Context: an optimization exercise on an open-source flow, tuned for small area. The choices shown serve that exercise and are no tape-out recipe. At most, simulation tests tie the RTL to the original design; equivalence was not proved. The series may have gaps, and a smaller design here may also do less where the tests do not look. For runs 2 and 5 to 7, only the layout was checked, not whether the RTL still works. Treat power and IR drop as tool artefacts here; the default activity estimate runs too high for this design.

<file path="flow/design.v">
module gomoku(
    input        clk,
    input        rst,
    input        Btn0,
    output [3:0] VGA_R,     output [3:0] VGA_G,  output [3:0] VGA_B,
    output       VGA_HS,    output       VGA_VS,
    output [3:0] KeyPadRow, input  [3:0] KeyPadCol,
    output [7:0] Dot_row,
    output [7:0] Dot1_col,
    output [7:0] Dot2_col,
    output [6:0] HEX0,      output [6:0] HEX1
);
    wire enVGA, enPad, enDot, enSevenSegment;
    wire        key_valid_raw;
    wire [3:0]  key_code_raw;
    wire        key_valid;
    wire [3:0]  key_code;
    wire        place_en;
    wire [1:0]  place_result;
    wire [3:0] cursor_row;
    wire [3:0] cursor_col;
    wire [1:0]   current_player;
    wire [1:0]   cell_data;
    wire [511:0] board_snapshot;
    wire win_flag;
    wire game_over;
    wire [1:0] winner;
    wire [6:0] turn_sec;
    wire timeout_pulse;
    wire turn_reset_pulse;
    wire [3:0] last_row;
    wire [3:0] last_col;
    wire [1:0] last_player;
    freqDiv u_freqDiv(
        .clk(clk),
        .rst(rst),
        .en_vga(enVGA),
        .en_keypad(enPad),
        .en_dot(enDot),
        .en_7seg(enSevenSegment)
    );
    checkPad u_checkPad(
        .clk(clk),
        .en_scan(enPad),
        .rst(rst),
        .keypadRow(KeyPadRow),
        .keypadCol(KeyPadCol),
        .key_valid(key_valid_raw),
        .key_code(key_code_raw)
    );
    keypad_onepress_cdc #(
        .RELEASE_TH(3'd6)
    ) u_key_onepress (
        .en_scan(enPad),
        .clk(clk),
        .rst(rst),
        .raw_valid(key_valid_raw),
        .raw_code(key_code_raw),
        .key_valid(key_valid),
        .key_code(key_code)
    );
    game_fsm u_game_fsm(
        .clk(clk),
        .rst(rst),
        .key_valid(key_valid),
        .key_code(key_code),
        .btn0(Btn0),
        .current_cell_data(cell_data),
        .win_in(win_flag),
        .timeout_pulse(timeout_pulse),
        .place_en(place_en),
        .place_result(place_result),
        .game_over(game_over),
        .winner(winner),
        .turn_reset(turn_reset_pulse),
        .cursor_row(cursor_row),
        .cursor_col(cursor_col),
        .current_player(current_player),
        .last_row(last_row),
        .last_col(last_col),
        .last_player(last_player)
    );
    turn_timer u_turn_timer (
        .clk(clk),
        .rst(rst),
        .enable(~game_over),
        .reset_pulse(turn_reset_pulse),
        .sec_left(turn_sec),
        .timeout_pulse(timeout_pulse)
    );
    wire [3:0] sec_tens;
    wire [3:0] sec_ones;
    assign sec_tens = turn_sec / 7'd10;
    assign sec_ones = turn_sec % 7'd10;
    sevenseg_digit u_7seg0(.digit(sec_ones), .seg(HEX0));
    sevenseg_digit u_7seg1(.digit(sec_tens), .seg(HEX1));
    board_mem u_board_mem(
        .clk(clk),
        .rst(rst),
        .write_en(place_en),
        .row(cursor_row),
        .col(cursor_col),
        .player(current_player),
        .cell_data(cell_data),
        .board(board_snapshot)
    );
    win_checker u_win(
        .board(board_snapshot),
        .last_x(last_row),
        .last_y(last_col),
        .player(last_player),
        .win(win_flag)
    );
    vga_display u_vga(
        .clk(clk),
        .en_vga(enVGA),
        .rst(rst),
        .board(board_snapshot),
        .cursor_row(cursor_row),
        .cursor_col(cursor_col),
        .current_player(current_player),
        .VGA_R(VGA_R),
        .VGA_G(VGA_G),
        .VGA_B(VGA_B),
        .VGA_HS(VGA_HS),
        .VGA_VS(VGA_VS)
    );
    reg [2:0] row_index;
    always @(posedge clk or negedge rst) begin
        if (!rst) row_index <= 3'd0;
        else if (enDot) row_index <= row_index + 3'd1;
    end
    assign Dot_row = ~(8'b00000001 << row_index);
    dotmatrix_check u_dot1(
        .place_result(place_result),
        .row_index(row_index),
        .dot_col(Dot1_col)
    );
    dotmatrix_winner u_dot2(
        .game_over(game_over),
        .winner(winner),
        .row_index(row_index),
        .dot_col(Dot2_col)
    );
endmodule
module checkPad(
    input             clk,
    input             en_scan,
    input             rst,
    output reg [3:0]  keypadRow,
    input      [3:0]  keypadCol,
    output reg        key_valid,
    output reg [3:0]  key_code
);
    reg [1:0] row_index;
    always @(posedge clk or negedge rst) begin
        if (!rst) begin
            row_index <= 2'd0;
            keypadRow <= 4'b1110;
            key_valid <= 1'b0;
            key_code  <= 4'd0;
        end else if (en_scan) begin
            if (keypadCol != 4'b1111) begin
                key_valid <= 1'b1;
                case (keypadRow)
                    4'b1110: begin
                        if (!keypadCol[3]) key_code <= 4'h0;
                        else if (!keypadCol[2]) key_code <= 4'h1;
                        else if (!keypadCol[1]) key_code <= 4'h4;
                        else if (!keypadCol[0]) key_code <= 4'h7;
                    end
                    4'b1101: begin
                        if (!keypadCol[3]) key_code <= 4'hA;
                        else if (!keypadCol[2]) key_code <= 4'h2;
                        else if (!keypadCol[1]) key_code <= 4'h5;
                        else if (!keypadCol[0]) key_code <= 4'h8;
                    end
                    4'b1011: begin
                        if (!keypadCol[3]) key_code <= 4'hB;
                        else if (!keypadCol[2]) key_code <= 4'h3;
                        else if (!keypadCol[1]) key_code <= 4'h6;
                        else if (!keypadCol[0]) key_code <= 4'h9;
                    end
                    4'b0111: begin
                        if (!keypadCol[3]) key_code <= 4'hF;
                        else if (!keypadCol[2]) key_code <= 4'hE;
                        else if (!keypadCol[1]) key_code <= 4'hD;
                        else if (!keypadCol[0]) key_code <= 4'hC;
                    end
                endcase
            end else begin
                key_valid <= 1'b0;
            end
            row_index <= row_index + 2'd1;
            case (row_index + 2'd1)
                2'd0: keypadRow <= 4'b1110;
                2'd1: keypadRow <= 4'b1101;
                2'd2: keypadRow <= 4'b1011;
                2'd3: keypadRow <= 4'b0111;
            endcase
        end
    end
endmodule
module freqDiv(
    input  clk,
    input  rst,
    output en_vga,
    output en_keypad,
    output en_dot,
    output en_7seg
);
    reg [31:0] cnt_vga, cnt_keypad, cnt_dot, cnt_7seg;
    reg clk_vga, clk_keypad, clk_dot, clk_7seg;
    localparam VGA_EXP      = 32'd0;
    localparam KEYPAD_EXP   = 32'd1;
    localparam DOT_EXP      = 32'd3;
    localparam SEVENSEG_EXP = 32'd24;
    assign en_vga    = (cnt_vga    >= VGA_EXP)      & ~clk_vga;
    assign en_keypad = (cnt_keypad >= KEYPAD_EXP)   & ~clk_keypad;
    assign en_dot    = (cnt_dot    >= DOT_EXP)      & ~clk_dot;
    assign en_7seg   = (cnt_7seg   >= SEVENSEG_EXP) & ~clk_7seg;
    always @(posedge clk or negedge rst) begin
        if (!rst) begin
            cnt_vga    <= 32'd0;
            cnt_keypad <= 32'd0;
            cnt_dot    <= 32'd0;
            cnt_7seg   <= 32'd0;
            clk_vga    <= 1'b0;
            clk_keypad <= 1'b0;
            clk_dot    <= 1'b0;
            clk_7seg   <= 1'b0;
        end else begin
            if (cnt_vga >= VGA_EXP) begin
                cnt_vga <= 32'd0;
                clk_vga <= ~clk_vga;
            end else cnt_vga <= cnt_vga + 32'd1;
            if (cnt_keypad >= KEYPAD_EXP) begin
                cnt_keypad <= 32'd0;
                clk_keypad <= ~clk_keypad;
            end else cnt_keypad <= cnt_keypad + 32'd1;
            if (cnt_dot >= DOT_EXP) begin
                cnt_dot <= 32'd0;
                clk_dot <= ~clk_dot;
            end else cnt_dot <= cnt_dot + 32'd1;
            if (cnt_7seg >= SEVENSEG_EXP) begin
                cnt_7seg <= 32'd0;
                clk_7seg <= ~clk_7seg;
            end else cnt_7seg <= cnt_7seg + 32'd1;
        end
    end
endmodule
module game_fsm(
    input        clk,
    input        rst,
    input        key_valid,
    input  [3:0] key_code,
    input        btn0,
    input  [1:0] current_cell_data,
    input        win_in,
    input        timeout_pulse,
    output reg        place_en,
    output reg [1:0]  place_result,
    output reg        game_over,
    output reg [1:0]  winner,
    output reg        turn_reset,
    output reg [3:0]  cursor_row,
    output reg [3:0]  cursor_col,
    output reg [1:0]  current_player,
    output reg [3:0]  last_row,
    output reg [3:0]  last_col,
    output reg [1:0]  last_player
);
    localparam P1 = 2'b01;
    localparam P2 = 2'b10;
    reg key_valid_prev;
    reg btn0_prev;
    wire key_valid_pos_edge = key_valid & ~key_valid_prev;
    wire btn0_press_edge = (~btn0) & btn0_prev;
    reg pending_win_check;
    wire confirm_pulse = btn0_press_edge | (key_valid_pos_edge && (key_code == 4'h5));
    always @(posedge clk or negedge rst) begin
        if (!rst) begin
            current_player    <= P1;
            place_en          <= 1'b0;
            place_result      <= 2'b00;
            game_over         <= 1'b0;
            winner            <= 2'b00;
            turn_reset        <= 1'b0;
            cursor_row        <= 4'd0;
            cursor_col        <= 4'd0;
            last_row          <= 4'd0;
            last_col          <= 4'd0;
            last_player       <= 2'b00;
            key_valid_prev    <= 1'b0;
            btn0_prev         <= 1'b1;
            pending_win_check <= 1'b0;
        end else begin
            place_en   <= 1'b0;
            turn_reset <= 1'b0;
            key_valid_prev <= key_valid;
            btn0_prev      <= btn0;
            if (pending_win_check) begin
                pending_win_check <= 1'b0;
                if (win_in) begin
                    game_over <= 1'b1;
                    winner    <= current_player;
                end else begin
                    current_player <= (current_player == P1) ? P2 : P1;
                    turn_reset     <= 1'b1;
                end
            end
            if (!game_over) begin
                if (!pending_win_check && timeout_pulse) begin
                    current_player <= (current_player == P1) ? P2 : P1;
                    place_result   <= 2'b00;
                    turn_reset     <= 1'b1;
                end
                if (!pending_win_check && key_valid_pos_edge) begin
                    if (key_code == 4'h6) begin
                        if (cursor_row != 4'd0)  cursor_row <= cursor_row - 4'd1;
                        place_result <= 2'b00;
                    end else if (key_code == 4'h4) begin
                        if (cursor_row != 4'd15) cursor_row <= cursor_row + 4'd1;
                        place_result <= 2'b00;
                    end else if (key_code == 4'h2) begin
                        if (cursor_col != 4'd0)  cursor_col <= cursor_col - 4'd1;
                        place_result <= 2'b00;
                    end else if (key_code == 4'h8) begin
                        if (cursor_col != 4'd15) cursor_col <= cursor_col + 4'd1;
                        place_result <= 2'b00;
                    end
                end
                if (!pending_win_check && confirm_pulse) begin
                    if (current_cell_data == 2'b00) begin
                        place_en     <= 1'b1;
                        place_result <= 2'b01;
                        last_row     <= cursor_row;
                        last_col     <= cursor_col;
                        last_player  <= current_player;
                        pending_win_check <= 1'b1;
                    end else begin
                        place_result <= 2'b10;
                    end
                end
            end
        end
    end
endmodule
module board_mem(
    input   clk,
    input   rst,
    input   write_en,
    input  [3:0] row,
    input  [3:0] col,
    input  [1:0] player,
    output [1:0] cell_data,
    output reg [511:0] board
);
    wire [7:0] idx = {row, col};
    assign cell_data = board[2*idx +: 2];
    always @(posedge clk or negedge rst) begin
        if (!rst) begin
            board <= 512'd0;
        end else begin
            if (write_en) begin
                if (board[2*idx +: 2] == 2'b00)
                    board[2*idx +: 2] <= player;
            end
        end
    end
endmodule
module win_checker(
    input  [511:0] board,
    input  [3:0] last_x,
    input  [3:0] last_y,
    input  [1:0] player,
    output reg   win
);
    integer count;
    function integer in_range;
        input integer x;
        input integer y;
        begin
            in_range = (x >= 0 && x < 16 && y >= 0 && y < 16);
        end
    endfunction
    function [1:0] cell_at;
        input integer x;
        input integer y;
        begin
            cell_at = board[2*(16*(x & 15) + (y & 15)) +: 2];
        end
    endfunction
    task automatic count_dir;
        input integer dx;
        input integer dy;
        integer k;
        integer cx;
        integer cy;
        integer stop;
        begin
            count = 1;
            stop = 0;
            for (k = 1; k < 5; k = k + 1) begin
                if (!stop) begin
                    cx = last_x + dx * k;
                    cy = last_y + dy * k;
                    if (in_range(cx, cy) && cell_at(cx, cy) == player)
                        count = count + 1;
                    else
                        stop = 1;
                end
            end
            stop = 0;
            for (k = 1; k < 5; k = k + 1) begin
                if (!stop) begin
                    cx = last_x - dx * k;
                    cy = last_y - dy * k;
                    if (in_range(cx, cy) && cell_at(cx, cy) == player)
                        count = count + 1;
                    else
                        stop = 1;
                end
            end
        end
    endtask
    always @(*) begin
        win = 1'b0;
        count = 0;
        if (player != 2'b00) begin
            count_dir(1, 0);
            if (count >= 5) win = 1'b1;
            if (!win) begin
                count_dir(0, 1);
                if (count >= 5) win = 1'b1;
            end
            if (!win) begin
                count_dir(1, 1);
                if (count >= 5) win = 1'b1;
            end
            if (!win) begin
                count_dir(1, -1);
                if (count >= 5) win = 1'b1;
            end
        end
    end
endmodule
module vga_display(
    input  clk,
    input  en_vga,
    input  rst,
    input  [511:0] board,
    input  [3:0] cursor_row,
    input  [3:0] cursor_col,
    input  [1:0] current_player,
    output reg [3:0] VGA_R,
    output reg [3:0] VGA_G,
    output reg [3:0] VGA_B,
    output reg       VGA_HS,
    output reg       VGA_VS
);
    localparam H_VISIBLE = 640;
    localparam H_FRONT   = 16;
    localparam H_SYNC    = 96;
    localparam H_BACK    = 48;
    localparam H_TOTAL   = H_VISIBLE + H_FRONT + H_SYNC + H_BACK;
    localparam V_VISIBLE = 480;
    localparam V_FRONT   = 10;
    localparam V_SYNC    = 2;
    localparam V_BACK    = 33;
    localparam V_TOTAL   = V_VISIBLE + V_FRONT + V_SYNC + V_BACK;
    reg [9:0] h_cnt;
    reg [9:0] v_cnt;
    wire visible = (h_cnt < H_VISIBLE) && (v_cnt < V_VISIBLE);
    localparam integer GRID_N     = 16;
    localparam integer CELL_SIZE  = 28;
    localparam integer BOARD_SIZE = GRID_N * CELL_SIZE;
    localparam integer X0 = (H_VISIBLE - BOARD_SIZE) / 2;
    localparam integer Y0 = (V_VISIBLE - BOARD_SIZE) / 2;
    localparam [3:0] BG_R = 4'hD, BG_G = 4'h9, BG_B = 4'h4;
    localparam [3:0] GRID_R = 4'h0, GRID_G = 4'h6, GRID_B = 4'h0;
    localparam integer STONE_SIZE = 20;
    localparam integer STONE_HALF = STONE_SIZE / 2;
    localparam integer CUR_THICK   = 2;
    localparam integer CROSS_LEN   = 6;
    localparam integer CROSS_THICK = 1;
    wire [3:0] CUR_R = (current_player == 2'b01) ? 4'h0 :
                       (current_player == 2'b10) ? 4'hF : 4'hF;
    wire [3:0] CUR_G = (current_player == 2'b01) ? 4'h0 :
                       (current_player == 2'b10) ? 4'hF : 4'h0;
    wire [3:0] CUR_B = (current_player == 2'b01) ? 4'h0 :
                       (current_player == 2'b10) ? 4'hF : 4'h0;
    wire in_board = (h_cnt >= X0) && (h_cnt < (X0 + BOARD_SIZE)) &&
                    (v_cnt >= Y0) && (v_cnt < (Y0 + BOARD_SIZE));
    wire [9:0] rel_x = h_cnt - X0;
    wire [9:0] rel_y = v_cnt - Y0;
    wire [3:0] cell_c = rel_x / CELL_SIZE;
    wire [3:0] cell_r = rel_y / CELL_SIZE;
    wire [5:0] in_x = rel_x % CELL_SIZE;
    wire [5:0] in_y = rel_y % CELL_SIZE;
    wire grid_pixel = (in_x == 0) || (in_y == 0) || (in_x == (CELL_SIZE-1)) || (in_y == (CELL_SIZE-1));
    wire [1:0] cell_value = board[2*{cell_r, cell_c} +: 2];
    wire cell_has_stone = (cell_value != 2'b00);
    localparam integer CX = CELL_SIZE / 2;
    localparam integer CY = CELL_SIZE / 2;
    wire in_stone_square =
        (in_x >= (CX - STONE_HALF)) && (in_x < (CX + STONE_HALF)) &&
        (in_y >= (CY - STONE_HALF)) && (in_y < (CY + STONE_HALF));
    wire is_cursor_cell = (cell_r == cursor_row) && (cell_c == cursor_col);
    wire cursor_outline_pixel =
        (in_x < CUR_THICK) || (in_y < CUR_THICK) ||
        (in_x >= (CELL_SIZE - CUR_THICK)) || (in_y >= (CELL_SIZE - CUR_THICK));
    wire cursor_cross_pixel =
        ((in_x >= (CX - CROSS_THICK)) && (in_x <= (CX + CROSS_THICK)) &&
         (in_y >= (CY - CROSS_LEN))   && (in_y <= (CY + CROSS_LEN))) ||
        ((in_y >= (CY - CROSS_THICK)) && (in_y <= (CY + CROSS_THICK)) &&
         (in_x >= (CX - CROSS_LEN))   && (in_x <= (CX + CROSS_LEN)));
    always @(posedge clk or negedge rst) begin
        if (!rst) begin
            h_cnt  <= 10'd0;
            v_cnt  <= 10'd0;
            VGA_HS <= 1'b1;
            VGA_VS <= 1'b1;
        end else if (en_vga) begin
            if (h_cnt == H_TOTAL-1) begin
                h_cnt <= 10'd0;
                if (v_cnt == V_TOTAL-1) v_cnt <= 10'd0;
                else v_cnt <= v_cnt + 10'd1;
            end else begin
                h_cnt <= h_cnt + 10'd1;
            end
            VGA_HS <= ~((h_cnt >= (H_VISIBLE + H_FRONT)) && (h_cnt < (H_VISIBLE + H_FRONT + H_SYNC)));
            VGA_VS <= ~((v_cnt >= (V_VISIBLE + V_FRONT)) && (v_cnt < (V_VISIBLE + V_FRONT + V_SYNC)));
        end
    end
    always @(*) begin
        VGA_R = 4'h0;
        VGA_G = 4'h0;
        VGA_B = 4'h0;
        if (visible) begin
            VGA_R = BG_R;
            VGA_G = BG_G;
            VGA_B = BG_B;
            if (in_board) begin
                if (grid_pixel) begin
                    VGA_R = GRID_R;
                    VGA_G = GRID_G;
                    VGA_B = GRID_B;
                end
                if (cell_has_stone && in_stone_square) begin
                    if (cell_value == 2'b01) begin
                        VGA_R = 4'h0;
                        VGA_G = 4'h0;
                        VGA_B = 4'h0;
                    end else begin
                        VGA_R = 4'hF;
                        VGA_G = 4'hF;
                        VGA_B = 4'hF;
                    end
                end
                if (is_cursor_cell && (cursor_outline_pixel || cursor_cross_pixel)) begin
                    VGA_R = CUR_R;
                    VGA_G = CUR_G;
                    VGA_B = CUR_B;
                end
            end
        end
    end
endmodule
module dotmatrix_check(
    input  [1:0] place_result,
    input  [2:0] row_index,
    output reg [7:0] dot_col
);
    reg [7:0] pattern;
    always @(*) begin
        pattern = 8'b00000000;
        if (place_result == 2'b01) begin
            case (row_index)
                3'd7: pattern = 8'b11111111;
                3'd6: pattern = 8'b11100111;
                3'd5: pattern = 8'b11011011;
                3'd4: pattern = 8'b10111101;
                3'd3: pattern = 8'b10111101;
                3'd2: pattern = 8'b11011011;
                3'd1: pattern = 8'b11100111;
                3'd0: pattern = 8'b11111111;
            endcase
        end else if (place_result == 2'b10) begin
            case (row_index)
                3'd7: pattern = 8'b11111111;
                3'd6: pattern = 8'b10111101;
                3'd5: pattern = 8'b11011011;
                3'd4: pattern = 8'b11100111;
                3'd3: pattern = 8'b11100111;
                3'd2: pattern = 8'b11011011;
                3'd1: pattern = 8'b10111101;
                3'd0: pattern = 8'b11111111;
            endcase
        end
        dot_col = ~pattern;
    end
endmodule
module dotmatrix_winner(
    input        game_over,
    input  [1:0] winner,
    input  [2:0] row_index,
    output reg [7:0] dot_col
);
    reg [7:0] pattern;
    always @(*) begin
        pattern = 8'b00000000;
        if (game_over) begin
            if (winner == 2'b01) begin
                case (row_index)
                    3'd7: pattern = 8'b11110011;
                    3'd6: pattern = 8'b11100011;
                    3'd5: pattern = 8'b11000011;
                    3'd4: pattern = 8'b11110011;
                    3'd3: pattern = 8'b11110011;
                    3'd2: pattern = 8'b11110011;
                    3'd1: pattern = 8'b11000001;
                    3'd0: pattern = 8'b11111111;
                endcase
            end else if (winner == 2'b10) begin
                case (row_index)
                    3'd7: pattern = 8'b11100011;
                    3'd6: pattern = 8'b11001101;
                    3'd5: pattern = 8'b11111001;
                    3'd4: pattern = 8'b11110011;
                    3'd3: pattern = 8'b11100111;
                    3'd2: pattern = 8'b11001111;
                    3'd1: pattern = 8'b11000001;
                    3'd0: pattern = 8'b11111111;
                endcase
            end
        end
        dot_col = ~pattern;
    end
endmodule
module sevenseg_digit(
    input  [3:0] digit,
    output reg [6:0] seg
);
    always @(*) begin
        case (digit)
            4'd0: seg = 7'b1000000;
            4'd1: seg = 7'b1111001;
            4'd2: seg = 7'b0100100;
            4'd3: seg = 7'b0110000;
            4'd4: seg = 7'b0011001;
            4'd5: seg = 7'b0010010;
            4'd6: seg = 7'b0000010;
            4'd7: seg = 7'b1111000;
            4'd8: seg = 7'b0000000;
            4'd9: seg = 7'b0010000;
            default: seg = 7'b1111111;
        endcase
    end
endmodule
module turn_timer(
    input        clk,
    input        rst,
    input        enable,
    input        reset_pulse,
    output reg [6:0] sec_left,
    output reg       timeout_pulse
);
    localparam integer secClock = 500;
    localparam [6:0] seconds = 7'd99;
    reg [31:0] count;
    always @(posedge clk or negedge rst) begin
        if (!rst) begin
            count <= 32'd0;
            sec_left <= seconds;
            timeout_pulse <= 1'b0;
        end else begin
            timeout_pulse <= 1'b0;
            if (reset_pulse) begin
                count <= 32'd0;
                sec_left <= seconds;
            end else if (enable) begin
                if (count == (secClock - 1)) begin
                    count <= 32'd0;
                    if (sec_left != 7'd0) begin
                        sec_left <= sec_left - 7'd1;
                        if (sec_left == 7'd1) begin
                            timeout_pulse <= 1'b1;
                        end
                    end
                end else begin
                    count <= count + 32'd1;
                end
            end
        end
    end
endmodule
module keypad_onepress_cdc #(
    parameter [2:0] RELEASE_TH = 3'd6
)(
    input        en_scan,
    input        clk,
    input        rst,
    input        raw_valid,
    input  [3:0] raw_code,
    output       key_valid,
    output [3:0] key_code
);
    reg        held;
    reg [2:0]  miss_cnt;
    reg [3:0]  code_latched;
    reg        evt_tgl;
    always @(posedge clk or negedge rst) begin
        if (!rst) begin
            held         <= 1'b0;
            miss_cnt     <= 3'd0;
            code_latched <= 4'd0;
            evt_tgl      <= 1'b0;
        end else if (en_scan) begin
            if (!held) begin
                if (raw_valid) begin
                    held         <= 1'b1;
                    miss_cnt     <= 3'd0;
                    code_latched <= raw_code;
                    evt_tgl      <= ~evt_tgl;
                end
            end else begin
                if (raw_valid) begin
                    miss_cnt <= 3'd0;
                end else begin
                    if (miss_cnt < RELEASE_TH)
                        miss_cnt <= miss_cnt + 3'd1;
                end
                if (miss_cnt >= RELEASE_TH) begin
                    held     <= 1'b0;
                    miss_cnt <= 3'd0;
                end
            end
        end
    end
    reg [2:0] tgl_sync;
    always @(posedge clk or negedge rst) begin
        if (!rst) tgl_sync <= 3'b000;
        else      tgl_sync <= {tgl_sync[1:0], evt_tgl};
    end
    wire evt_pulse_raw = tgl_sync[2] ^ tgl_sync[1];
    reg [3:0] code_sync1, code_sync2;
    always @(posedge clk or negedge rst) begin
        if (!rst) begin
            code_sync1 <= 4'd0;
            code_sync2 <= 4'd0;
        end else begin
            code_sync1 <= code_latched;
            code_sync2 <= code_sync1;
        end
    end
    reg [3:0] key_code_reg;
    reg       key_valid_reg;
    always @(posedge clk or negedge rst) begin
        if (!rst) begin
            key_code_reg  <= 4'd0;
            key_valid_reg <= 1'b0;
        end else begin
            key_valid_reg <= evt_pulse_raw;
            if (evt_pulse_raw) begin
                key_code_reg <= code_sync2;
            end
        end
    end
    assign key_valid = key_valid_reg;
    assign key_code  = key_code_reg;
endmodule
</file>
<file path="flow/constraint.sdc">
create_clock -name core_clock -period 12.0 [get_ports {clk}]
set_input_delay 2.4000 -clock core_clock [delete_from_list [all_inputs] [get_ports {clk}]]
set_output_delay 2.4000 -clock core_clock [all_outputs]
set_load 0.01 [all_outputs]
</file>
<file path="flow/config.mk">
export PLATFORM = sky130hd
export DESIGN_NAME = gomoku
export DESIGN_NICKNAME = gomoku
export VERILOG_FILES = /design/flow/design.v
export SDC_FILE = /design/flow/constraint.sdc
export NUM_CORES = 8
export LEC_CHECK = 0
export CAP_MARGIN = 20
export CORE_MARGIN = 2
export CORE_UTILIZATION = 30
export SLEW_MARGIN = 20
</file>
<file path="flow/run.sh">
#!/bin/bash
# synth_recipe.tcl (not shown) runs the flow's synth.tcl, then flattens the netlist and writes it again
# the make line also repeats each setting of config.mk as NAME=value (left out here)
make -C /OpenROAD-flow-scripts/flow DESIGN_CONFIG=/design/flow/config.mk WORK_HOME=/design/flow/orfs CLKGATE_MAP_FILE= SYNTH_SCRIPT=/design/flow/synth_recipe.tcl finish
</file>
**Run 1: where the registers sit**

Other sequential cells in the stronger grey, the rest of the logic in the fainter grey.
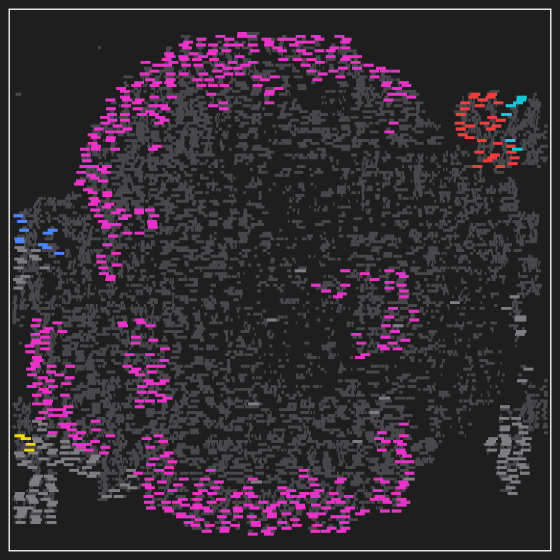
Key: yellow = `u_checkPad.keypadRow` [flops 4, where bottom left]; blue = `u_vga.h_cnt` [flops 10, where left middle]; cyan = `u_turn_timer.sec_left` [flops 7, where top right]; red = `u_turn_timer.count` [flops 32, where top right]; magenta = `u_board_mem.board` [flops 512]
Seq area share: 21.2%
flip-flop and latch area: 17800 sq um

**Run 1: signal wires by layer**

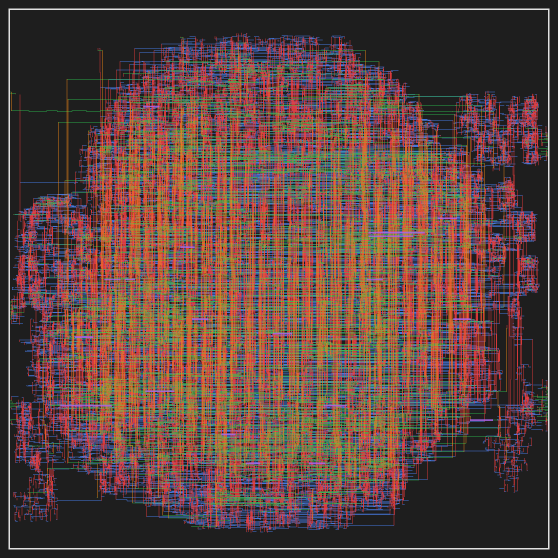
Key: red = metal 2 [wire length 188 mm]; blue = metal 1 [wire length 170 mm]; orange = metal 4 [wire length 42.9 mm]; green = metal 3 [wire length 62.6 mm]; purple = metal 5 [wire length 382 um]
via count of the routed design: 73809
overall routed net length: 464000 um
GR Util All Layers: 35.1%
post-DR wirelength/cell: 43.3 um

==> results list, run 1 <==
* Total congestion overflow after global routing: 0
- Largest register by flop count: u_board_mem.board
- Synth async-reset ratio: 100%
- The flow ran to the end and the layout has no timing, DRC or antenna violations.
- The worst hold path belongs to the class flop to flop.
* Final count of hold timing violations: 0
* Yosys warnings: 12
* Crit path required time: roughly 9.6 ns
- TritonCTS buffer count: 85
* Root Buffer: clkbuf_16
- Leaving out fill and tap cells, the most frequent cell in the layout is mux4_2.
* Vias per Instance: slightly below 7
- The first global-routing pass estimated 621000 um of wire.
- Depth of the worst hold-timing path: 0
- Top Ports: 63
- After the first detailed-routing iteration, the DRC count stood at 12230.
- For this design, the CTS-stage hold fixing added 0 buffers.
- Estimated wirelength of the detail-placed design: 355000 um
* Accumulated negative setup slack: 0 ns
- Max Transition Viols Final: 0
* Total Nets Final: 7358
* Relative slew margins: under 10%
* Effective utilization at floorplan: between 30% and 40%
* Number of antenna violations at the first check in global routing: 56
- The register with the most flip-flops in the layout has roughly 500 of them.
* Critical Path Start Type: flop
- Core Region: 252000 sq um
- Drt pass-1 iters: 9
- Number of library cell types mapped by synthesis: 116
* Number of cells on the worst reg-to-reg path: 28
* Post-synthesis cell area: 76100 sq um
- The cell count after synthesis came out at 7408.
* Number of routed nets with antenna violations: 0
- TritonCTS clock tree: yes
- Setup violations remaining at the end of the flow were counted as 0.
* RSZ-0062 raised after global routing: false
- Met3 usage: between 10% and 20%
- At the later pin of the worst-skew pair, clock insertion delay measures 0.82 ns.
* Number of levels the H-tree was split into: 3
- Clock edge transition at the registers on the reported setup and hold paths: 0.06 ns
**Run 1: I/O pins on the die edge**

Pins as bars across the die edge, other pins in grey.
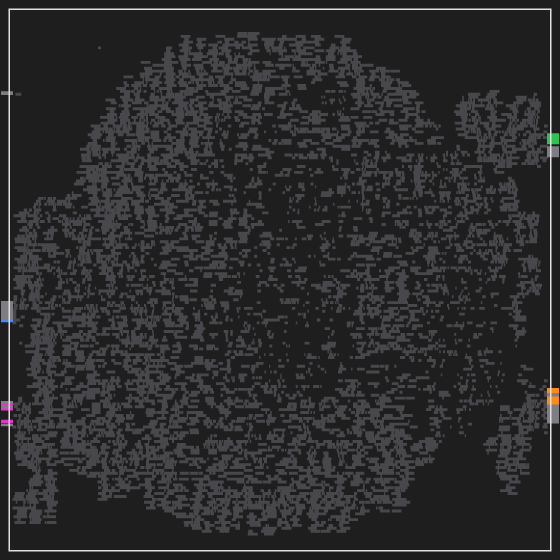
Key: magenta = `KeyPadRow` [pins 4, direction output, edge left]; orange = `Dot2_col` [pins 8, direction output, edge right]; green = `HEX0` [pins 7, direction output, edge right]; blue = `VGA_HS` [pins 1, direction output, edge left]
All pins by edge: 38 right, 25 left.
count of buffers from port buffering: 62
Die Span Y: 508 um
x dimension of the die: 508 um

**Run 1: IR drop over the die**

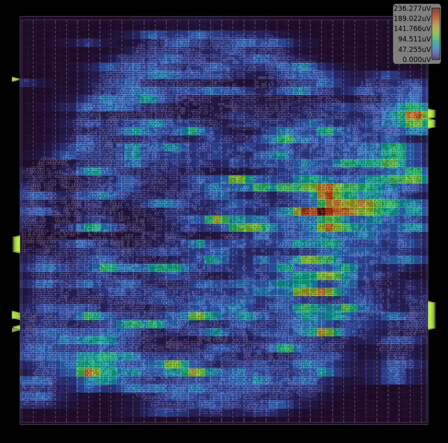

-- run 1: cells by family (layout without fill, tap and decap cells) --
family          Yosys count  in the layout  synth area share, %
xor+xnor                164            164                 1.97
flops                   709            709                 23.3
fa+ha+maj               101            101                 1.67
buf+inv                 761            615                 4.98
simple gates           2257           2257                 13.8
mux                    2112           2112                 42.4
other cells               1             89              0.00493
compound gates         1303           1303                 11.8
-- run 1: cells in the mapped netlist (37+ instances only) --
cell / n
a211oi_1: 99
a21oi_1: 257
a221oi_1: 37
a22oi_1: 106
a31oi_1: 40
and2_1: 47
and3_1: 41
buf_1: 89
buf_2: 89
buf_4: 38
buf_6: 39
clkbuf_1: 367
dfrtp_1: 698
ha_1: 97
inv_1: 96
mux2_2: 677
mux2i_1: 603
mux4_2: 802
nand2_1: 648
nand3_1: 252
nand4_1: 79
nor2_1: 657
nor2b_1: 40
nor3_1: 239
nor4_1: 61
o211ai_1: 53
o21ai_0: 184
o22ai_1: 127
xnor2_1: 118
xor2_1: 39
-- run 1: stage by stage --
step	hold slack [ns]	std cells	setup slack (ns)	instance area, sq um
5_1_grt	0.355	10673	0.0127	83900
2_1_floorplan	0.331	7466	2.16	76300
6_report	0.349	10698	0.207	84000
3_3_place_gp	0.336	10508	1.25	80700
4_1_cts	0.352	10665	0.331	83800
3_5_place_dp	0.338	10510	1.17	80700
-- run 1: metal layers --
metal	vias up	part of all wire [%]	routed length (um)
met1	37845	37	170000
met3	1476	14	62600
met4	38	9.2	42900
li1	28668	-	-
met2	5782	40	188000
met5	-	0.082	381
-- run 1: how the worst max path moves through the flow --
stage | start | end | slack [ns]
final | u_vga.h_cnt[5]$_DFFE_PN0N_ | VGA_G[0] | 0.21
after global routing | u_vga.h_cnt[5]$_DFFE_PN0N_ | VGA_G[0] | 0.01
after CTS | u_vga.h_cnt[5]$_DFFE_PN0N_ | VGA_G[0] | 0.33
after detailed placement | u_vga.h_cnt[5]$_DFFE_PN0N_ | VGA_G[0] | 1.17
after global placement | u_vga.h_cnt[5]$_DFFE_PN0N_ | VGA_B[2] | 1.25
after floorplan | u_game_fsm.last_col[0]$_DFFE_PN0P_ | u_game_fsm.winner[0]$_DFFE_PN0P_ | 2.16
-- run 1: critical path: stages, from the launching register on --
cell and delay, ns:
dfrtp_1 0.64, ha_1 0.46, or4_1 0.60, nand2_1 0.16, ha_1 0.26, o21a_1 0.27
nor3_1 0.53, mux2i_1 0.35, a21oi_1 0.23, a2111oi_1 0.72, o31ai_2 0.15, buf_4 0.24
nor2_4 0.50, buf_4 0.34, mux2_2 0.40, o221ai_1 0.18, a31oi_1 0.19, o31ai_1 0.66
o31ai_1 0.15, buf_4 0.20, o2111a_1 0.22, a311oi_1 0.50, clkdlybuf4s50_1 0.64
-- run 1: final cells by class --
cell class,count,area [sq um],area share [%]
Inverter,109,415,0.495
Timing Repair Buffer,351,3230,3.85
Sequential cell,709,17800,21.2
Clock buffer,106,2340,2.78
Antenna cell,30,75.1,0.0894
Multi-Input combinational cell,5996,55200,65.7
Clock inverter,49,756,0.900
Tap cell,3348,4190,4.99
## Run 2: files that changed since run 1, shown whole
==> flow/design.v <==
module gomoku(
    input        clk,
    input        rst,
    input        Btn0,
    output [3:0] VGA_R,     output [3:0] VGA_G,  output [3:0] VGA_B,
    output       VGA_HS,    output       VGA_VS,
    output [3:0] KeyPadRow, input  [3:0] KeyPadCol,
    output [7:0] Dot_row,
    output [7:0] Dot1_col,
    output [7:0] Dot2_col,
    output [6:0] HEX0,      output [6:0] HEX1
);
    reg [5:0] ph;
    always @(posedge clk or negedge rst) begin
        if (!rst) ph <= 6'd2;
        else      ph <= ph + 6'd1;
    end
    wire       en_vga = ~ph[0];
    wire       tick   = ph[1] & ph[0];
    wire [1:0] krow   = ph[3:2];
    wire [2:0] drow   = ph[5:3] + {2'b00, ph[2] & ph[1]};
    assign KeyPadRow = ~(4'b0001 << krow);
    assign Dot_row   = ~(8'b00000001 << drow);
    wire key_any = (KeyPadCol != 4'b1111);
    reg [3:0] key_now;
    always @(*) begin
        key_now = 4'h0;
        case (krow)
            2'd0: key_now = !KeyPadCol[3] ? 4'h0 : !KeyPadCol[2] ? 4'h1 : !KeyPadCol[1] ? 4'h4 : 4'h7;
            2'd1: key_now = !KeyPadCol[3] ? 4'hA : !KeyPadCol[2] ? 4'h2 : !KeyPadCol[1] ? 4'h5 : 4'h8;
            2'd2: key_now = !KeyPadCol[3] ? 4'hB : !KeyPadCol[2] ? 4'h3 : !KeyPadCol[1] ? 4'h6 : 4'h9;
            2'd3: key_now = !KeyPadCol[3] ? 4'hF : !KeyPadCol[2] ? 4'hE : !KeyPadCol[1] ? 4'hD : 4'hC;
        endcase
    end
    reg [2:0] kst;           
    reg [3:0] key_code;
    reg       ev1, ev2;
    always @(posedge clk or negedge rst) begin
        if (!rst) begin
            kst      <= 3'd0;
            key_code <= 4'd0;
            ev1      <= 1'b0;
            ev2      <= 1'b0;
        end else if (tick) begin
            ev1 <= 1'b0;
            ev2 <= ev1;
            if (kst == 3'd0) begin
                if (key_any) begin
                    kst      <= 3'd1;
                    key_code <= key_now;
                    ev1      <= 1'b1;
                end
            end else if (kst == 3'd7) begin
                kst <= 3'd0;
            end else begin
                kst <= key_any ? 3'd1 : kst + 3'd1;
            end
        end
    end
    wire key_valid = tick & ev2;
    reg       cp;            
    reg [1:0] place_result;
    reg       game_over;
    reg       turn_reset;
    reg       pending;       
    reg       btn0_prev;
    reg [3:0] cur_r, cur_c;
    reg       win_reg;
    wire      occ_cur;       
    wire      win_now;
    wire      timeout_pulse;
    wire confirm = (~Btn0 & btn0_prev) | (key_valid && key_code == 4'h5);
    always @(posedge clk or negedge rst) begin
        if (!rst) begin
            cp           <= 1'b0;
            place_result <= 2'b00;
            game_over    <= 1'b0;
            turn_reset   <= 1'b0;
            pending      <= 1'b0;
            btn0_prev    <= 1'b1;
            cur_r        <= 4'd0;
            cur_c        <= 4'd0;
            win_reg      <= 1'b0;
        end else begin
            turn_reset <= 1'b0;
            btn0_prev  <= Btn0;
            win_reg    <= win_now;
            if (pending) begin
                pending <= 1'b0;
                if (win_reg) game_over <= 1'b1;
                else begin
                    cp         <= ~cp;
                    turn_reset <= 1'b1;
                end
            end
            if (!game_over && !pending) begin
                if (timeout_pulse) begin
                    cp           <= ~cp;
                    place_result <= 2'b00;
                    turn_reset   <= 1'b1;
                end
                if (key_valid) begin
                    if (key_code == 4'h6) begin
                        if (cur_r != 4'd0)  cur_r <= cur_r - 4'd1;
                        place_result <= 2'b00;
                    end else if (key_code == 4'h4) begin
                        if (cur_r != 4'd15) cur_r <= cur_r + 4'd1;
                        place_result <= 2'b00;
                    end else if (key_code == 4'h2) begin
                        if (cur_c != 4'd0)  cur_c <= cur_c - 4'd1;
                        place_result <= 2'b00;
                    end else if (key_code == 4'h8) begin
                        if (cur_c != 4'd15) cur_c <= cur_c + 4'd1;
                        place_result <= 2'b00;
                    end
                end
                if (confirm) begin
                    if (!occ_cur) begin
                        pending      <= 1'b1;
                        place_result <= 2'b01;
                    end else begin
                        place_result <= 2'b10;
                    end
                end
            end
        end
    end
    reg [8:0] tcnt;
    reg [3:0] sec_t, sec_o;
    reg       tout;
    always @(posedge clk or negedge rst) begin
        if (!rst) begin
            tcnt  <= 9'd0;
            sec_t <= 4'd9;
            sec_o <= 4'd9;
            tout  <= 1'b0;
        end else begin
            tout <= 1'b0;
            if (turn_reset) begin
                tcnt  <= 9'd0;
                sec_t <= 4'd9;
                sec_o <= 4'd9;
            end else if (!game_over) begin
                if (tcnt == 9'd499) begin
                    tcnt <= 9'd0;
                    if (sec_t != 4'd0 || sec_o != 4'd0) begin
                        if (sec_o == 4'd0) begin
                            sec_o <= 4'd9;
                            sec_t <= sec_t - 4'd1;
                        end else begin
                            sec_o <= sec_o - 4'd1;
                        end
                        if (sec_t == 4'd0 && sec_o == 4'd1) tout <= 1'b1;
                    end
                end else begin
                    tcnt <= tcnt + 9'd1;
                end
            end
        end
    end
    assign timeout_pulse = tout;
    function [6:0] seg7;
        input [3:0] d;
        case (d)
            4'd0: seg7 = 7'b1000000;
            4'd1: seg7 = 7'b1111001;
            4'd2: seg7 = 7'b0100100;
            4'd3: seg7 = 7'b0110000;
            4'd4: seg7 = 7'b0011001;
            4'd5: seg7 = 7'b0010010;
            4'd6: seg7 = 7'b0000010;
            4'd7: seg7 = 7'b1111000;
            4'd8: seg7 = 7'b0000000;
            4'd9: seg7 = 7'b0010000;
            default: seg7 = 7'b1111111;
        endcase
    endfunction
    assign HEX0 = seg7(sec_o);
    assign HEX1 = seg7(sec_t);
    reg [255:0] b1, b2;
    wire [15:0] rsel = 16'd1 << cur_r;
    wire [15:0] csel = 16'd1 << cur_c;
    wire wen = pending & ~occ_cur;
    integer i, j;
    reg [255:0] cellsel;
    always @(*) begin
        for (i = 0; i < 16; i = i + 1)
            for (j = 0; j < 16; j = j + 1)
                cellsel[16*i+j] = rsel[i] & csel[j];
    end
    always @(posedge clk or negedge rst) begin
        if (!rst) begin
            b1 <= 256'd0;
            b2 <= 256'd0;
        end else begin
            b1 <= b1 | ({256{wen & ~cp}} & cellsel);
            b2 <= b2 | ({256{wen &  cp}} & cellsel);
        end
    end
    reg [15:0] r1, r2;
    always @(*) begin
        r1 = 16'd0; r2 = 16'd0;
        for (i = 0; i < 16; i = i + 1) begin
            r1 = r1 | ({16{rsel[i]}} & b1[16*i +: 16]);
            r2 = r2 | ({16{rsel[i]}} & b2[16*i +: 16]);
        end
    end
    assign occ_cur = |((r1 | r2) & csel);
    wire [255:0] mine = cp ? b2 : b1;
    wire [15:0] lh = (cp ? r2 : r1) | csel;
    reg  [15:0] lv, ld, la;
    wire [4:0]  dd = {1'b0, cur_c} - {1'b0, cur_r} + 5'd15;   
    wire [4:0]  ss = {1'b0, cur_c} + {1'b0, cur_r};            
    wire [30:0] dsel = 31'd1 << dd;
    wire [30:0] ssel = 31'd1 << ss;
    always @(*) begin
        for (i = 0; i < 16; i = i + 1) begin
            lv[i] = rsel[i];
            ld[i] = rsel[i];
            la[i] = rsel[i];
            for (j = 0; j < 16; j = j + 1) begin
                lv[i] = lv[i] | (csel[j] & mine[16*i+j]);
                ld[i] = ld[i] | (dsel[j - i + 15] & mine[16*i+j]);
                la[i] = la[i] | (ssel[i + j] & mine[16*i+j]);
            end
        end
    end
    function run5;
        input [15:0] l;
        input [15:0] p;    
        integer s;
        begin
            run5 = 1'b0;
            for (s = 0; s < 12; s = s + 1)
                if ((&l[s +: 5]) && (|p[s +: 5])) run5 = 1'b1;
        end
    endfunction
    assign win_now = run5(lh, csel) | run5(lv, rsel) | run5(ld, rsel) | run5(la, rsel);
    reg [4:0] hc, hx, vc, vy;
    wire h_last = (hc == 5'd25) && (hx == 5'd3);      
    always @(posedge clk or negedge rst) begin
        if (!rst) begin
            hc <= 5'd25; hx <= 5'd4;
            vc <= 5'd18; vy <= 5'd5;
        end else if (en_vga) begin
            if (hc == 5'd28 && hx == 5'd15) begin
                hc <= 5'd0; hx <= 5'd0;
            end else if (hx == 5'd27) begin
                hc <= hc + 5'd1; hx <= 5'd0;
            end else begin
                hx <= hx + 5'd1;
            end
            if (h_last) begin
                if (vc == 5'd18 && vy == 5'd20) begin
                    vc <= 5'd0; vy <= 5'd0;
                end else if (vy == 5'd27) begin
                    vc <= vc + 5'd1; vy <= 5'd0;
                end else begin
                    vy <= vy + 5'd1;
                end
            end
        end
    end
    wire h0 = (hc == 5'd25) && (hx == 5'd4);           
    wire hs_on = ({hc, hx} >= {5'd20, 5'd1}) && ({hc, hx} <= {5'd23, 5'd12});
    assign VGA_HS = ~hs_on;
    wire vs_on = h0 ? ((vc == 5'd16 && vy == 5'd27) || (vc == 5'd17 && vy == 5'd0))
                    : (vc == 5'd16 && (vy == 5'd26 || vy == 5'd27));
    assign VGA_VS = ~vs_on;
    wire vis_x = (hc >= 5'd26) || (hc == 5'd25 && hx >= 5'd4) || (hc < 5'd19) || (hc == 5'd19 && hx < 5'd12);
    wire vis_y = (vc == 5'd18 && vy >= 5'd5) || (vc < 5'd16) || (vc == 5'd16 && vy < 5'd16);
    wire visible  = vis_x & vis_y;
    wire in_board = ~hc[4] & ~vc[4];
    wire [15:0] vrsel = 16'd1 << vc[3:0];
    wire [15:0] vcsel = 16'd1 << hc[3:0];
    reg  [15:0] vr1, vr2;
    always @(*) begin
        vr1 = 16'd0; vr2 = 16'd0;
        for (i = 0; i < 16; i = i + 1) begin
            vr1 = vr1 | ({16{vrsel[i]}} & b1[16*i +: 16]);
            vr2 = vr2 | ({16{vrsel[i]}} & b2[16*i +: 16]);
        end
    end
    wire v_p1 = |(vr1 & vcsel);
    wire v_p2 = |(vr2 & vcsel);
    wire grid_pixel = (hx == 5'd0) || (vy == 5'd0) || (hx == 5'd27) || (vy == 5'd27);
    wire in_stone   = (hx >= 5'd4) && (hx < 5'd24) && (vy >= 5'd4) && (vy < 5'd24);
    wire is_cursor  = (vc[3:0] == cur_r) && (hc[3:0] == cur_c);
    wire cur_outline = (hx < 5'd2) || (vy < 5'd2) || (hx >= 5'd26) || (vy >= 5'd26);
    wire cur_cross  = ((hx >= 5'd13) && (hx <= 5'd15) && (vy >= 5'd8) && (vy <= 5'd20)) ||
                      ((vy >= 5'd13) && (vy <= 5'd15) && (hx >= 5'd8) && (hx <= 5'd20));
    reg [3:0] r_o, g_o, b_o;
    always @(*) begin
        r_o = 4'h0; g_o = 4'h0; b_o = 4'h0;
        if (visible) begin
            r_o = 4'hD; g_o = 4'h9; b_o = 4'h4;
            if (in_board) begin
                if (grid_pixel) begin
                    r_o = 4'h0; g_o = 4'h6; b_o = 4'h0;
                end
                if ((v_p1 | v_p2) && in_stone) begin
                    if (v_p1) begin
                        r_o = 4'h0; g_o = 4'h0; b_o = 4'h0;
                    end else begin
                        r_o = 4'hF; g_o = 4'hF; b_o = 4'hF;
                    end
                end
                if (is_cursor && (cur_outline || cur_cross)) begin
                    r_o = {4{cp}}; g_o = {4{cp}}; b_o = {4{cp}};
                end
            end
        end
    end
    assign VGA_R = r_o;
    assign VGA_G = g_o;
    assign VGA_B = b_o;
    reg [7:0] pat1, pat2;
    always @(*) begin
        pat1 = 8'b00000000;
        if (place_result == 2'b01) begin
            case (drow)
                3'd7: pat1 = 8'b11111111;
                3'd6: pat1 = 8'b11100111;
                3'd5: pat1 = 8'b11011011;
                3'd4: pat1 = 8'b10111101;
                3'd3: pat1 = 8'b10111101;
                3'd2: pat1 = 8'b11011011;
                3'd1: pat1 = 8'b11100111;
                3'd0: pat1 = 8'b11111111;
            endcase
        end else if (place_result == 2'b10) begin
            case (drow)
                3'd7: pat1 = 8'b11111111;
                3'd6: pat1 = 8'b10111101;
                3'd5: pat1 = 8'b11011011;
                3'd4: pat1 = 8'b11100111;
                3'd3: pat1 = 8'b11100111;
                3'd2: pat1 = 8'b11011011;
                3'd1: pat1 = 8'b10111101;
                3'd0: pat1 = 8'b11111111;
            endcase
        end
        pat2 = 8'b00000000;
        if (game_over) begin
            if (!cp) begin
                case (drow)
                    3'd7: pat2 = 8'b11110011;
                    3'd6: pat2 = 8'b11100011;
                    3'd5: pat2 = 8'b11000011;
                    3'd4: pat2 = 8'b11110011;
                    3'd3: pat2 = 8'b11110011;
                    3'd2: pat2 = 8'b11110011;
                    3'd1: pat2 = 8'b11000001;
                    3'd0: pat2 = 8'b11111111;
                endcase
            end else begin
                case (drow)
                    3'd7: pat2 = 8'b11100011;
                    3'd6: pat2 = 8'b11001101;
                    3'd5: pat2 = 8'b11111001;
                    3'd4: pat2 = 8'b11110011;
                    3'd3: pat2 = 8'b11100111;
                    3'd2: pat2 = 8'b11001111;
                    3'd1: pat2 = 8'b11000001;
                    3'd0: pat2 = 8'b11111111;
                endcase
            end
        end
    end
    assign Dot1_col = ~pat1;
    assign Dot2_col = ~pat2;
endmodule
==> flow/config.mk <==
export PLATFORM = sky130hd
export DESIGN_NAME = gomoku
export DESIGN_NICKNAME = gomoku
export VERILOG_FILES = /design/flow/design.v
export SDC_FILE = /design/flow/constraint.sdc
export NUM_CORES = 8
export LEC_CHECK = 0
export ABC_AREA = 1
export CAP_MARGIN = 20
export CORE_MARGIN = 2
export CORE_UTILIZATION = 30
export SLEW_MARGIN = 20
**Run 2: where the registers sit**

Other sequential cells in the stronger grey, the rest of the logic in the fainter grey.
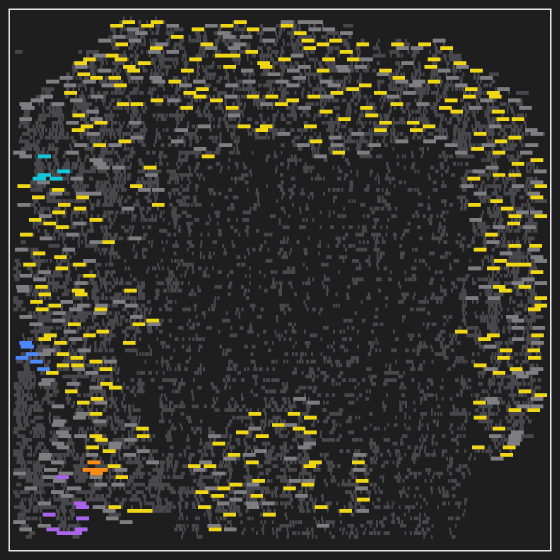
Key: blue = `ph` [flops 6]; yellow = `b2` [flops 256, where spread over the die]; cyan = `hc` [flops 5]; purple = `tcnt` [flops 9, where bottom left]; orange = `cur_c` [flops 4, where bottom left]
Another 301 sequential cells are not coloured.
Seq area share: 28.1%

==> results list, run 2 <==
* Number of DRC markers in iteration 0: 9323
* Root Buffer: clkbuf_16
- The most numerous cell type found on the critical path is nand2_1.
- Number of antenna violations at the first check in global routing: 51
- For this run, the number of Yosys warnings is 1.
- Cell with the largest stage delay on the worst path: o21ai_0
- For this run, asynchronously set or reset flops after synthesis account for 100%.
* Number of library cell types mapped by synthesis: 46
- Core Region: roughly 150000 sq um
- The flow ran to the end and the layout has no timing, DRC or antenna violations.
* Effective utilization at floorplan: 30.3%
- The clock tree synthesis step divided the H-tree into 3 levels.
* Type of the tightest min-delay check: flop to flop
* Number of hold buffers added after cts: 0
* Total Nets Final: roughly 7400
- The worst setup path is launched from a flop.
- Number of routed nets with antenna violations: 0
* Flip-flop and latch area: 14600 sq um
- TritonCTS clock tree: yes
* Die Span Y: 394 um
- Top-count cell post-synth: nand2_1
- Synthesized instance count: 7394
* Max Transition Viols Final: 0
- Measured against its own limit, the worst slew margin works out to 10.9%.
- TritonCTS created 77 clock buffers.
- Drt pass-1 iters: 7
- Detailed placement finished with a half-perimeter wire length of around 260000 um.
- Vias per Instance: 6.23
- Setup violations remaining at the end of the flow were counted as 0.
- Clock Latency Late Sink: 0.76 ns
- In the final layout, the multi-input gates occupy 25900 sq um.
- Leaving out fill and tap cells, the most frequent cell in the layout is nand2_1.
- The total overflow left after global routing is 0.
- Clock-pin slew was measured on the worst setup and hold paths at 0.06 ns.
- For this design the top-level I/O count stands at 63.
- Measured along the x axis, the die boundary spans a little under 400 um.
**Run 2: signal wires by layer**

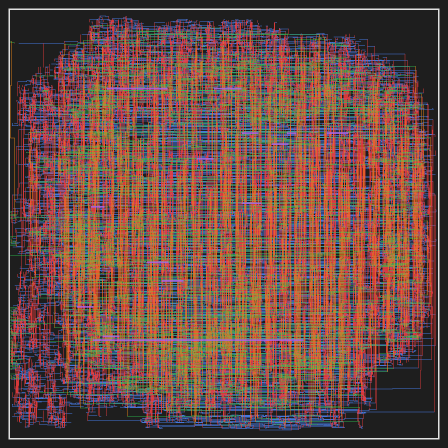
Key: orange = metal 4 [wire length 37.9 mm]; green = metal 3 [wire length 45.4 mm]; purple = metal 5 [wire length 430 um]; red = metal 2 [wire length 140 mm]; blue = metal 1 [wire length 129 mm]
GR Util All Layers: 44.0%
via count of the routed design: 58579
post-DR wirelength/cell: 37.6 um
overall routed net length: 353000 um

-- run 2: cell types whose count changed after synthesis, moves of 603 or more --
cell and change:
mux2i_1 -603, nand2_1 +1616, mux2_2 -677, mux4_2 -802, nand4_1 +772, inv_1 +717
-- run 2: cell type report --
type / instances / area share [%]
Antenna cell: 24 / 0.116
Clock buffer: 106 / 4.27
Clock inverter: 35 / 1.07
Inverter: 832 / 6.03
Multi-Input combinational cell: 5467 / 50.0
Sequential cell: 581 / 28.1
Tap cell: 2016 / 4.86
Timing Repair Buffer: 346 / 5.58
-- run 2: cell families (layout without fill, tap and decap cells) --
logic type                 Yosys count  count (layout)  share of synthesized area, %
and+or+nand+nor                   4523            4523                          43.2
buffers and inverters             1346            1319                          12.0
AOI/OAI and AO/OA                  852             852                          10.5
DFF                                581             581                          32.0
adders and majority gates           64              64                          1.82
xor gates and xnor gates            28              28                         0.538
other                                0              24                             0
-- run 2: stage by stage --
stage	instance area, sq um	instances	hold slack, ns	util, %	setup WS [ns]
after floorplan	45500	7394	0.439	-	6.82
final	51900	9407	0.470	34.5	3.16
after CTS	51800	9380	0.474	34.4	3.48
after detailed placement	49000	9239	0.459	32.6	4.28
after global placement	48900	9239	0.456	32.6	3.94
after global routing	51800	9383	0.512	34.5	3.19
-- run 2: metal layers --
layer / up-vias / global-route usage, % / share of wire, %
met5: - / 0 / 0.12
met4: 28 / 38.6 / 11
met3: 1361 / 15.9 / 13
met2: 4770 / 61.3 / 40
met1: 28159 / 53.0 / 37
li1: 24261 / - / -
-- run 2: path summary, 6_finish.rpt --
path | from | end | cells after the start
hold / removal | ev2$_DFFE_PN0P_ | ev2$_DFFE_PN0P_ | 2
setup reg to reg | cur_r[0]$_DFFE_PN0P_ | b1[128]$_DFF_PN0_ | 17
min in group asynchronous | rst | b2[102]$_DFF_PN0_ | 1
max in group asynchronous | rst | b2[27]$_DFF_PN0_ | 3
setup / recovery | vc[1]$_DFFE_PN1P_ | VGA_R[0] | 21
hold reg to reg | ev2$_DFFE_PN0P_ | ev2$_DFFE_PN0P_ | 2
-- run 2: worst max-delay path: cells and delay by family, from the launching register on --
kind / cells / cell delay, ns
buffers and inverters: 7 / 2.04
AOI/OAI and AO/OA: 2 / 1.01
and+or+nand+nor: 11 / 1.75
adders and majority gates: 1 / 0.27
DFF: 1 / 0.58
**Run 2: IR drop over the die**

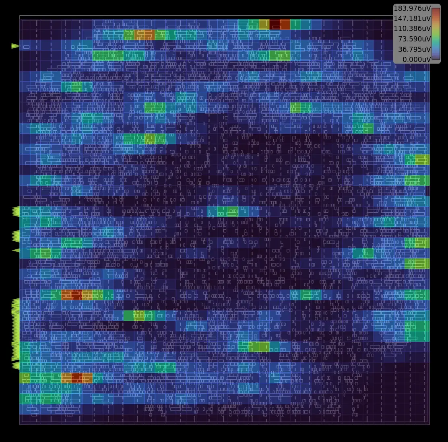

==> run 3: a larger rewrite; changed files in full <==
==> flow/design.v <==
module gomoku(
    input        clk,
    input        rst,
    input        Btn0,
    output [3:0] VGA_R,     output [3:0] VGA_G,  output [3:0] VGA_B,
    output       VGA_HS,    output       VGA_VS,
    output [3:0] KeyPadRow, input  [3:0] KeyPadCol,
    output [7:0] Dot_row,
    output [7:0] Dot1_col,
    output [7:0] Dot2_col,
    output [6:0] HEX0,      output [6:0] HEX1
);
    reg [5:0] ph;
    always @(posedge clk or negedge rst) begin
        if (!rst) ph <= 6'd2;
        else      ph <= ph + 6'd1;
    end
    wire       en_vga = ~ph[0];
    wire       tick   = ph[1] & ph[0];
    wire [1:0] krow   = ph[3:2];
    wire [2:0] drow   = ph[5:3] + {2'b00, ph[2] & ph[1]};
    assign KeyPadRow = ~(4'b0001 << krow);
    assign Dot_row   = ~(8'b00000001 << drow);
    wire key_any = (KeyPadCol != 4'b1111);
    reg [3:0] key_now;
    always @(*) begin
        key_now = 4'h0;
        case (krow)
            2'd0: key_now = !KeyPadCol[3] ? 4'h0 : !KeyPadCol[2] ? 4'h1 : !KeyPadCol[1] ? 4'h4 : 4'h7;
            2'd1: key_now = !KeyPadCol[3] ? 4'hA : !KeyPadCol[2] ? 4'h2 : !KeyPadCol[1] ? 4'h5 : 4'h8;
            2'd2: key_now = !KeyPadCol[3] ? 4'hB : !KeyPadCol[2] ? 4'h3 : !KeyPadCol[1] ? 4'h6 : 4'h9;
            2'd3: key_now = !KeyPadCol[3] ? 4'hF : !KeyPadCol[2] ? 4'hE : !KeyPadCol[1] ? 4'hD : 4'hC;
        endcase
    end
    reg [2:0] kst;           
    reg [3:0] key_code;
    reg       ev1, ev2;
    always @(posedge clk or negedge rst) begin
        if (!rst) begin
            kst      <= 3'd0;
            key_code <= 4'd0;
            ev1      <= 1'b0;
            ev2      <= 1'b0;
        end else if (tick) begin
            ev1 <= 1'b0;
            ev2 <= ev1;
            if (kst == 3'd0) begin
                if (key_any) begin
                    kst      <= 3'd1;
                    key_code <= key_now;
                    ev1      <= 1'b1;
                end
            end else if (kst == 3'd7) begin
                kst <= 3'd0;
            end else begin
                kst <= key_any ? 3'd1 : kst + 3'd1;
            end
        end
    end
    wire key_valid = tick & ev2;
    reg       cp;            
    reg       lp;            
    reg [1:0] place_result;
    reg       game_over;
    reg       turn_reset;
    reg       pending;       
    reg       btn0_prev;
    reg [3:0] cur_r, cur_c;
    reg       occ_reg;       
    reg       win1, win2;    
    wire      timeout_pulse;
    wire      occ_t_now;     
    wire confirm  = (~Btn0 & btn0_prev) | (key_valid && key_code == 4'h5);
    wire key_up    = (key_code == 4'h6);
    wire key_down  = (key_code == 4'h4);
    wire key_left  = (key_code == 4'h2);
    wire key_right = (key_code == 4'h8);
    wire do_move  = key_valid && !game_over && !pending &&
                    ((key_up && cur_r != 4'd0) || (key_down && cur_r != 4'd15) ||
                     (key_left && cur_c != 4'd0) || (key_right && cur_c != 4'd15));
    always @(posedge clk or negedge rst) begin
        if (!rst) begin
            cp           <= 1'b0;
            lp           <= 1'b0;
            place_result <= 2'b00;
            game_over    <= 1'b0;
            turn_reset   <= 1'b0;
            pending      <= 1'b0;
            btn0_prev    <= 1'b1;
            cur_r        <= 4'd0;
            cur_c        <= 4'd0;
            occ_reg      <= 1'b0;
        end else begin
            turn_reset <= 1'b0;
            btn0_prev  <= Btn0;
            lp         <= cp;
            if (pending) begin
                pending <= 1'b0;
                occ_reg <= 1'b1;
                if (lp ? win2 : win1) game_over <= 1'b1;
                else begin
                    cp         <= ~cp;
                    turn_reset <= 1'b1;
                end
            end
            if (do_move) occ_reg <= occ_t_now;
            if (!game_over && !pending) begin
                if (timeout_pulse) begin
                    cp           <= ~cp;
                    place_result <= 2'b00;
                    turn_reset   <= 1'b1;
                end
                if (key_valid) begin
                    if (key_up) begin
                        if (cur_r != 4'd0)  cur_r <= cur_r - 4'd1;
                        place_result <= 2'b00;
                    end else if (key_down) begin
                        if (cur_r != 4'd15) cur_r <= cur_r + 4'd1;
                        place_result <= 2'b00;
                    end else if (key_left) begin
                        if (cur_c != 4'd0)  cur_c <= cur_c - 4'd1;
                        place_result <= 2'b00;
                    end else if (key_right) begin
                        if (cur_c != 4'd15) cur_c <= cur_c + 4'd1;
                        place_result <= 2'b00;
                    end
                end
                if (confirm) begin
                    if (!occ_reg) begin
                        pending      <= 1'b1;
                        place_result <= 2'b01;
                    end else begin
                        place_result <= 2'b10;
                    end
                end
            end
        end
    end
    reg [8:0] tcnt;
    reg [3:0] sec_t, sec_o;
    reg       tout;
    always @(posedge clk or negedge rst) begin
        if (!rst) begin
            tcnt  <= 9'd0;
            sec_t <= 4'd9;
            sec_o <= 4'd9;
            tout  <= 1'b0;
        end else begin
            tout <= 1'b0;
            if (turn_reset) begin
                tcnt  <= 9'd0;
                sec_t <= 4'd9;
                sec_o <= 4'd9;
            end else if (!game_over) begin
                if (tcnt == 9'd499) begin
                    tcnt <= 9'd0;
                    if (sec_t != 4'd0 || sec_o != 4'd0) begin
                        if (sec_o == 4'd0) begin
                            sec_o <= 4'd9;
                            sec_t <= sec_t - 4'd1;
                        end else begin
                            sec_o <= sec_o - 4'd1;
                        end
                        if (sec_t == 4'd0 && sec_o == 4'd1) tout <= 1'b1;
                    end
                end else begin
                    tcnt <= tcnt + 9'd1;
                end
            end
        end
    end
    assign timeout_pulse = tout;
    function [6:0] seg7;
        input [3:0] d;
        case (d)
            4'd0: seg7 = 7'b1000000;
            4'd1: seg7 = 7'b1111001;
            4'd2: seg7 = 7'b0100100;
            4'd3: seg7 = 7'b0110000;
            4'd4: seg7 = 7'b0011001;
            4'd5: seg7 = 7'b0010010;
            4'd6: seg7 = 7'b0000010;
            4'd7: seg7 = 7'b1111000;
            4'd8: seg7 = 7'b0000000;
            4'd9: seg7 = 7'b0010000;
            default: seg7 = 7'b1111111;
        endcase
    endfunction
    assign HEX0 = seg7(sec_o);
    assign HEX1 = seg7(sec_t);
    reg [255:0] occ, bp2;
    wire [15:0] rsel = 16'd1 << cur_r;
    wire [15:0] csel = 16'd1 << cur_c;
    wire wen = pending & ~occ_reg;
    integer i, j;
    reg [255:0] cellsel;
    always @(*) begin
        for (i = 0; i < 16; i = i + 1)
            for (j = 0; j < 16; j = j + 1)
                cellsel[16*i+j] = rsel[i] & csel[j];
    end
    always @(posedge clk or negedge rst) begin
        if (!rst) begin
            occ <= 256'd0;
            bp2 <= 256'd0;
        end else begin
            occ <= occ | ({256{wen}} & cellsel);
            bp2 <= bp2 | ({256{wen & cp}} & cellsel);
        end
    end
    wire trig_key = tick && (kst == 3'd0) && key_any;
    wire [1:0] mv_now = (key_now == 4'h6) ? 2'd0 : (key_now == 4'h4) ? 2'd1 :
                        (key_now == 4'h2) ? 2'd2 : 2'd3;
    wire mv_ok = ((key_now == 4'h6) && cur_r != 4'd0) || ((key_now == 4'h4) && cur_r != 4'd15) ||
                 ((key_now == 4'h2) && cur_c != 4'd0) || ((key_now == 4'h8) && cur_c != 4'd15);
    wire trig = trig_key & mv_ok;
    reg [3:0] ust;           
    reg [1:0] mv;
    wire [3:0] s  = trig ? 4'd0 : ust;
    wire busy = trig | ((ust != 4'd0) && (ust != 4'd9));
    wire [1:0] m  = trig ? mv_now : mv;
    wire [3:0] tr = (m == 2'd0) ? cur_r - 4'd1 : (m == 2'd1) ? cur_r + 4'd1 : cur_r;
    wire [3:0] tc = (m == 2'd2) ? cur_c - 4'd1 : (m == 2'd3) ? cur_c + 4'd1 : cur_c;
    reg signed [4:0] k;
    always @(*) begin
        case (s)
            4'd0: k = -5'sd4;
            4'd1: k =  5'sd4;
            4'd2: k = -5'sd3;
            4'd3: k =  5'sd3;
            4'd4: k = -5'sd2;
            4'd5: k =  5'sd2;
            4'd6: k = (m == 2'd1) ?  5'sd1 : -5'sd1;
            4'd7: k = (m[1]) ?  5'sd1 : 5'sd0;
            default: k = (m == 2'd1) ? -5'sd1 : (m == 2'd0) ? 5'sd1 : 5'sd0;
        endcase
    end
    wire [4:0] ra  = {1'b0, tr} + k;
    wire [4:0] cd  = {1'b0, tc} + k;
    wire [4:0] ca  = {1'b0, tc} - k;
    wire row_ok = ~ra[4];
    wire [3:0] pa = busy ? ra[3:0] : vc[3:0];
    wire [15:0] pasel = 16'd1 << pa;
    reg  [15:0] po, pq;
    always @(*) begin
        po = 16'd0; pq = 16'd0;
        for (i = 0; i < 16; i = i + 1) begin
            po = po | ({16{pasel[i]}} & occ[16*i +: 16]);
            pq = pq | ({16{pasel[i]}} & bp2[16*i +: 16]);
        end
    end
    wire [2:0] co, cq;
    assign co[0] = row_ok & po[tc];
    assign cq[0] = row_ok & pq[tc];
    assign co[1] = row_ok & ~cd[4] & po[cd[3:0]];
    assign cq[1] = row_ok & ~cd[4] & pq[cd[3:0]];
    assign co[2] = row_ok & ~ca[4] & po[ca[3:0]];
    assign cq[2] = row_ok & ~ca[4] & pq[ca[3:0]];
    wire [5:0] cpk = {cq, co & ~cq};       
    reg [11:0] runb, runf;       
    reg acc1, acc2;
    reg win_d1, win_d2;      
    reg [1:0] nb, nf;
    reg x1, x2;
    integer e;
    function run5;
        input [15:0] l;
        input [15:0] p;    
        integer q;
        begin
            run5 = 1'b0;
            for (q = 0; q < 12; q = q + 1)
                if ((&l[q +: 5]) && (|p[q +: 5])) run5 = 1'b1;
        end
    endfunction
    wire [15:0] tcsel = 16'd1 << tc;
    wire h1 = run5((po & ~pq) | tcsel, tcsel);
    wire h2 = run5(pq | tcsel, tcsel);
    wire is_h = (k == 5'sd0);
    assign occ_t_now = ((s == 4'd8) && is_h) ? po[tc] : occ_t;
    reg occ_t;
    wire first_n  = (s == 4'd6);
    wire second_n = (s == 4'd8 && !is_h) || (s == 4'd7 && m[1]);
    wire side_f   = (k > 5'sd0);           
    always @(*) begin
        win_d1 = 1'b0; win_d2 = 1'b0;
        for (e = 0; e < 6; e = e + 1) begin
            if (second_n) begin
                if (cpk[e] ? runf[2*e+1] : runb[2*e+1]) begin
                    if (e < 3) win_d1 = 1'b1; else win_d2 = 1'b1;
                end
            end
        end
    end
    always @(posedge clk or negedge rst) begin
        if (!rst) begin
            ust   <= 4'd0;
            mv    <= 2'd0;
            acc1  <= 1'b0;
            acc2  <= 1'b0;
            win1  <= 1'b0;
            win2  <= 1'b0;
            occ_t <= 1'b0;
            runb <= 12'd0;
            runf <= 12'd0;
        end else begin
            if (trig) begin
                ust  <= 4'd1;
                mv   <= mv_now;
                acc1 <= 1'b0;
                acc2 <= 1'b0;
            end else if (ust == 4'd9) begin
                ust  <= 4'd0;
                win1 <= acc1;
                win2 <= acc2;
            end else if (ust != 4'd0) begin
                ust <= ust + 4'd1;
            end
            if (busy) begin
                if (is_h) begin
                    occ_t <= po[tc];
                    if (h1) acc1 <= 1'b1;
                    if (h2) acc2 <= 1'b1;
                end
                if (win_d1) acc1 <= 1'b1;
                if (win_d2) acc2 <= 1'b1;
                for (e = 0; e < 6; e = e + 1) begin
                    if (s < 4'd6) begin
                        if (s[0]) runf[2*e +: 2] <= (cpk[e] ? ((s == 4'd1) ? 2'd1 : runf[2*e +: 2] + 2'd1) : 2'd0);
                        else      runb[2*e +: 2] <= (cpk[e] ? ((s == 4'd0) ? 2'd1 : runb[2*e +: 2] + 2'd1) : 2'd0);
                    end else if (first_n) begin
                        runb[2*e+1] <= cpk[e] && ((side_f ? runf[2*e +: 2] : runb[2*e +: 2]) == 2'd3);
                        runf[2*e+1] <= cpk[e] ? ({1'b0, runf[2*e +: 2]} + {1'b0, runb[2*e +: 2]} >= 3'd2)
                                             : ((side_f ? runb[2*e +: 2] : runf[2*e +: 2]) == 2'd3);
                    end
                end
            end
        end
    end
    reg [4:0] hc, hx, vc, vy;
    wire h_last = (hc == 5'd25) && (hx == 5'd3);      
    always @(posedge clk or negedge rst) begin
        if (!rst) begin
            hc <= 5'd25; hx <= 5'd4;
            vc <= 5'd18; vy <= 5'd5;
        end else if (en_vga) begin
            if (hc == 5'd28 && hx == 5'd15) begin
                hc <= 5'd0; hx <= 5'd0;
            end else if (hx == 5'd27) begin
                hc <= hc + 5'd1; hx <= 5'd0;
            end else begin
                hx <= hx + 5'd1;
            end
            if (h_last) begin
                if (vc == 5'd18 && vy == 5'd20) begin
                    vc <= 5'd0; vy <= 5'd0;
                end else if (vy == 5'd27) begin
                    vc <= vc + 5'd1; vy <= 5'd0;
                end else begin
                    vy <= vy + 5'd1;
                end
            end
        end
    end
    wire h0 = (hc == 5'd25) && (hx == 5'd4);           
    wire hs_on = ({hc, hx} >= {5'd20, 5'd1}) && ({hc, hx} <= {5'd23, 5'd12});
    assign VGA_HS = ~hs_on;
    wire vs_on = h0 ? ((vc == 5'd16 && vy == 5'd27) || (vc == 5'd17 && vy == 5'd0))
                    : (vc == 5'd16 && (vy == 5'd26 || vy == 5'd27));
    assign VGA_VS = ~vs_on;
    wire vis_x = (hc >= 5'd26) || (hc == 5'd25 && hx >= 5'd4) || (hc < 5'd19) || (hc == 5'd19 && hx < 5'd12);
    wire vis_y = (vc == 5'd18 && vy >= 5'd5) || (vc < 5'd16) || (vc == 5'd16 && vy < 5'd16);
    wire visible  = vis_x & vis_y;
    wire in_board = ~hc[4] & ~vc[4];
    reg [15:0] vr_o, vr_q;
    wire load_row = ~busy & ((hc >= 5'd26) || (hc == 5'd25 && hx >= 5'd4));
    wire vw = wen & (cur_r == vc[3:0]);
    always @(posedge clk or negedge rst) begin
        if (!rst) begin
            vr_o <= 16'd0;
            vr_q <= 16'd0;
        end else begin
            vr_o <= (load_row ? po : vr_o) | ({16{vw}} & csel);
            vr_q <= (load_row ? pq : vr_q) | ({16{vw & cp}} & csel);
        end
    end
    wire v_occ = vr_o[hc[3:0]];
    wire v_p2  = vr_q[hc[3:0]];
    wire grid_pixel = (hx == 5'd0) || (vy == 5'd0) || (hx == 5'd27) || (vy == 5'd27);
    wire in_stone   = (hx >= 5'd4) && (hx < 5'd24) && (vy >= 5'd4) && (vy < 5'd24);
    wire is_cursor  = (vc[3:0] == cur_r) && (hc[3:0] == cur_c);
    wire cur_outline = (hx < 5'd2) || (vy < 5'd2) || (hx >= 5'd26) || (vy >= 5'd26);
    wire cur_cross  = ((hx >= 5'd13) && (hx <= 5'd15) && (vy >= 5'd8) && (vy <= 5'd20)) ||
                      ((vy >= 5'd13) && (vy <= 5'd15) && (hx >= 5'd8) && (hx <= 5'd20));
    reg [3:0] r_o, g_o, b_o;
    always @(*) begin
        r_o = 4'h0; g_o = 4'h0; b_o = 4'h0;
        if (visible) begin
            r_o = 4'hD; g_o = 4'h9; b_o = 4'h4;
            if (in_board) begin
                if (grid_pixel) begin
                    r_o = 4'h0; g_o = 4'h6; b_o = 4'h0;
                end
                if (v_occ && in_stone) begin
                    r_o = {4{v_p2}}; g_o = {4{v_p2}}; b_o = {4{v_p2}};
                end
                if (is_cursor && (cur_outline || cur_cross)) begin
                    r_o = {4{cp}}; g_o = {4{cp}}; b_o = {4{cp}};
                end
            end
        end
    end
    assign VGA_R = r_o;
    assign VGA_G = g_o;
    assign VGA_B = b_o;
    reg [7:0] pat1, pat2;
    always @(*) begin
        pat1 = 8'b00000000;
        if (place_result == 2'b01) begin
            case (drow)
                3'd7: pat1 = 8'b11111111;
                3'd6: pat1 = 8'b11100111;
                3'd5: pat1 = 8'b11011011;
                3'd4: pat1 = 8'b10111101;
                3'd3: pat1 = 8'b10111101;
                3'd2: pat1 = 8'b11011011;
                3'd1: pat1 = 8'b11100111;
                3'd0: pat1 = 8'b11111111;
            endcase
        end else if (place_result == 2'b10) begin
            case (drow)
                3'd7: pat1 = 8'b11111111;
                3'd6: pat1 = 8'b10111101;
                3'd5: pat1 = 8'b11011011;
                3'd4: pat1 = 8'b11100111;
                3'd3: pat1 = 8'b11100111;
                3'd2: pat1 = 8'b11011011;
                3'd1: pat1 = 8'b10111101;
                3'd0: pat1 = 8'b11111111;
            endcase
        end
        pat2 = 8'b00000000;
        if (game_over) begin
            if (!cp) begin
                case (drow)
                    3'd7: pat2 = 8'b11110011;
                    3'd6: pat2 = 8'b11100011;
                    3'd5: pat2 = 8'b11000011;
                    3'd4: pat2 = 8'b11110011;
                    3'd3: pat2 = 8'b11110011;
                    3'd2: pat2 = 8'b11110011;
                    3'd1: pat2 = 8'b11000001;
                    3'd0: pat2 = 8'b11111111;
                endcase
            end else begin
                case (drow)
                    3'd7: pat2 = 8'b11100011;
                    3'd6: pat2 = 8'b11001101;
                    3'd5: pat2 = 8'b11111001;
                    3'd4: pat2 = 8'b11110011;
                    3'd3: pat2 = 8'b11100111;
                    3'd2: pat2 = 8'b11001111;
                    3'd1: pat2 = 8'b11000001;
                    3'd0: pat2 = 8'b11111111;
                endcase
            end
        end
    end
    assign Dot1_col = ~pat1;
    assign Dot2_col = ~pat2;
endmodule
==> flow/config.mk <==
export PLATFORM = sky130hd
export DESIGN_NAME = gomoku
export DESIGN_NICKNAME = gomoku
export VERILOG_FILES = /design/flow/design.v
export SDC_FILE = /design/flow/constraint.sdc
export NUM_CORES = 8
export LEC_CHECK = 0
export ABC_AREA = 0
export CAP_MARGIN = 20
export CORE_MARGIN = 2
export CORE_UTILIZATION = 60
export SLEW_MARGIN = 20
**Run 3: IR drop over the die**

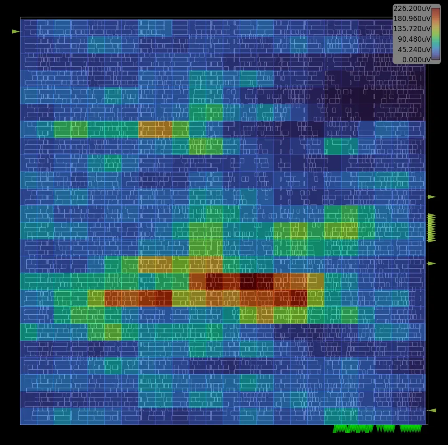

**Run 3: where the registers sit**

Other sequential cells in the stronger grey, the rest of the logic in the fainter grey.
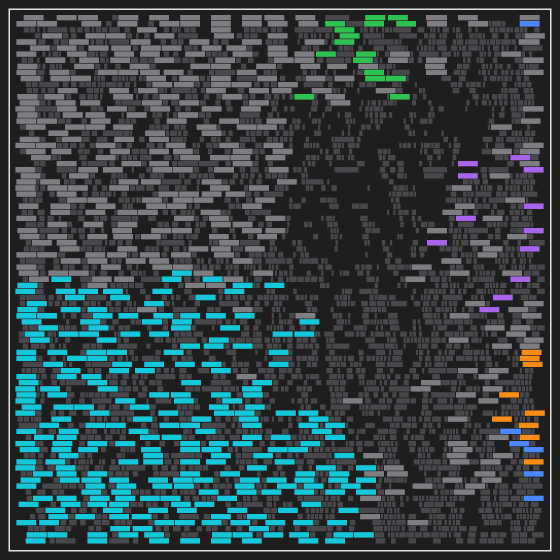
Key: blue = `ph` [flops 6]; purple = `runf` [flops 12, where right middle]; orange = `tcnt` [flops 9, where bottom right]; green = `vr_q` [flops 16]; cyan = `bp2` [flops 256]
Another 350 sequential cells are not coloured.
flip-flop and latch area: 16300 sq um
Seq area share: 43.3%
Final Core Density: 67.0%

==> results list, run 3 <==
- Summed over all layers, the global routing overflow is 0.
- After synthesis, the most frequently instantiated cells are 635 x dfrtp_1, 510 x o21bai_1, 288 x nand2_1.
- Number of levels the H-tree was split into: 3
* Most frequent standard cell in the layout excluding fill and tap cells: dfrtp_1
- In this run the clock root is driven by a clkbuf_16.
* Finish-stage setup viols: 0
* Pre-CTS setup slack: 1.15 ns
* Total Nets Final: ~3400
- The run finished with no timing, DRC or antenna violations.
* Number of antenna violations at the first check in global routing: 6
- The routed layout has 29566 vias.
- After synthesis, the share of flip-flops with an asynchronous set or reset is 100%.
- Clock Latency Late Sink: 0.65 ns
- TritonCTS clock tree: yes
* Count of buffers from port buffering: between 60 and 70
- After clock tree synthesis, the clock-pin slew on the worst setup and hold paths is 0.06 ns.
- In this run the remaining antenna-violating nets after routing total 0.
* Count of placed standard cells in the final layout, fillers left out: 4140
- Die Span Y: 241 um
* Yosys warnings: 1
- Crit path required time: 12.50 ns
* Accumulated negative setup slack: 0 ns
* Estimated wirelength of the detail-placed design: between 80000 and 90000 um
* Vias per Instance: 7.14
* Overall routed net length: approximately 120000 um
- Type of the tightest min-delay check: flop to flop
* First-pass GRT wire length: 183000 um
* X dimension of the die: 241 um
- The total count of max-transition violations in the final report was 0.
* Critical Path Start Type: input pin
- Flip-flop count of the largest register, all copies and words added: 257
run 3: cell types whose count changed in the layout (fill, tap and decap cells not counted), moves of 88 or more:
cell,previous run,this run
inv_1,812,66
nor2_1,989,183
nand3_1,296,85
o22ai_1,295,49
o21ai_0,359,195
a21oi_1,36,139
o21bai_1,5,510
o21ai_1,92,4
nand4_1,851,33
buf_4,271,87
nand2_1,2240,288
run 3: cell families after synthesis:
| logic type | Yosys count | synth area share (%) |
|---|---|---|
| mux | 106 | 3.58 |
| compound gates | 1303 | 27.5 |
| fa+ha+maj | 84 | 3.31 |
| buf+inv | 332 | 4.16 |
| flops | 649 | 48.1 |
| simple gates | 846 | 12.1 |
| xor+xnor | 49 | 1.27 |
run 3: worst paths after layout:
path / from / end / depth (start not counted)
min reg2reg: bp2[13]$_DFF_PN0_ / bp2[13]$_DFF_PN0_ / 1
max: KeyPadCol[3] / acc1$_DFF_PN0_ / 25
min in group asynchronous: rst / ph[4]$_DFF_PN0_ / 1
max reg2reg: ph[0]$_DFF_PN0_ / acc1$_DFF_PN0_ / 26
min: bp2[13]$_DFF_PN0_ / bp2[13]$_DFF_PN0_ / 1
max in group asynchronous: rst / occ[95]$_DFF_PN0_ / 3
run 3: area by class of cell:
| cell class | instances | area [sq um] |
|---|---|---|
| fill | 4267 | 18500 |
| multi-input combinational | 2388 | 16300 |
| sequential | 649 | 16300 |
| clock buffer | 95 | 2020 |
| timing repair buffer | 153 | 1310 |
| tap | 756 | 946 |
| clock inverter | 32 | 469 |
| inverter | 67 | 251 |
run 3: metrics by stage:
step / hold WS, ns / util, % / area (sq um)
3_3_place_gp: 0.444 / 62.5 / 35000
5_1_grt: 0.479 / 67.0 / 37600
4_1_cts: 0.471 / 66.9 / 37500
6_report: 0.467 / 67.0 / 37600
3_5_place_dp: 0.453 / 62.5 / 35000
2_1_floorplan: 0.427 / - / 33800
run 3: layer usage:
metal  vias up  routed length [um]  track usage (%)
met1     14691               46100             55.1
met5         -                 123                0
met3       498               15000             12.1
met2      2057               53000             62.9
li1      12312                   -                -
met4         8                9590             28.3
run 3: worst max-delay path, stage by stage:
cell             delay [ns]
clkdlybuf4s50_1        0.65
and4bb_2               0.30
and3_1                 0.45
nor4b_1                0.11
nand3b_1               0.43
and2_1                 0.34
o21ai_0                0.17
a21oi_1                0.09
a211o_1                0.36
inv_1                  0.20
fa_1                   0.64
nor4_1                 0.42
o31ai_1                0.18
a2bb2oi_1              0.48
o21a_1                 0.97
a22oi_1                0.25
nand4_1                0.52
o311ai_1               0.19
a2111oi_1              0.72
a211oi_4               0.07
buf_4                  0.22
o2111a_2               0.21
mux2i_1                0.18
a31oi_1                0.10
a211o_1                0.27
**Run 3: cell sizes after repair**

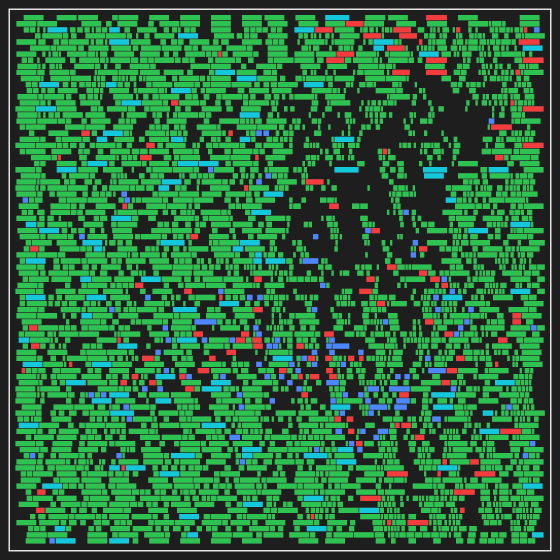

==> run 4, diff against run 3 <==
--- a/flow/config.mk
+++ b/flow/config.mk
@@ -8,5 +8,5 @@
 export ABC_AREA = 0
 export CAP_MARGIN = 20
 export CORE_MARGIN = 2
-export CORE_UTILIZATION = 60
+export CORE_UTILIZATION = 30
 export SLEW_MARGIN = 20
**Run 4: cell sizes after repair**

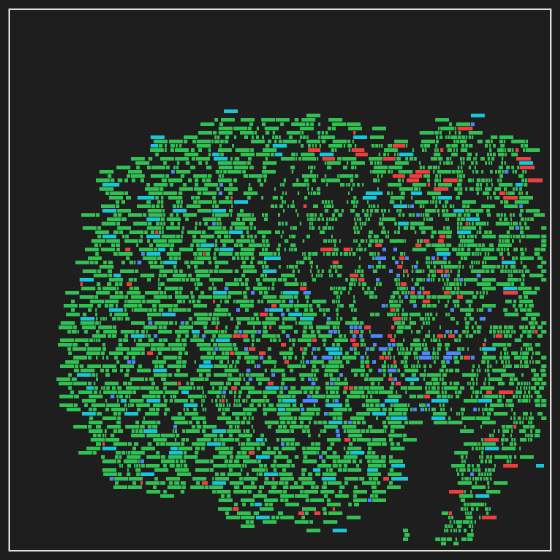
Key: blue = _3 and _4 cells [cells 117, share 3.4%]; red = _2 cells [cells 117, share 3.4%]; cyan = _6 and larger [cells 105, share 3.1%]; green = _0 and _1 cells [cells 3065, share 90%]
area of all placed cells without fillers: 38600 sq um
Layout area overhead: 14.3%
Worst Slack Setup Final: 1.55 ns
non-clock buffer count in the final layout: 167

**Run 4: where the registers sit**

Other sequential cells in the stronger grey, the rest of the logic in the fainter grey.
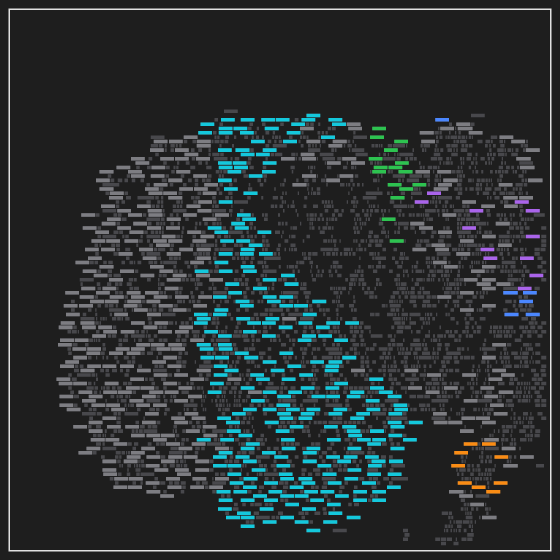
Key: orange = `tcnt` [flops 9, where bottom right]; purple = `runf` [flops 12, where right middle]; green = `vr_q` [flops 16]; cyan = `bp2` [flops 256]; blue = `ph` [flops 6, where right middle]
Another 350 sequential cells are not coloured.
Final Core Density: 34.4%
Seq area share: 42.1%

==> results list, run 4 <==
- First-pass GRT wire length: between 150000 and 200000 um
* Yosys warnings: 1
- Post-synthesis compound-gate area fraction: 27.5%
- Run status: timing/DRC/antenna clean
- Effective utilization at floorplan: 30.1%
* RSZ-0062 raised after global routing: false
* Number of hold buffers added after cts: 0
- For the final routed database, the setup TNS stands at 0 ns.
- In this run, the number of DRC markers left after iteration 0 of detailed routing was 3348.
- The detailed router placed 28759 vias in this run.
- The cell count after synthesis came out at 3369.
- Core Region: 112000 sq um
* Count of placed standard cells in the final layout, fillers left out: slightly below 5000
* Estimated wirelength of the detail-placed design: 86300 um
* Main combinational cell family by area after synthesis: compound AO/OA/AOI/OAI gates
* Post-synthesis cell area: 33800 sq um
- After detailed routing, the average wire length per cell comes to 26.3 um.
- The clock tree synthesis step divided the H-tree into 3 levels.
* Antenna cell count: 0
* Crit path required time: 12.53 ns
- The first detailed-routing pass ran for 10 iterations.
- Top Ports: between 60 and 70
- Root Buffer: clkbuf_16
- Walking the worst path, the cells encountered are clkdlybuf4s50_1, and4bb_2, and3_1, nor4b_1, nand3b_1, and2_1, o21ai_0, a21oi_1, a211o_1, inv_1, fa_1, a22o_1, or3_1, o21ai_2, nor2_1, a2111oi_1, nand2_1, mux4_2, nand2b_1, a41oi_1, o2111a_2, mux2i_1, a31oi_1, a211o_1.
- Critical Path Start Type: input pin
- During placement, the flow inserted port buffers numbering 62.
- Die Span Y: 340 um
- For the worst-skew pair, the clock arrives at the later sink with an insertion delay of 0.66 ns.
- Most common cell type on the critical path: a211o_1
- Relative slew margins: approximately 17%
- The startpoint identified for the worst register-to-register timing path is ph[0]$_DFF_PN0_.
* Pre-CTS setup slack: 1.23 ns
* TritonCTS clock tree: yes
- In this run the most critical hold path is launched from bp2[78]$_DFF_PN0_.
* Number of cells after detailed placement: 4769
- Final count of hold timing violations: 0
- Number of library cell types mapped by synthesis: 109
run 4: metrics by stage:
stage          utilization (%)  hold WS [ns]
2_1_floorplan                -         0.427
4_1_cts                   34.4         0.467
6_report                  34.4         0.467
3_5_place_dp              32.2         0.452
5_1_grt                   34.4         0.477
3_3_place_gp              32.2         0.447
run 4: worst paths after layout:
kind                                             end  depth (start not counted)  slack [ns]
max in group asynchronous         bp2[219]$_DFF_PN0_                          3        7.80
worst max-delay path                  acc1$_DFF_PN0_                         24        1.55
worst min-delay path               bp2[78]$_DFF_PN0_                          2        0.47
min in group asynchronous       sec_o[2]$_DFFE_PN0P_                          1        1.80
worst max register to register        acc1$_DFF_PN0_                         24        2.78
worst min register to register     bp2[78]$_DFF_PN0_                          2        0.47
run 4: layout make-up:
cell class                      count  area, sq um
Clock inverter                     31          408
Timing Repair Buffer              167         1470
Inverter                           67          251
Tap cell                         1500         1880
Fill cell                       11223        73500
Clock buffer                      102         2100
Sequential cell                   649        16300
Multi-Input combinational cell   2388        16300
run 4: logic make-up (layout without fill, tap and decap cells):
logic type / count (synthesis) / after routing
and+or+nand+nor: 846 / 846
AOI/OAI and AO/OA: 1303 / 1303
buffers and inverters: 332 / 367
adders and majority gates: 84 / 84
xor gates and xnor gates: 49 / 49
DFF: 649 / 649
muxes: 106 / 106
run 4: worst reg2reg max path: cells and delay by family (launching register included):
| kind | cells | cell delay, ns |
|---|---|---|
| buf+inv | 1 | 0.20 |
| fa+ha+maj | 2 | 1.23 |
| flops | 1 | 0.63 |
| mux | 2 | 0.70 |
| simple gates | 8 | 2.66 |
| compound gates | 11 | 3.67 |
run 4: routing by layer:
metal | wire, um | share of wire, % | track usage (%) | up-vias
li1 | - | - | - | 12373
met1 | 54600 | 42 | 30.0 | 14560
met2 | 55800 | 43 | 32.6 | 1479
met3 | 12100 | 9.4 | 5.54 | 347
met4 | 6470 | 5.0 | 9.94 | 0
met5 | 0 | 0 | 0.408 | -
**Run 4: I/O pins on the die edge**

Pins as bars across the die edge, other pins in grey.
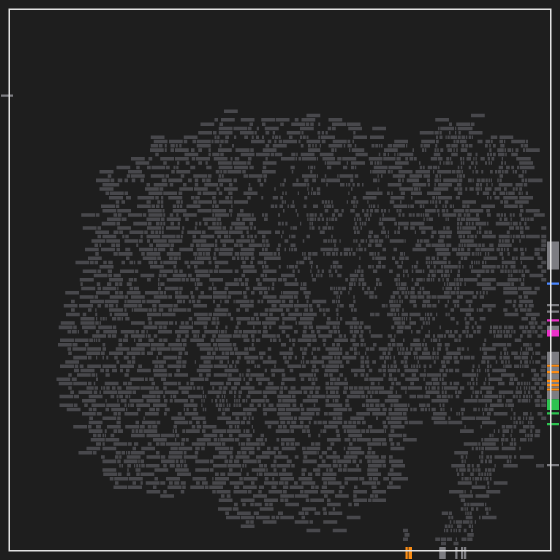

==> run 5, diff against run 4 <==
--- a/flow/design.v
+++ b/flow/design.v
@@ -188,24 +188,25 @@
     endfunction
     assign HEX0 = seg7(sec_o);
     assign HEX1 = seg7(sec_t);
-    reg [255:0] occ, bp2;
+    reg  [255:0] occ, bp2;
+    wire [255:0] occ_d, bp2_d;
     wire [15:0] rsel = 16'd1 << cur_r;
     wire [15:0] csel = 16'd1 << cur_c;
     wire wen = pending & ~occ_reg;
-    integer i, j;
-    reg [255:0] cellsel;
-    always @(*) begin
-        for (i = 0; i < 16; i = i + 1)
-            for (j = 0; j < 16; j = j + 1)
-                cellsel[16*i+j] = rsel[i] & csel[j];
-    end
+    genvar gi, gj;
+    generate
+        for (gi = 0; gi < 16; gi = gi + 1) begin : g_wr
+            gk_setrow u_o (.rw(wen & rsel[gi]),      .c(csel), .q(occ[16*gi +: 16]), .d(occ_d[16*gi +: 16]));
+            gk_setrow u_p (.rw(wen & cp & rsel[gi]), .c(csel), .q(bp2[16*gi +: 16]), .d(bp2_d[16*gi +: 16]));
+        end
+    endgenerate
     always @(posedge clk or negedge rst) begin
         if (!rst) begin
             occ <= 256'd0;
             bp2 <= 256'd0;
         end else begin
-            occ <= occ | ({256{wen}} & cellsel);
-            bp2 <= bp2 | ({256{wen & cp}} & cellsel);
+            occ <= occ_d;
+            bp2 <= bp2_d;
         end
     end
     wire trig_key = tick && (kst == 3'd0) && key_any;
@@ -241,14 +242,18 @@
     wire row_ok = ~ra[4];
     wire [3:0] pa = busy ? ra[3:0] : vc[3:0];
     wire [15:0] pasel = 16'd1 << pa;
-    reg  [15:0] po, pq;
-    always @(*) begin
-        po = 16'd0; pq = 16'd0;
-        for (i = 0; i < 16; i = i + 1) begin
-            po = po | ({16{pasel[i]}} & occ[16*i +: 16]);
-            pq = pq | ({16{pasel[i]}} & bp2[16*i +: 16]);
+    wire [15:0] po, pq;
+    generate
+        for (gj = 0; gj < 16; gj = gj + 1) begin : g_port
+            wire [15:0] col_o, col_q;
+            for (gi = 0; gi < 16; gi = gi + 1) begin : g_b
+                assign col_o[gi] = occ[16*gi + gj];
+                assign col_q[gi] = bp2[16*gi + gj];
+            end
+            gk_sel16 u_o (.s(pasel), .d(col_o), .o(po[gj]));
+            gk_sel16 u_q (.s(pasel), .d(col_q), .o(pq[gj]));
         end
-    end
+    endgenerate
     wire [2:0] co, cq;
     assign co[0] = row_ok & po[tc];
     assign cq[0] = row_ok & pq[tc];
@@ -257,11 +262,10 @@
     assign co[2] = row_ok & ~ca[4] & po[ca[3:0]];
     assign cq[2] = row_ok & ~ca[4] & pq[ca[3:0]];
     wire [5:0] cpk = {cq, co & ~cq};       
-    reg [11:0] runb, runf;       
+    reg [11:0] runb, runf;   
     reg acc1, acc2;
+    reg occ_t;
     reg win_d1, win_d2;      
-    reg [1:0] nb, nf;
-    reg x1, x2;
     integer e;
     function run5;
         input [15:0] l;
@@ -278,7 +282,6 @@
     wire h2 = run5(pq | tcsel, tcsel);
     wire is_h = (k == 5'sd0);
     assign occ_t_now = ((s == 4'd8) && is_h) ? po[tc] : occ_t;
-    reg occ_t;
     wire first_n  = (s == 4'd6);
     wire second_n = (s == 4'd8 && !is_h) || (s == 4'd7 && m[1]);
     wire side_f   = (k > 5'sd0);           
@@ -301,8 +304,8 @@
             win1  <= 1'b0;
             win2  <= 1'b0;
             occ_t <= 1'b0;
-            runb <= 12'd0;
-            runf <= 12'd0;
+            runb  <= 12'd0;
+            runf  <= 12'd0;
         end else begin
             if (trig) begin
                 ust  <= 4'd1;
@@ -339,12 +342,13 @@
     end
     reg [4:0] hc, hx, vc, vy;
     wire h_last = (hc == 5'd25) && (hx == 5'd3);      
+    wire h_wrap = (hc == 5'd28) && (hx == 5'd15);     
     always @(posedge clk or negedge rst) begin
         if (!rst) begin
             hc <= 5'd25; hx <= 5'd4;
             vc <= 5'd18; vy <= 5'd5;
         end else if (en_vga) begin
-            if (hc == 5'd28 && hx == 5'd15) begin
+            if (h_wrap) begin
                 hc <= 5'd0; hx <= 5'd0;
             end else if (hx == 5'd27) begin
                 hc <= hc + 5'd1; hx <= 5'd0;
@@ -368,27 +372,36 @@
     wire vs_on = h0 ? ((vc == 5'd16 && vy == 5'd27) || (vc == 5'd17 && vy == 5'd0))
                     : (vc == 5'd16 && (vy == 5'd26 || vy == 5'd27));
     assign VGA_VS = ~vs_on;
-    wire vis_x = (hc >= 5'd26) || (hc == 5'd25 && hx >= 5'd4) || (hc < 5'd19) || (hc == 5'd19 && hx < 5'd12);
+    wire left_border = (hc >= 5'd26) || (hc == 5'd25 && hx >= 5'd4);    
+    wire vis_x = left_border || (hc < 5'd19) || (hc == 5'd19 && hx < 5'd12);
     wire vis_y = (vc == 5'd18 && vy >= 5'd5) || (vc < 5'd16) || (vc == 5'd16 && vy < 5'd16);
     wire visible  = vis_x & vis_y;
     wire in_board = ~hc[4] & ~vc[4];
-    reg [15:0] vr_o, vr_q;
-    wire load_row = ~busy & ((hc >= 5'd26) || (hc == 5'd25 && hx >= 5'd4));
-    wire vw = wen & (cur_r == vc[3:0]);
+    reg [1:0] vcur, vnxt;    
+    wire [3:0] nc = hc[4] ? 4'd0 : hc[3:0] + 4'd1;
+    wire nxt_ok = ~busy & ((~hc[4] & (hc[3:0] != 4'd15)) | left_border);
+    wire [15:0] ncsel = 16'd1 << nc;
+    wire pn_o, pn_q;
+    gk_sel16 u_vn_o (.s(ncsel), .d(po), .o(pn_o));
+    gk_sel16 u_vn_q (.s(ncsel), .d(pq), .o(pn_q));
+    wire wr_nxt = wen & (cur_r == vc[3:0]) & (cur_c == nc);
+    wire is_cursor = (vc[3:0] == cur_r) && (hc[3:0] == cur_c);
+    wire wr_cur = wen & is_cursor;
+    wire enter = en_vga & (h_wrap | (hx == 5'd27));
+    wire [1:0] vnxt_d = (nxt_ok ? {pn_q, pn_o} : vnxt) | {wr_nxt & cp, wr_nxt};
     always @(posedge clk or negedge rst) begin
         if (!rst) begin
-            vr_o <= 16'd0;
-            vr_q <= 16'd0;
+            vcur <= 2'b00;
+            vnxt <= 2'b00;
         end else begin
-            vr_o <= (load_row ? po : vr_o) | ({16{vw}} & csel);
-            vr_q <= (load_row ? pq : vr_q) | ({16{vw & cp}} & csel);
+            vnxt <= vnxt_d;
+            vcur <= enter ? vnxt_d : (vcur | {wr_cur & cp, wr_cur});
         end
     end
-    wire v_occ = vr_o[hc[3:0]];
-    wire v_p2  = vr_q[hc[3:0]];
+    wire v_occ = vcur[0];
+    wire v_p2  = vcur[1];
     wire grid_pixel = (hx == 5'd0) || (vy == 5'd0) || (hx == 5'd27) || (vy == 5'd27);
     wire in_stone   = (hx >= 5'd4) && (hx < 5'd24) && (vy >= 5'd4) && (vy < 5'd24);
-    wire is_cursor  = (vc[3:0] == cur_r) && (hc[3:0] == cur_c);
     wire cur_outline = (hx < 5'd2) || (vy < 5'd2) || (hx >= 5'd26) || (vy >= 5'd26);
     wire cur_cross  = ((hx >= 5'd13) && (hx <= 5'd15) && (vy >= 5'd8) && (vy <= 5'd20)) ||
                       ((vy >= 5'd13) && (vy <= 5'd15) && (hx >= 5'd8) && (hx <= 5'd20));
@@ -469,3 +482,41 @@
     assign Dot1_col = ~pat1;
     assign Dot2_col = ~pat2;
 endmodule
+module gk_setrow(
+    input         rw,
+    input  [15:0] c,
+    input  [15:0] q,
+    output [15:0] d
+);
+    genvar i;
+    generate
+        for (i = 0; i < 16; i = i + 1) begin : g
+            gk_ao21 u (.a(rw), .b(c[i]), .c(q[i]), .y(d[i]));
+        end
+    endgenerate
+endmodule
+module gk_ao21(
+    input  a,
+    input  b,
+    input  c,
+    output y
+);
+    assign y = (a & b) | c;
+endmodule
+module gk_sel16(
+    input  [15:0] s,
+    input  [15:0] d,
+    output        o
+);
+    wire a, b;
+    gk_sel8 u0 (.s(s[7:0]),  .d(d[7:0]),  .o(a));
+    gk_sel8 u1 (.s(s[15:8]), .d(d[15:8]), .o(b));
+    assign o = a | b;
+endmodule
+module gk_sel8(
+    input  [7:0] s,
+    input  [7:0] d,
+    output       o
+);
+    assign o = |(s & d);
+endmodule
--- a/flow/config.mk
+++ b/flow/config.mk
@@ -8,5 +8,8 @@
 export ABC_AREA = 0
 export CAP_MARGIN = 20
 export CORE_MARGIN = 2
-export CORE_UTILIZATION = 30
+export CORE_UTILIZATION = 65
+export CTS_BUF_LIST = sky130_fd_sc_hd__clkbuf_4
 export SLEW_MARGIN = 20
+export SYNTH_HIERARCHICAL = 1
+export SYNTH_MINIMUM_KEEP_SIZE = 0
**Run 5: I/O pins on the die edge**

Pins as bars across the die edge, other pins in grey.
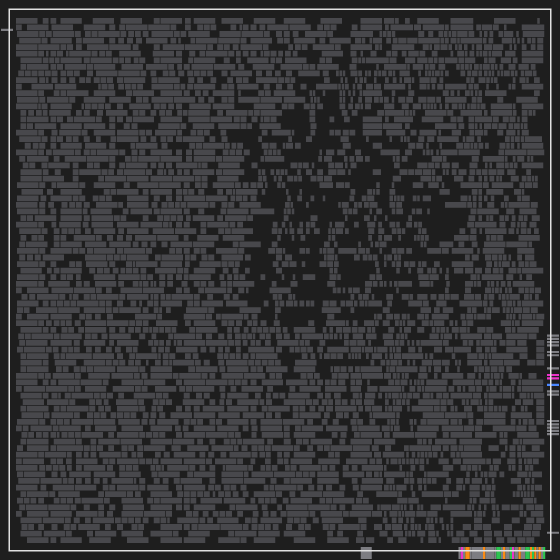
Key: blue = `VGA_HS` [pins 1, direction output, edge right]; orange = `Dot2_col` [pins 8, direction output, edge bottom]; magenta = `KeyPadRow` [pins 4, direction output, edge 2 right, 2 bottom]; green = `HEX0` [pins 7, direction output, edge bottom]
x dimension of the die: 223 um
Die Span Y: 223 um

**Run 5: signal wires by layer**

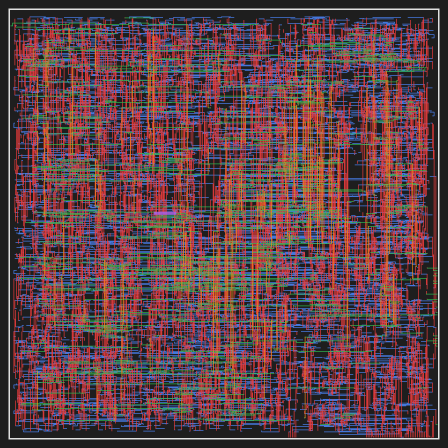
Key: blue = metal 1 [wire length 38.9 mm]; green = metal 3 [wire length 9690 um]; purple = metal 5 [wire length 10.1 um]; red = metal 2 [wire length 44.1 mm]; orange = metal 4 [wire length 4460 um]
overall routed net length: 97200 um
GR Util All Layers: 39.6%
post-DR wirelength/cell: 25.2 um
via count of the routed design: 26854

==> results list, run 5 <==
- Run status: timing/DRC/antenna clean
- Flip-flop count of the largest register, all copies and words added: 257
* Post-synthesis cell area: 31300 sq um
- Drt pass-1 iters: 6
- Terminating pin of the worst hold path: bp2[108]$_DFF_PN0_
- Root Buffer: clkbuf_4
* First-pass GRT wire length: 151000 um
- The number of antenna violations at the first check in global routing came to 4.
* Synth async-reset ratio: 100%
- Number of DRC markers in iteration 0: around 3200
- The final number of hold-violating endpoints is 0.
* Count of buffers from port buffering: 62
- The path class of the tightest hold or removal check is flop to flop.
* Peak-usage layer in the global routing report: met2
- Effective utilization at floorplan: roughly two thirds
- Number of library cell types mapped by synthesis: 96
- Commonest cells in the netlist: 607 x dfrtp_1, 533 x a21o_1, 282 x a22oi_1
* Endpoint of the worst-slack reg-to-reg timing path: acc1$_DFF_PN0_
* R2r setup slk: 2.38 ns
* Number of hold buffers added after cts: 0
* Crit-path leading delay family: simple AND/OR/NAND/NOR gates
* Crit path required time: ~13 ns
- In the global route stage, met3 resource usage came out at 11.2%.
- Yosys warnings: 7
- TritonCTS clock tree: yes
- The total count of max-transition violations in the final report is 0.
- Among all stages on the critical path, the largest delay is contributed by o31ai_1.
## run 5: logic make-up (layout without fill, tap and decap cells)
group	count (synthesis)	in the layout	share of synthesized area [%]
adder cells (fa/ha/maj)	85	85	3.61
other	0	4	0
flip-flops	621	621	49.7
buffers and inverters	183	465	2.46
AND/OR/NAND/NOR	730	730	11.8
AO/OA/AOI/OAI	1208	1208	27.9
XOR/XNOR	54	54	1.58
multiplexers	74	74	2.95
## run 5: how the worst max path moves through the flow
| stage | end | slack, ns | cells after the start |
|---|---|---|---|
| final | acc1$_DFF_PN0_ | 1.55 | 32 |
| after global routing | acc1$_DFF_PN0_ | 1.01 | 32 |
| after CTS | acc1$_DFF_PN0_ | 1.91 | 32 |
| after detailed placement | acc1$_DFF_PN0_ | 0.84 | 32 |
| after global placement | acc1$_DFF_PN0_ | 1.08 | 32 |
| after floorplan | acc1$_DFF_PN0_ | 2.50 | 31 |
## run 5: layout make-up
class	instances	area [sq um]	share of cell area, %
Antenna cell	4	10.0	0.0288
Timing Repair Buffer	125	1150	3.30
Clock buffer	223	1670	4.81
Tap cell	615	769	2.21
Clock inverter	44	295	0.849
Multi-Input combinational cell	2151	15100	43.3
Inverter	73	274	0.788
Sequential cell	621	15600	44.7
## run 5: metal layers
| layer | share of wire (%) | vias to the layer above |
|---|---|---|
| li1 | - | 11579 |
| met1 | 40 | 13409 |
| met2 | 45 | 1560 |
| met3 | 10 | 304 |
| met4 | 4.6 | 2 |
| met5 | 0.010 | - |
## run 5: Yosys stat by module (local to each module, per instance), excerpt
module | flip-flops and latches | cells inside | times used | cell area (sq um)
gomoku | 621 | 2069 | 1 | 24800
gk_sel8 | 0 | 5 | 68 | 36.3
gk_ao21 | 0 | 1 | 512 | 7.51
gk_sel16 | 0 | 1 | 34 | 6.26
## run 5: through the flow
| step | util (%) | setup WS, ns | hold slack [ns] | cells |
|---|---|---|---|---|
| CTS | 72.9 | 1.91 | 0.457 | 3851 |
| global route | 73.0 | 1.01 | 0.466 | 3856 |
| floorplan | - | 2.50 | 0.390 | 2955 |
| detailed placement | 68.8 | 0.838 | 0.444 | 3584 |
| global placement | 68.8 | 1.08 | 0.437 | 3584 |
| finish | 73.0 | 1.55 | 0.455 | 3856 |
**Run 5: where the registers sit**

Other sequential cells in the stronger grey, the rest of the logic in the fainter grey.
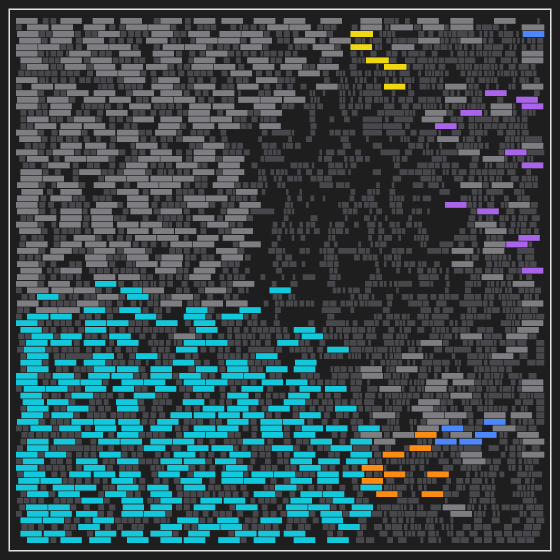

==> run 6, diff against run 5 <==
--- a/flow/design.v
+++ b/flow/design.v
@@ -70,14 +70,14 @@
     reg       win1, win2;    
     wire      timeout_pulse;
     wire      occ_t_now;     
+    reg [3:0] ust;           
+    wire [3:0] tr, tc;       
     wire confirm  = (~Btn0 & btn0_prev) | (key_valid && key_code == 4'h5);
     wire key_up    = (key_code == 4'h6);
     wire key_down  = (key_code == 4'h4);
     wire key_left  = (key_code == 4'h2);
     wire key_right = (key_code == 4'h8);
-    wire do_move  = key_valid && !game_over && !pending &&
-                    ((key_up && cur_r != 4'd0) || (key_down && cur_r != 4'd15) ||
-                     (key_left && cur_c != 4'd0) || (key_right && cur_c != 4'd15));
+    wire do_move  = key_valid && !game_over && !pending && (ust == 4'd8);
     always @(posedge clk or negedge rst) begin
         if (!rst) begin
             cp           <= 1'b0;
@@ -110,20 +110,11 @@
                     place_result <= 2'b00;
                     turn_reset   <= 1'b1;
                 end
-                if (key_valid) begin
-                    if (key_up) begin
-                        if (cur_r != 4'd0)  cur_r <= cur_r - 4'd1;
-                        place_result <= 2'b00;
-                    end else if (key_down) begin
-                        if (cur_r != 4'd15) cur_r <= cur_r + 4'd1;
-                        place_result <= 2'b00;
-                    end else if (key_left) begin
-                        if (cur_c != 4'd0)  cur_c <= cur_c - 4'd1;
-                        place_result <= 2'b00;
-                    end else if (key_right) begin
-                        if (cur_c != 4'd15) cur_c <= cur_c + 4'd1;
-                        place_result <= 2'b00;
-                    end
+                if (key_valid && (key_up || key_down || key_left || key_right))
+                    place_result <= 2'b00;
+                if (do_move) begin
+                    cur_r <= tr;
+                    cur_c <= tc;
                 end
                 if (confirm) begin
                     if (!occ_reg) begin
@@ -215,13 +206,12 @@
     wire mv_ok = ((key_now == 4'h6) && cur_r != 4'd0) || ((key_now == 4'h4) && cur_r != 4'd15) ||
                  ((key_now == 4'h2) && cur_c != 4'd0) || ((key_now == 4'h8) && cur_c != 4'd15);
     wire trig = trig_key & mv_ok;
-    reg [3:0] ust;           
     reg [1:0] mv;
     wire [3:0] s  = trig ? 4'd0 : ust;
     wire busy = trig | ((ust != 4'd0) && (ust != 4'd9));
     wire [1:0] m  = trig ? mv_now : mv;
-    wire [3:0] tr = (m == 2'd0) ? cur_r - 4'd1 : (m == 2'd1) ? cur_r + 4'd1 : cur_r;
-    wire [3:0] tc = (m == 2'd2) ? cur_c - 4'd1 : (m == 2'd3) ? cur_c + 4'd1 : cur_c;
+    assign tr = (m == 2'd0) ? cur_r - 4'd1 : (m == 2'd1) ? cur_r + 4'd1 : cur_r;
+    assign tc = (m == 2'd2) ? cur_c - 4'd1 : (m == 2'd3) ? cur_c + 4'd1 : cur_c;
     reg signed [4:0] k;
     always @(*) begin
         case (s)
@@ -254,34 +244,35 @@
             gk_sel16 u_q (.s(pasel), .d(col_q), .o(pq[gj]));
         end
     endgenerate
-    wire [2:0] co, cq;
-    assign co[0] = row_ok & po[tc];
-    assign cq[0] = row_ok & pq[tc];
-    assign co[1] = row_ok & ~cd[4] & po[cd[3:0]];
-    assign cq[1] = row_ok & ~cd[4] & pq[cd[3:0]];
-    assign co[2] = row_ok & ~ca[4] & po[ca[3:0]];
-    assign cq[2] = row_ok & ~ca[4] & pq[ca[3:0]];
+    wire [2:0] co, cq, cor, cqr;
+    gk_mux16 u_pv_o (.a(tc),      .d(po), .o(cor[0]));
+    gk_mux16 u_pv_q (.a(tc),      .d(pq), .o(cqr[0]));
+    gk_mux16 u_pd_o (.a(cd[3:0]), .d(po), .o(cor[1]));
+    gk_mux16 u_pd_q (.a(cd[3:0]), .d(pq), .o(cqr[1]));
+    gk_mux16 u_pa_o (.a(ca[3:0]), .d(po), .o(cor[2]));
+    gk_mux16 u_pa_q (.a(ca[3:0]), .d(pq), .o(cqr[2]));
+    wire [2:0] pk_ok = {row_ok & ~ca[4], row_ok & ~cd[4], row_ok};
+    assign co = cor & pk_ok;
+    assign cq = cqr & pk_ok;
     wire [5:0] cpk = {cq, co & ~cq};       
     reg [11:0] runb, runf;   
     reg acc1, acc2;
     reg occ_t;
     reg win_d1, win_d2;      
     integer e;
-    function run5;
-        input [15:0] l;
-        input [15:0] p;    
-        integer q;
-        begin
-            run5 = 1'b0;
-            for (q = 0; q < 12; q = q + 1)
-                if ((&l[q +: 5]) && (|p[q +: 5])) run5 = 1'b1;
+    wire [11:0] hwin;
+    genvar gq;
+    generate
+        for (gq = 0; gq < 12; gq = gq + 1) begin : g_hw
+            assign hwin[gq] = (tc >= gq) && (tc <= gq + 4);
         end
-    endfunction
+    endgenerate
     wire [15:0] tcsel = 16'd1 << tc;
-    wire h1 = run5((po & ~pq) | tcsel, tcsel);
-    wire h2 = run5(pq | tcsel, tcsel);
+    wire h1, h2;
+    gk_run5 u_h1 (.m((po & ~pq) | tcsel), .w(hwin), .y(h1));
+    gk_run5 u_h2 (.m(pq | tcsel),         .w(hwin), .y(h2));
     wire is_h = (k == 5'sd0);
-    assign occ_t_now = ((s == 4'd8) && is_h) ? po[tc] : occ_t;
+    assign occ_t_now = ((s == 4'd8) && is_h) ? cor[0] : occ_t;
     wire first_n  = (s == 4'd6);
     wire second_n = (s == 4'd8 && !is_h) || (s == 4'd7 && m[1]);
     wire side_f   = (k > 5'sd0);           
@@ -321,7 +312,7 @@
             end
             if (busy) begin
                 if (is_h) begin
-                    occ_t <= po[tc];
+                    occ_t <= cor[0];
                     if (h1) acc1 <= 1'b1;
                     if (h2) acc2 <= 1'b1;
                 end
@@ -520,3 +511,20 @@
 );
     assign o = |(s & d);
 endmodule
+module gk_mux16(
+    input  [3:0]  a,
+    input  [15:0] d,
+    output        o
+);
+    assign o = d[a];
+endmodule
+module gk_run5(
+    input  [15:0] m,
+    input  [11:0] w,
+    output        y
+);
+    wire [14:0] p2 = m[14:0] & m[15:1];
+    wire [12:0] p4 = p2[12:0] & p2[14:2];
+    wire [11:0] p5 = p4[11:0] & m[15:4];
+    assign y = |(p5 & w);
+endmodule
--- a/flow/config.mk
+++ b/flow/config.mk
@@ -8,8 +8,10 @@
 export ABC_AREA = 0
 export CAP_MARGIN = 20
 export CORE_MARGIN = 2
-export CORE_UTILIZATION = 65
-export CTS_BUF_LIST = sky130_fd_sc_hd__clkbuf_4
+export CORE_UTILIZATION = 70
+export CTS_BUF_LIST = sky130_fd_sc_hd__clkbuf_16
+export CTS_CLUSTER_DIAMETER = 80
+export CTS_CLUSTER_SIZE = 25
 export SLEW_MARGIN = 20
 export SYNTH_HIERARCHICAL = 1
 export SYNTH_MINIMUM_KEEP_SIZE = 0
**Run 6: where the registers sit**

Other sequential cells in the stronger grey, the rest of the logic in the fainter grey.
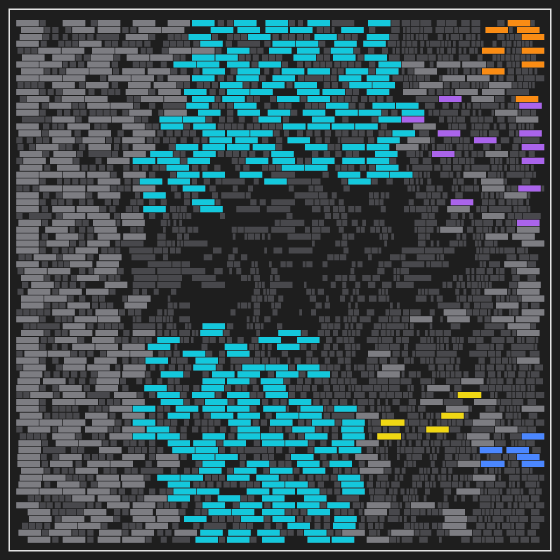
Key: blue = `ph` [flops 6, where bottom right]; yellow = `hc` [flops 5, where bottom right]; orange = `tcnt` [flops 9, where top right]; cyan = `bp2` [flops 256]; purple = `runf` [flops 12, where top right]
Seq area share: 47.1%
flip-flop and latch area: 15600 sq um

**Run 6: IR drop over the die**

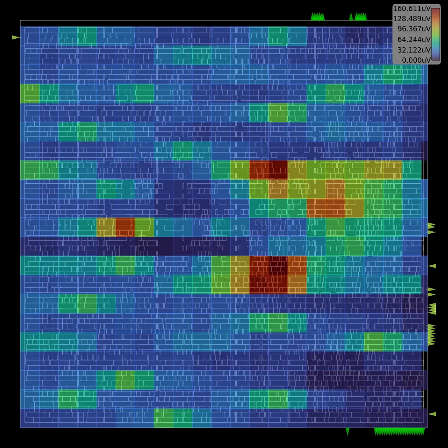

==> results list, run 6 <==
* X dimension of the die: 213 um
- Relative slew margins: about a quarter
- Across every metal layer, demand over resource in global routing totals 40.7%.
- During I/O placement, the number of pins put on the boundary was 63.
* Count of buffers from port buffering: 62
- Counting instances, the worst hold path has a depth of 1.
* Type of the tightest min-delay check: flop to flop
* Run status: timing/DRC/antenna clean
- Post-DR wirelength/cell: 26.5 um
- Worst Slack Setup Final: 2.10 ns
- Prior to clock tree synthesis, the placed netlist has a worst setup slack of roughly 1.7 ns.
- The core region is 43200 sq um.
* Terminating pin of the worst hold path: occ[183]$_DFF_PN0_
* Effective utilization at floorplan: between 70% and 80%
* RSZ-0062 raised after global routing: false
- For this block, the initial DRC count from the detailed router was 3389.
- In this run the critical register-to-register path is captured at acc2$_DFF_PN0_.
- In the final timing run, aggregate negative setup slack is 0 ns.
* Startpoint of the worst register-to-register path: cur_c[0]$_DFFE_PN0P_
- Via count of the routed design: between 20000 and 30000
- Met3 usage: between 6 and 7%
- Synth async-reset ratio: 100%
- Counting instances in the post-synthesis netlist gives the leading cell types as 607 x dfrtp_1, 530 x a21o_1, 281 x a22oi_1.
- Critical Path Start Type: input pin
- Most frequent standard cell in the layout excluding fill and tap cells: dfrtp_1
- Finish-stage setup viols: 0
- Clock latency on the worst-skew pair, taken at its later pin, is approximately 0.67 ns.
- In this run the number of H-tree levels came out at 1.
- Number of routed nets with antenna violations: 0
* Yosys warnings: 7
- Wires add up to 91500 um.
- TritonCTS clock tree: yes
* Synthesized instance count: roughly 2800
- Peak-usage layer in the global routing report: met2
## run 6: cell count changes after synthesis, sizes merged, moves of 13 or more
cell    delta
nand2     -29
clkbuf    -21
a21oi     -39
o21bai    +19
mux4      +13
o21ai     -16
nor3      -27
## run 6: critical path, cell delays in order
cell and delay, ns:
clkdlybuf4s50_1 0.74, a311o_1 0.25, and3_1 0.42, mux2i_4 0.39
o21ai_1 0.37, a211oi_1 0.60, ha_1 0.26, inv_1 0.06
fa_1 0.59, nor3_1 0.09, a31oi_1 0.57, nor2_2 0.08
buf_4 0.32, a22oi_1 0.27, nand4_1 0.30, or2_1 0.42
mux4_1 0.53, mux2i_1 0.14, mux2i_1 0.16, and3_1 0.21
mux2i_1 0.61, mux2i_1 0.32, nand3_1 0.12, o2bb2ai_1 0.14
## run 6: worst max-delay path by stage
stage                             from        endpoint  cells after the start
after CTS                 KeyPadCol[3]  acc2$_DFF_PN0_                     24
after floorplan           KeyPadCol[1]  acc1$_DFF_PN0_                     27
after global routing      KeyPadCol[3]  acc2$_DFF_PN0_                     28
after global placement    KeyPadCol[3]  acc1$_DFF_PN0_                     29
after detailed placement  KeyPadCol[3]  acc1$_DFF_PN0_                     29
final                     KeyPadCol[3]  acc2$_DFF_PN0_                     24
## run 6: cells by family after synthesis
logic type                 count (synthesis)  share of synthesized area, %
muxes                                     94                          4.62
and+or+nand+nor                          652                          10.7
AOI/OAI and AO/OA                       1129                          26.7
buffers and inverters                    163                          2.30
xor gates and xnor gates                  41                          1.20
adders and majority gates                 85                          3.69
DFF                                      621                          50.7
## run 6: routing by layer
layer | part of all wire (%) | vias to the layer above | routed length (um)
met5 | 0 | - | 0
met2 | 46 | 1547 | 42000
met3 | 9.5 | 308 | 8680
met1 | 39 | 12620 | 35400
met4 | 5.9 | 0 | 5390
li1 | - | 10599 | -
## run 6: area by class of cell
class                      count  area (sq um)  share of cell area, %
clock buffer                  31           776                   2.35
clock inverter                15           143                  0.432
inverter                      82           308                  0.931
multi-input combinational   2001         14500                   43.8
sequential                   621         15600                   47.1
tap                          585           732                   2.21
timing repair buffer         115          1050                   3.18
## run 6: stage by stage
step	util [%]	instance area [sq um]	hold slack [ns]	cells
after floorplan	-	30700	0.410	2785
after global placement	74.4	32100	0.437	3404
after detailed placement	74.4	32100	0.444	3404
after CTS	76.5	33000	0.465	3450
after global routing	76.6	33000	0.470	3450
final	76.6	33000	0.462	3450
## run 6: modules after synthesis, one instance, submodules excluded, a selection
module | copies in the design | cells inside
gk_sel16 | 34 | 1
gk_mux16 | 6 | 7
gk_sel8 | 68 | 5
gk_ao21 | 512 | 1
gk_run5 | 2 | 18
gomoku | 1 | 1821
**Run 6: signal wires by layer**

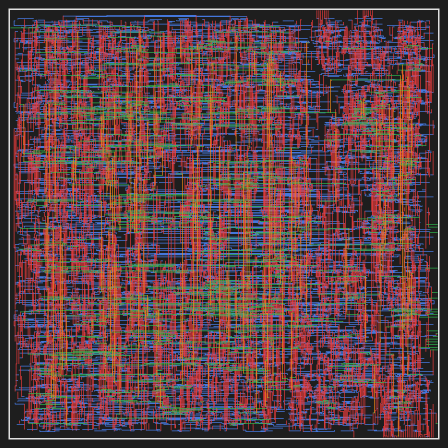

==> run 7, diff against run 6 <==
--- a/flow/config.mk
+++ b/flow/config.mk
@@ -10,8 +10,8 @@
 export CORE_MARGIN = 2
 export CORE_UTILIZATION = 70
 export CTS_BUF_LIST = sky130_fd_sc_hd__clkbuf_16
-export CTS_CLUSTER_DIAMETER = 80
-export CTS_CLUSTER_SIZE = 25
+export CTS_CLUSTER_DIAMETER = 60
+export CTS_CLUSTER_SIZE = 35
 export SLEW_MARGIN = 20
 export SYNTH_HIERARCHICAL = 1
 export SYNTH_MINIMUM_KEEP_SIZE = 0
**Run 7: signal wires by layer**

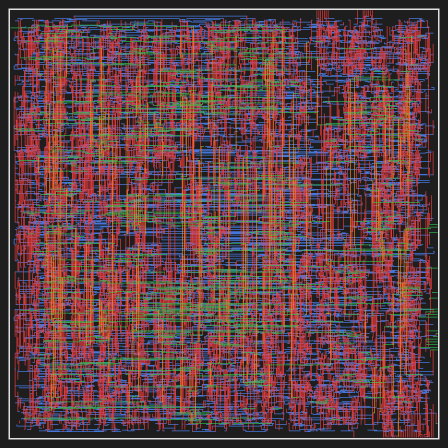
Key: orange = metal 4 [wire length 5870 um]; red = metal 2 [wire length 43.0 mm]; green = metal 3 [wire length 8320 um]; blue = metal 1 [wire length 36.1 mm]
post-DR wirelength/cell: 26.9 um
GR Util All Layers: 41.8%
overall routed net length: 93300 um

==> results list, run 7 <==
- Clock-pin slew was measured on the worst setup and hold paths at ~0.090 ns.
- RSZ-0062 raised after global routing: false
- The first global-routing pass estimated 145000 um of wire.
- By instance count, the leading cell after synthesis is dfrtp_1.
* Number of library cell types mapped by synthesis: between 80 and 90
- Number of levels the H-tree was split into: 2
- The total count of max-transition violations in the final report is 0.
- Antenna cell count: 0
* Sequential share of the synthesized area: 50.7%
- TritonCTS buffer count: 37
* Type of the tightest min-delay check: flop to flop
- For this block, the initial DRC count from the detailed router was roughly 3600.
- Relative slew margins: 28.2%
- The clock reaches the later pin of the worst-skew pair after about 0.63 ns.
- Finish-stage setup viols: 0
- X dimension of the die: between 200 and 250 um
- Measured on the finished design, the core utilization comes to slightly below 80%.
* Commonest cells in the netlist: 607 x dfrtp_1, 530 x a21o_1, 281 x a22oi_1
- Synth async-reset ratio: 100%
- Core Region: 43200 sq um
* Yosys warnings: 7
- Count of buffers from port buffering: 62
- Most frequent standard cell in the layout excluding fill and tap cells: dfrtp_1
- Die Span Y: 213 um
- Vias per Instance: 7.27
* # fillers: between 2000 and 3000
- Synthesized instance count: 2785
- Number of hold buffers added after cts: 0
* Post-synthesis cell area: around 31000 sq um
- Final count of hold timing violations: 0
- The detailed router placed 25252 vias in this run.
- Total congestion overflow after global routing: 0
- Run status: timing/DRC/antenna clean
- Estimated wirelength of the detail-placed design: 60400 um
* Top Ports: 63
- The number of placed instances, taps included, is 3404.
- Excluding fillers, the count of instances in the completed layout stands at 3472.
- The number of antenna violations at the first check in global routing was 0.
**Run 7: cell sizes after repair**

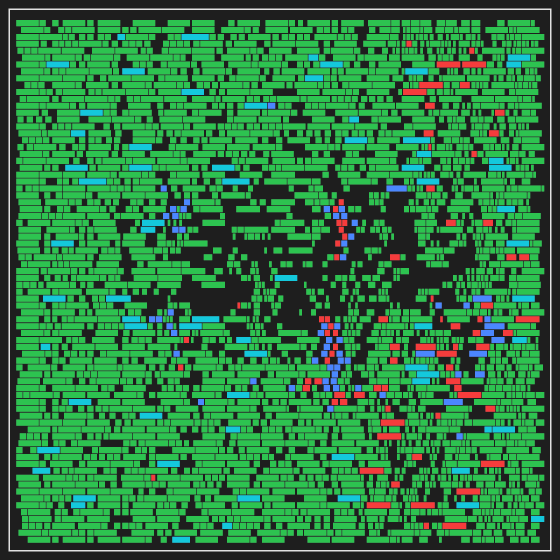
Key: red = _2 cells [cells 81, share 2.8%]; blue = _3 and _4 cells [cells 61, share 2.1%]; cyan = _6 and larger [cells 68, share 2.4%]; green = _0 and _1 cells [cells 2677, share 93%]
area of all placed cells without fillers: 33600 sq um
non-clock buffer count in the final layout: 116
Layout area overhead: 9.60%
Worst Slack Setup Final: 2.08 ns

-- run 7: cell counts after synthesis --
No cell type changed its count.
-- run 7: area by class of cell --
class                           count  area (sq um)  share of cell area, %
Sequential cell                   621         15600                   46.3
Multi-Input combinational cell   2001         14500                   43.1
Tap cell                          585           732                   2.18
Clock inverter                     29           497                   1.48
Clock buffer                       38           951                   2.83
Inverter                           82           308                  0.916
Timing Repair Buffer              116          1080                   3.20
-- run 7: critical path, cell delays in order --
cell and delay, ns:
clkdlybuf4s50_1 0.75, a311o_1 0.24, and3_1 0.41, mux2i_4 0.39, o21ai_1 0.37, a211oi_1 0.59, ha_1 0.26, inv_1 0.06
fa_1 0.40, xnor2_1 0.27, inv_1 0.09, a31oi_1 0.52, nor2_2 0.08, buf_4 0.29, a22oi_1 0.28, nand4_1 0.26
or2_1 0.41, mux4_1 0.52, mux2i_1 0.15, mux2i_1 0.22, nand2b_1 0.20, nor3_1 0.06, mux2i_1 0.60, mux2i_1 0.25
nand3_1 0.10, o2bb2ai_1 0.13
-- run 7: path summary, 6_finish.rpt --
kind	start	to	slack, ns	cells after the start
max	KeyPadCol[3]	acc1$_DFF_PN0_	2.08	26
max in group asynchronous	rst	occ[89]$_DFF_PN0_	7.91	3
min reg2reg	bp2[156]$_DFF_PN0_	bp2[156]$_DFF_PN0_	0.46	1
max reg2reg	cur_c[0]$_DFFE_PN0P_	acc1$_DFF_PN0_	3.64	27
min in group asynchronous	rst	hx[4]$_DFFE_PN0N_	1.83	1
min	bp2[156]$_DFF_PN0_	bp2[156]$_DFF_PN0_	0.46	1
-- run 7: layer usage --
layer  track usage (%)  wire (um)  part of all wire (%)  vias to the layer above
met3              6.49       8320                   8.9                      348
met2              64.6      43000                    46                     1546
met1              56.7      36100                    39                    12713
met4              24.7       5870                   6.3                        0
li1                  -          -                     -                    10645
met5                 0          0                     0                        -
-- run 7: cells by family (layout without fill, tap and decap cells) --
family	after synthesis	after routing	synth area share [%]
buf+inv	163	265	2.30
simple gates	652	652	10.7
compound gates	1129	1129	26.7
flops	621	621	50.7
xor+xnor	41	41	1.20
fa+ha+maj	85	85	3.69
mux	94	94	4.62
-- run 7: modules after synthesis (local to each module, per instance), excerpt --
module | copies in the design | cell area, sq um
gomoku | 1 | 23100
gk_mux16 | 6 | 135
gk_run5 | 2 | 115
gk_sel8 | 68 | 36.3
gk_ao21 | 512 | 7.51
gk_sel16 | 34 | 6.26
-- run 7: metrics by stage --
| step | setup WS [ns] | hold slack [ns] | instance area (sq um) |
|---|---|---|---|
| final | 2.08 | 0.464 | 33600 |
| after global routing | 1.72 | 0.474 | 33600 |
| after CTS | 2.30 | 0.464 | 33600 |
| after detailed placement | 1.73 | 0.444 | 32100 |
| after global placement | 1.92 | 0.437 | 32100 |
| after floorplan | 3.47 | 0.410 | 30700 |
**Run 7: I/O pins on the die edge**

Pins as bars across the die edge, other pins in grey.
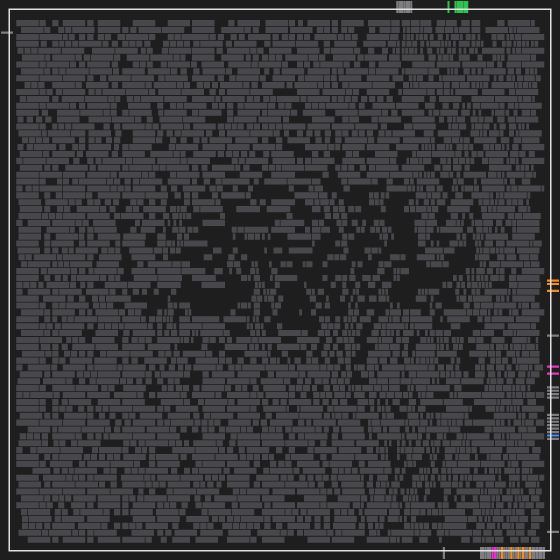

--- run 8: outline of the changes from run 7 ---
flow/design.v: 530 -> 513 lines; modules unchanged: 6
  gomoku: edited, 475 -> 458 lines
--- a/flow/config.mk
+++ b/flow/config.mk
@@ -11,6 +11,7 @@
 export CORE_UTILIZATION = 70
 export CTS_BUF_LIST = sky130_fd_sc_hd__clkbuf_16
-export CTS_CLUSTER_DIAMETER = 60
-export CTS_CLUSTER_SIZE = 35
+export CTS_CLUSTER_DIAMETER = 80
+export CTS_CLUSTER_SIZE = 25
+export GPL_TIMING_DRIVEN = 0
 export SLEW_MARGIN = 20
 export SYNTH_HIERARCHICAL = 1
**Run 8: I/O pins on the die edge**

Pins as bars across the die edge, other pins in grey.
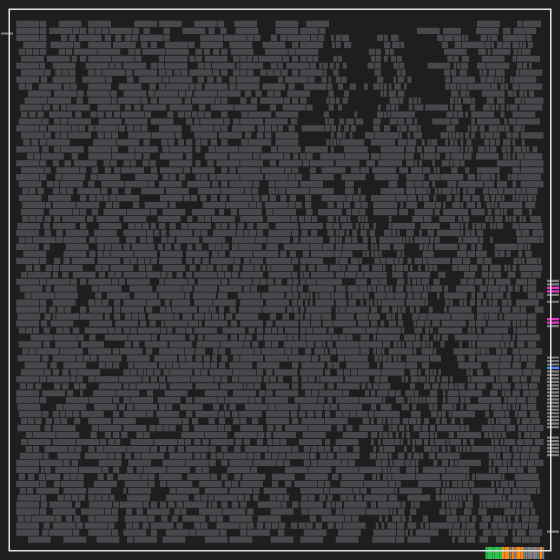
Key: magenta = `KeyPadRow` [pins 4, direction output, edge right]; green = `HEX0` [pins 7, direction output, edge bottom]; orange = `Dot2_col` [pins 8, direction output, edge bottom]; blue = `VGA_HS` [pins 1, direction output, edge right]
Die Span Y: 211 um
count of buffers from port buffering: 61
x dimension of the die: 211 um

==> results list, run 8 <==
* Antenna cell count: 0
- For this run, the slowest stage of the critical path takes 0.70 ns.
- In the post-route analysis, the smallest setup slack over all paths is roughly 1.7 ns.
- The worst setup path is launched from an input pin.
* First-pass GRT wire length: 132000 um
* Effective utilization at floorplan: around 70%
- Global routing consumed, on the met1 layer, approximately half of the routing resources.
* Met3 usage: 8.74%
- In this run the number of H-tree levels came out at 1.
- After synthesis, flip-flops and latches occupy 52.0% of the total area.
* Clock edge transition at the registers on the reported setup and hold paths: about 0.1 ns
- Met2 track utilization from global routing: 62.8%
* Number of DRC markers in iteration 0: 2668
- Startpoint of the lowest-slack hold path: cp$_DFF_PN0_
- Run status: timing/DRC/antenna clean
- Synth async-reset ratio: 100%
- RSZ-0062 raised after global routing: false
- Pre-CTS setup slack: around 1.2 ns
* Synthesized instance count: 2653
- TritonCTS clock tree: yes
* Endpoint of the worst-slack reg-to-reg timing path: acc1$_DFF_PN0_
- Yosys warnings: 7
- Number of cells on the worst reg-to-reg path: 28
- R2r setup slk: just under 3 ns
* Total Nets Final: 2865
- The path class of the tightest hold or removal check is flop to flop.
- The register with the most flip-flops in the layout has 257 of them.
- Root Buffer: clkbuf_16
* Number of library cell types mapped by synthesis: approximately 100
**Run 8: where the registers sit**

Other sequential cells in the stronger grey, the rest of the logic in the fainter grey.
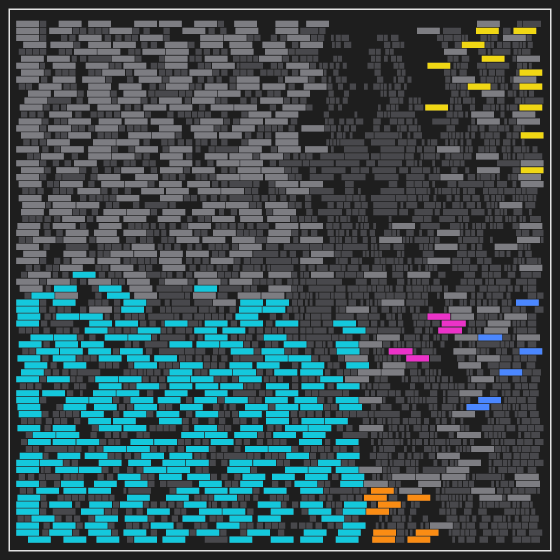
Key: blue = `ph` [flops 6]; orange = `tcnt` [flops 9]; magenta = `hc` [flops 5, where right middle]; cyan = `bp2` [flops 256]; yellow = `rx` [flops 12, where top right]
Another 333 sequential cells are not coloured.
Final Core Density: 78.8%
Seq area share: 47.0%

[run 8: routing by layer]
metal	up-vias	part of all wire, %
li1	10297	-
met1	12105	38
met3	295	9.8
met5	-	0.049
met4	2	4.6
met2	1279	47
[run 8: critical path, delay by kind of cell]
family,cells,cell delay (ns)
buffers and inverters,4,1.22
AOI/OAI and AO/OA,9,2.87
and+or+nand+nor,10,3.04
muxes,3,0.83
adders and majority gates,1,0.44
[run 8: cell families after synthesis]
| family | count (synthesis) | share of synthesized area (%) |
|---|---|---|
| buf+inv | 153 | 2.22 |
| mux | 72 | 3.74 |
| xor+xnor | 49 | 1.46 |
| fa+ha+maj | 74 | 3.32 |
| simple gates | 594 | 10.4 |
| flops | 621 | 52.0 |
| compound gates | 1090 | 26.9 |
[run 8: per-stage QoR]
step           util, %  std cells  area [sq um]
5_1_grt           78.8       3340         33100
4_1_cts           78.7       3340         33100
3_3_place_gp      74.3       3253         31200
2_1_floorplan        -       2653         29900
3_5_place_dp      76.6       3291         32200
6_report          78.8       3340         33100
[run 8: worst max path at each step]
stage / startpoint / endpoint / slack (ns) / depth (start not counted)
2_1_floorplan: KeyPadCol[2] / ry[9]$_DFF_PN0_ / 3.31 / 26
3_3_place_gp: rst / occ[28]$_DFF_PN0_ / -17.14 / 1
3_5_place_dp: KeyPadCol[3] / acc1$_DFF_PN0_ / 1.20 / 24
4_1_cts: KeyPadCol[3] / acc1$_DFF_PN0_ / 1.79 / 24
5_1_grt: KeyPadCol[3] / acc1$_DFF_PN0_ / 1.29 / 27
6_report: KeyPadCol[3] / acc1$_DFF_PN0_ / 1.69 / 27
[run 8: cell type report]
class | instances | area, sq um
plain buffers | 79 | 385
clock buffers | 31 | 776
clock inverters | 18 | 108
fillers | 2618 | 8920
inverters | 74 | 278
multi-input cells | 1879 | 14000
flip-flops and latches | 621 | 15600
well taps | 539 | 674
repair buffers | 99 | 1370

## afterwards: timing with drivers on the ports
Ports are ideal in the flow. The routed layouts listed here were re-timed in OpenROAD. Step 1 assumes that a clkbuf_16 drives the clock port and a buf_2 every other input. Step 2 also shifts input and output timing later by t, the mid clock arrival at the registers, as if the neighbouring blocks saw the same clock. Slacks: ideal ports / drivers / drivers and shift; pairs: ideal ports / drivers.
run	shift t [ns]	setup slack, ns	slew at the worst register clock pin (ns)	pins driven straight from the clock port
run 1	0.873	0.207 / 0.110 / 0.983	0.08 / 0.08	1
run 2	0.816	3.159 / 3.074 / 3.890	0.07 / 0.07	1
run 3	0.694	1.545 / 1.565 / 0.872	0.07 / 0.07	1
run 4	0.714	1.546 / 1.588 / 0.874	0.07 / 0.07	1
run 5	1.030	1.550 / 1.558 / 0.527	0.07 / 0.07	1
run 6	0.704	2.104 / 2.116 / 1.413	0.10 / 0.10	1
run 7	0.662	2.080 / 2.095 / 1.433	0.12 / 0.12	1
run 8	0.667	1.686 / 1.718 / 1.051	0.11 / 0.11	1
After both steps every run listed still meets setup and hold. The setup slack of run 5, which loses most, moves by +0.008 ns with the drivers and by -1.023 ns with both steps.
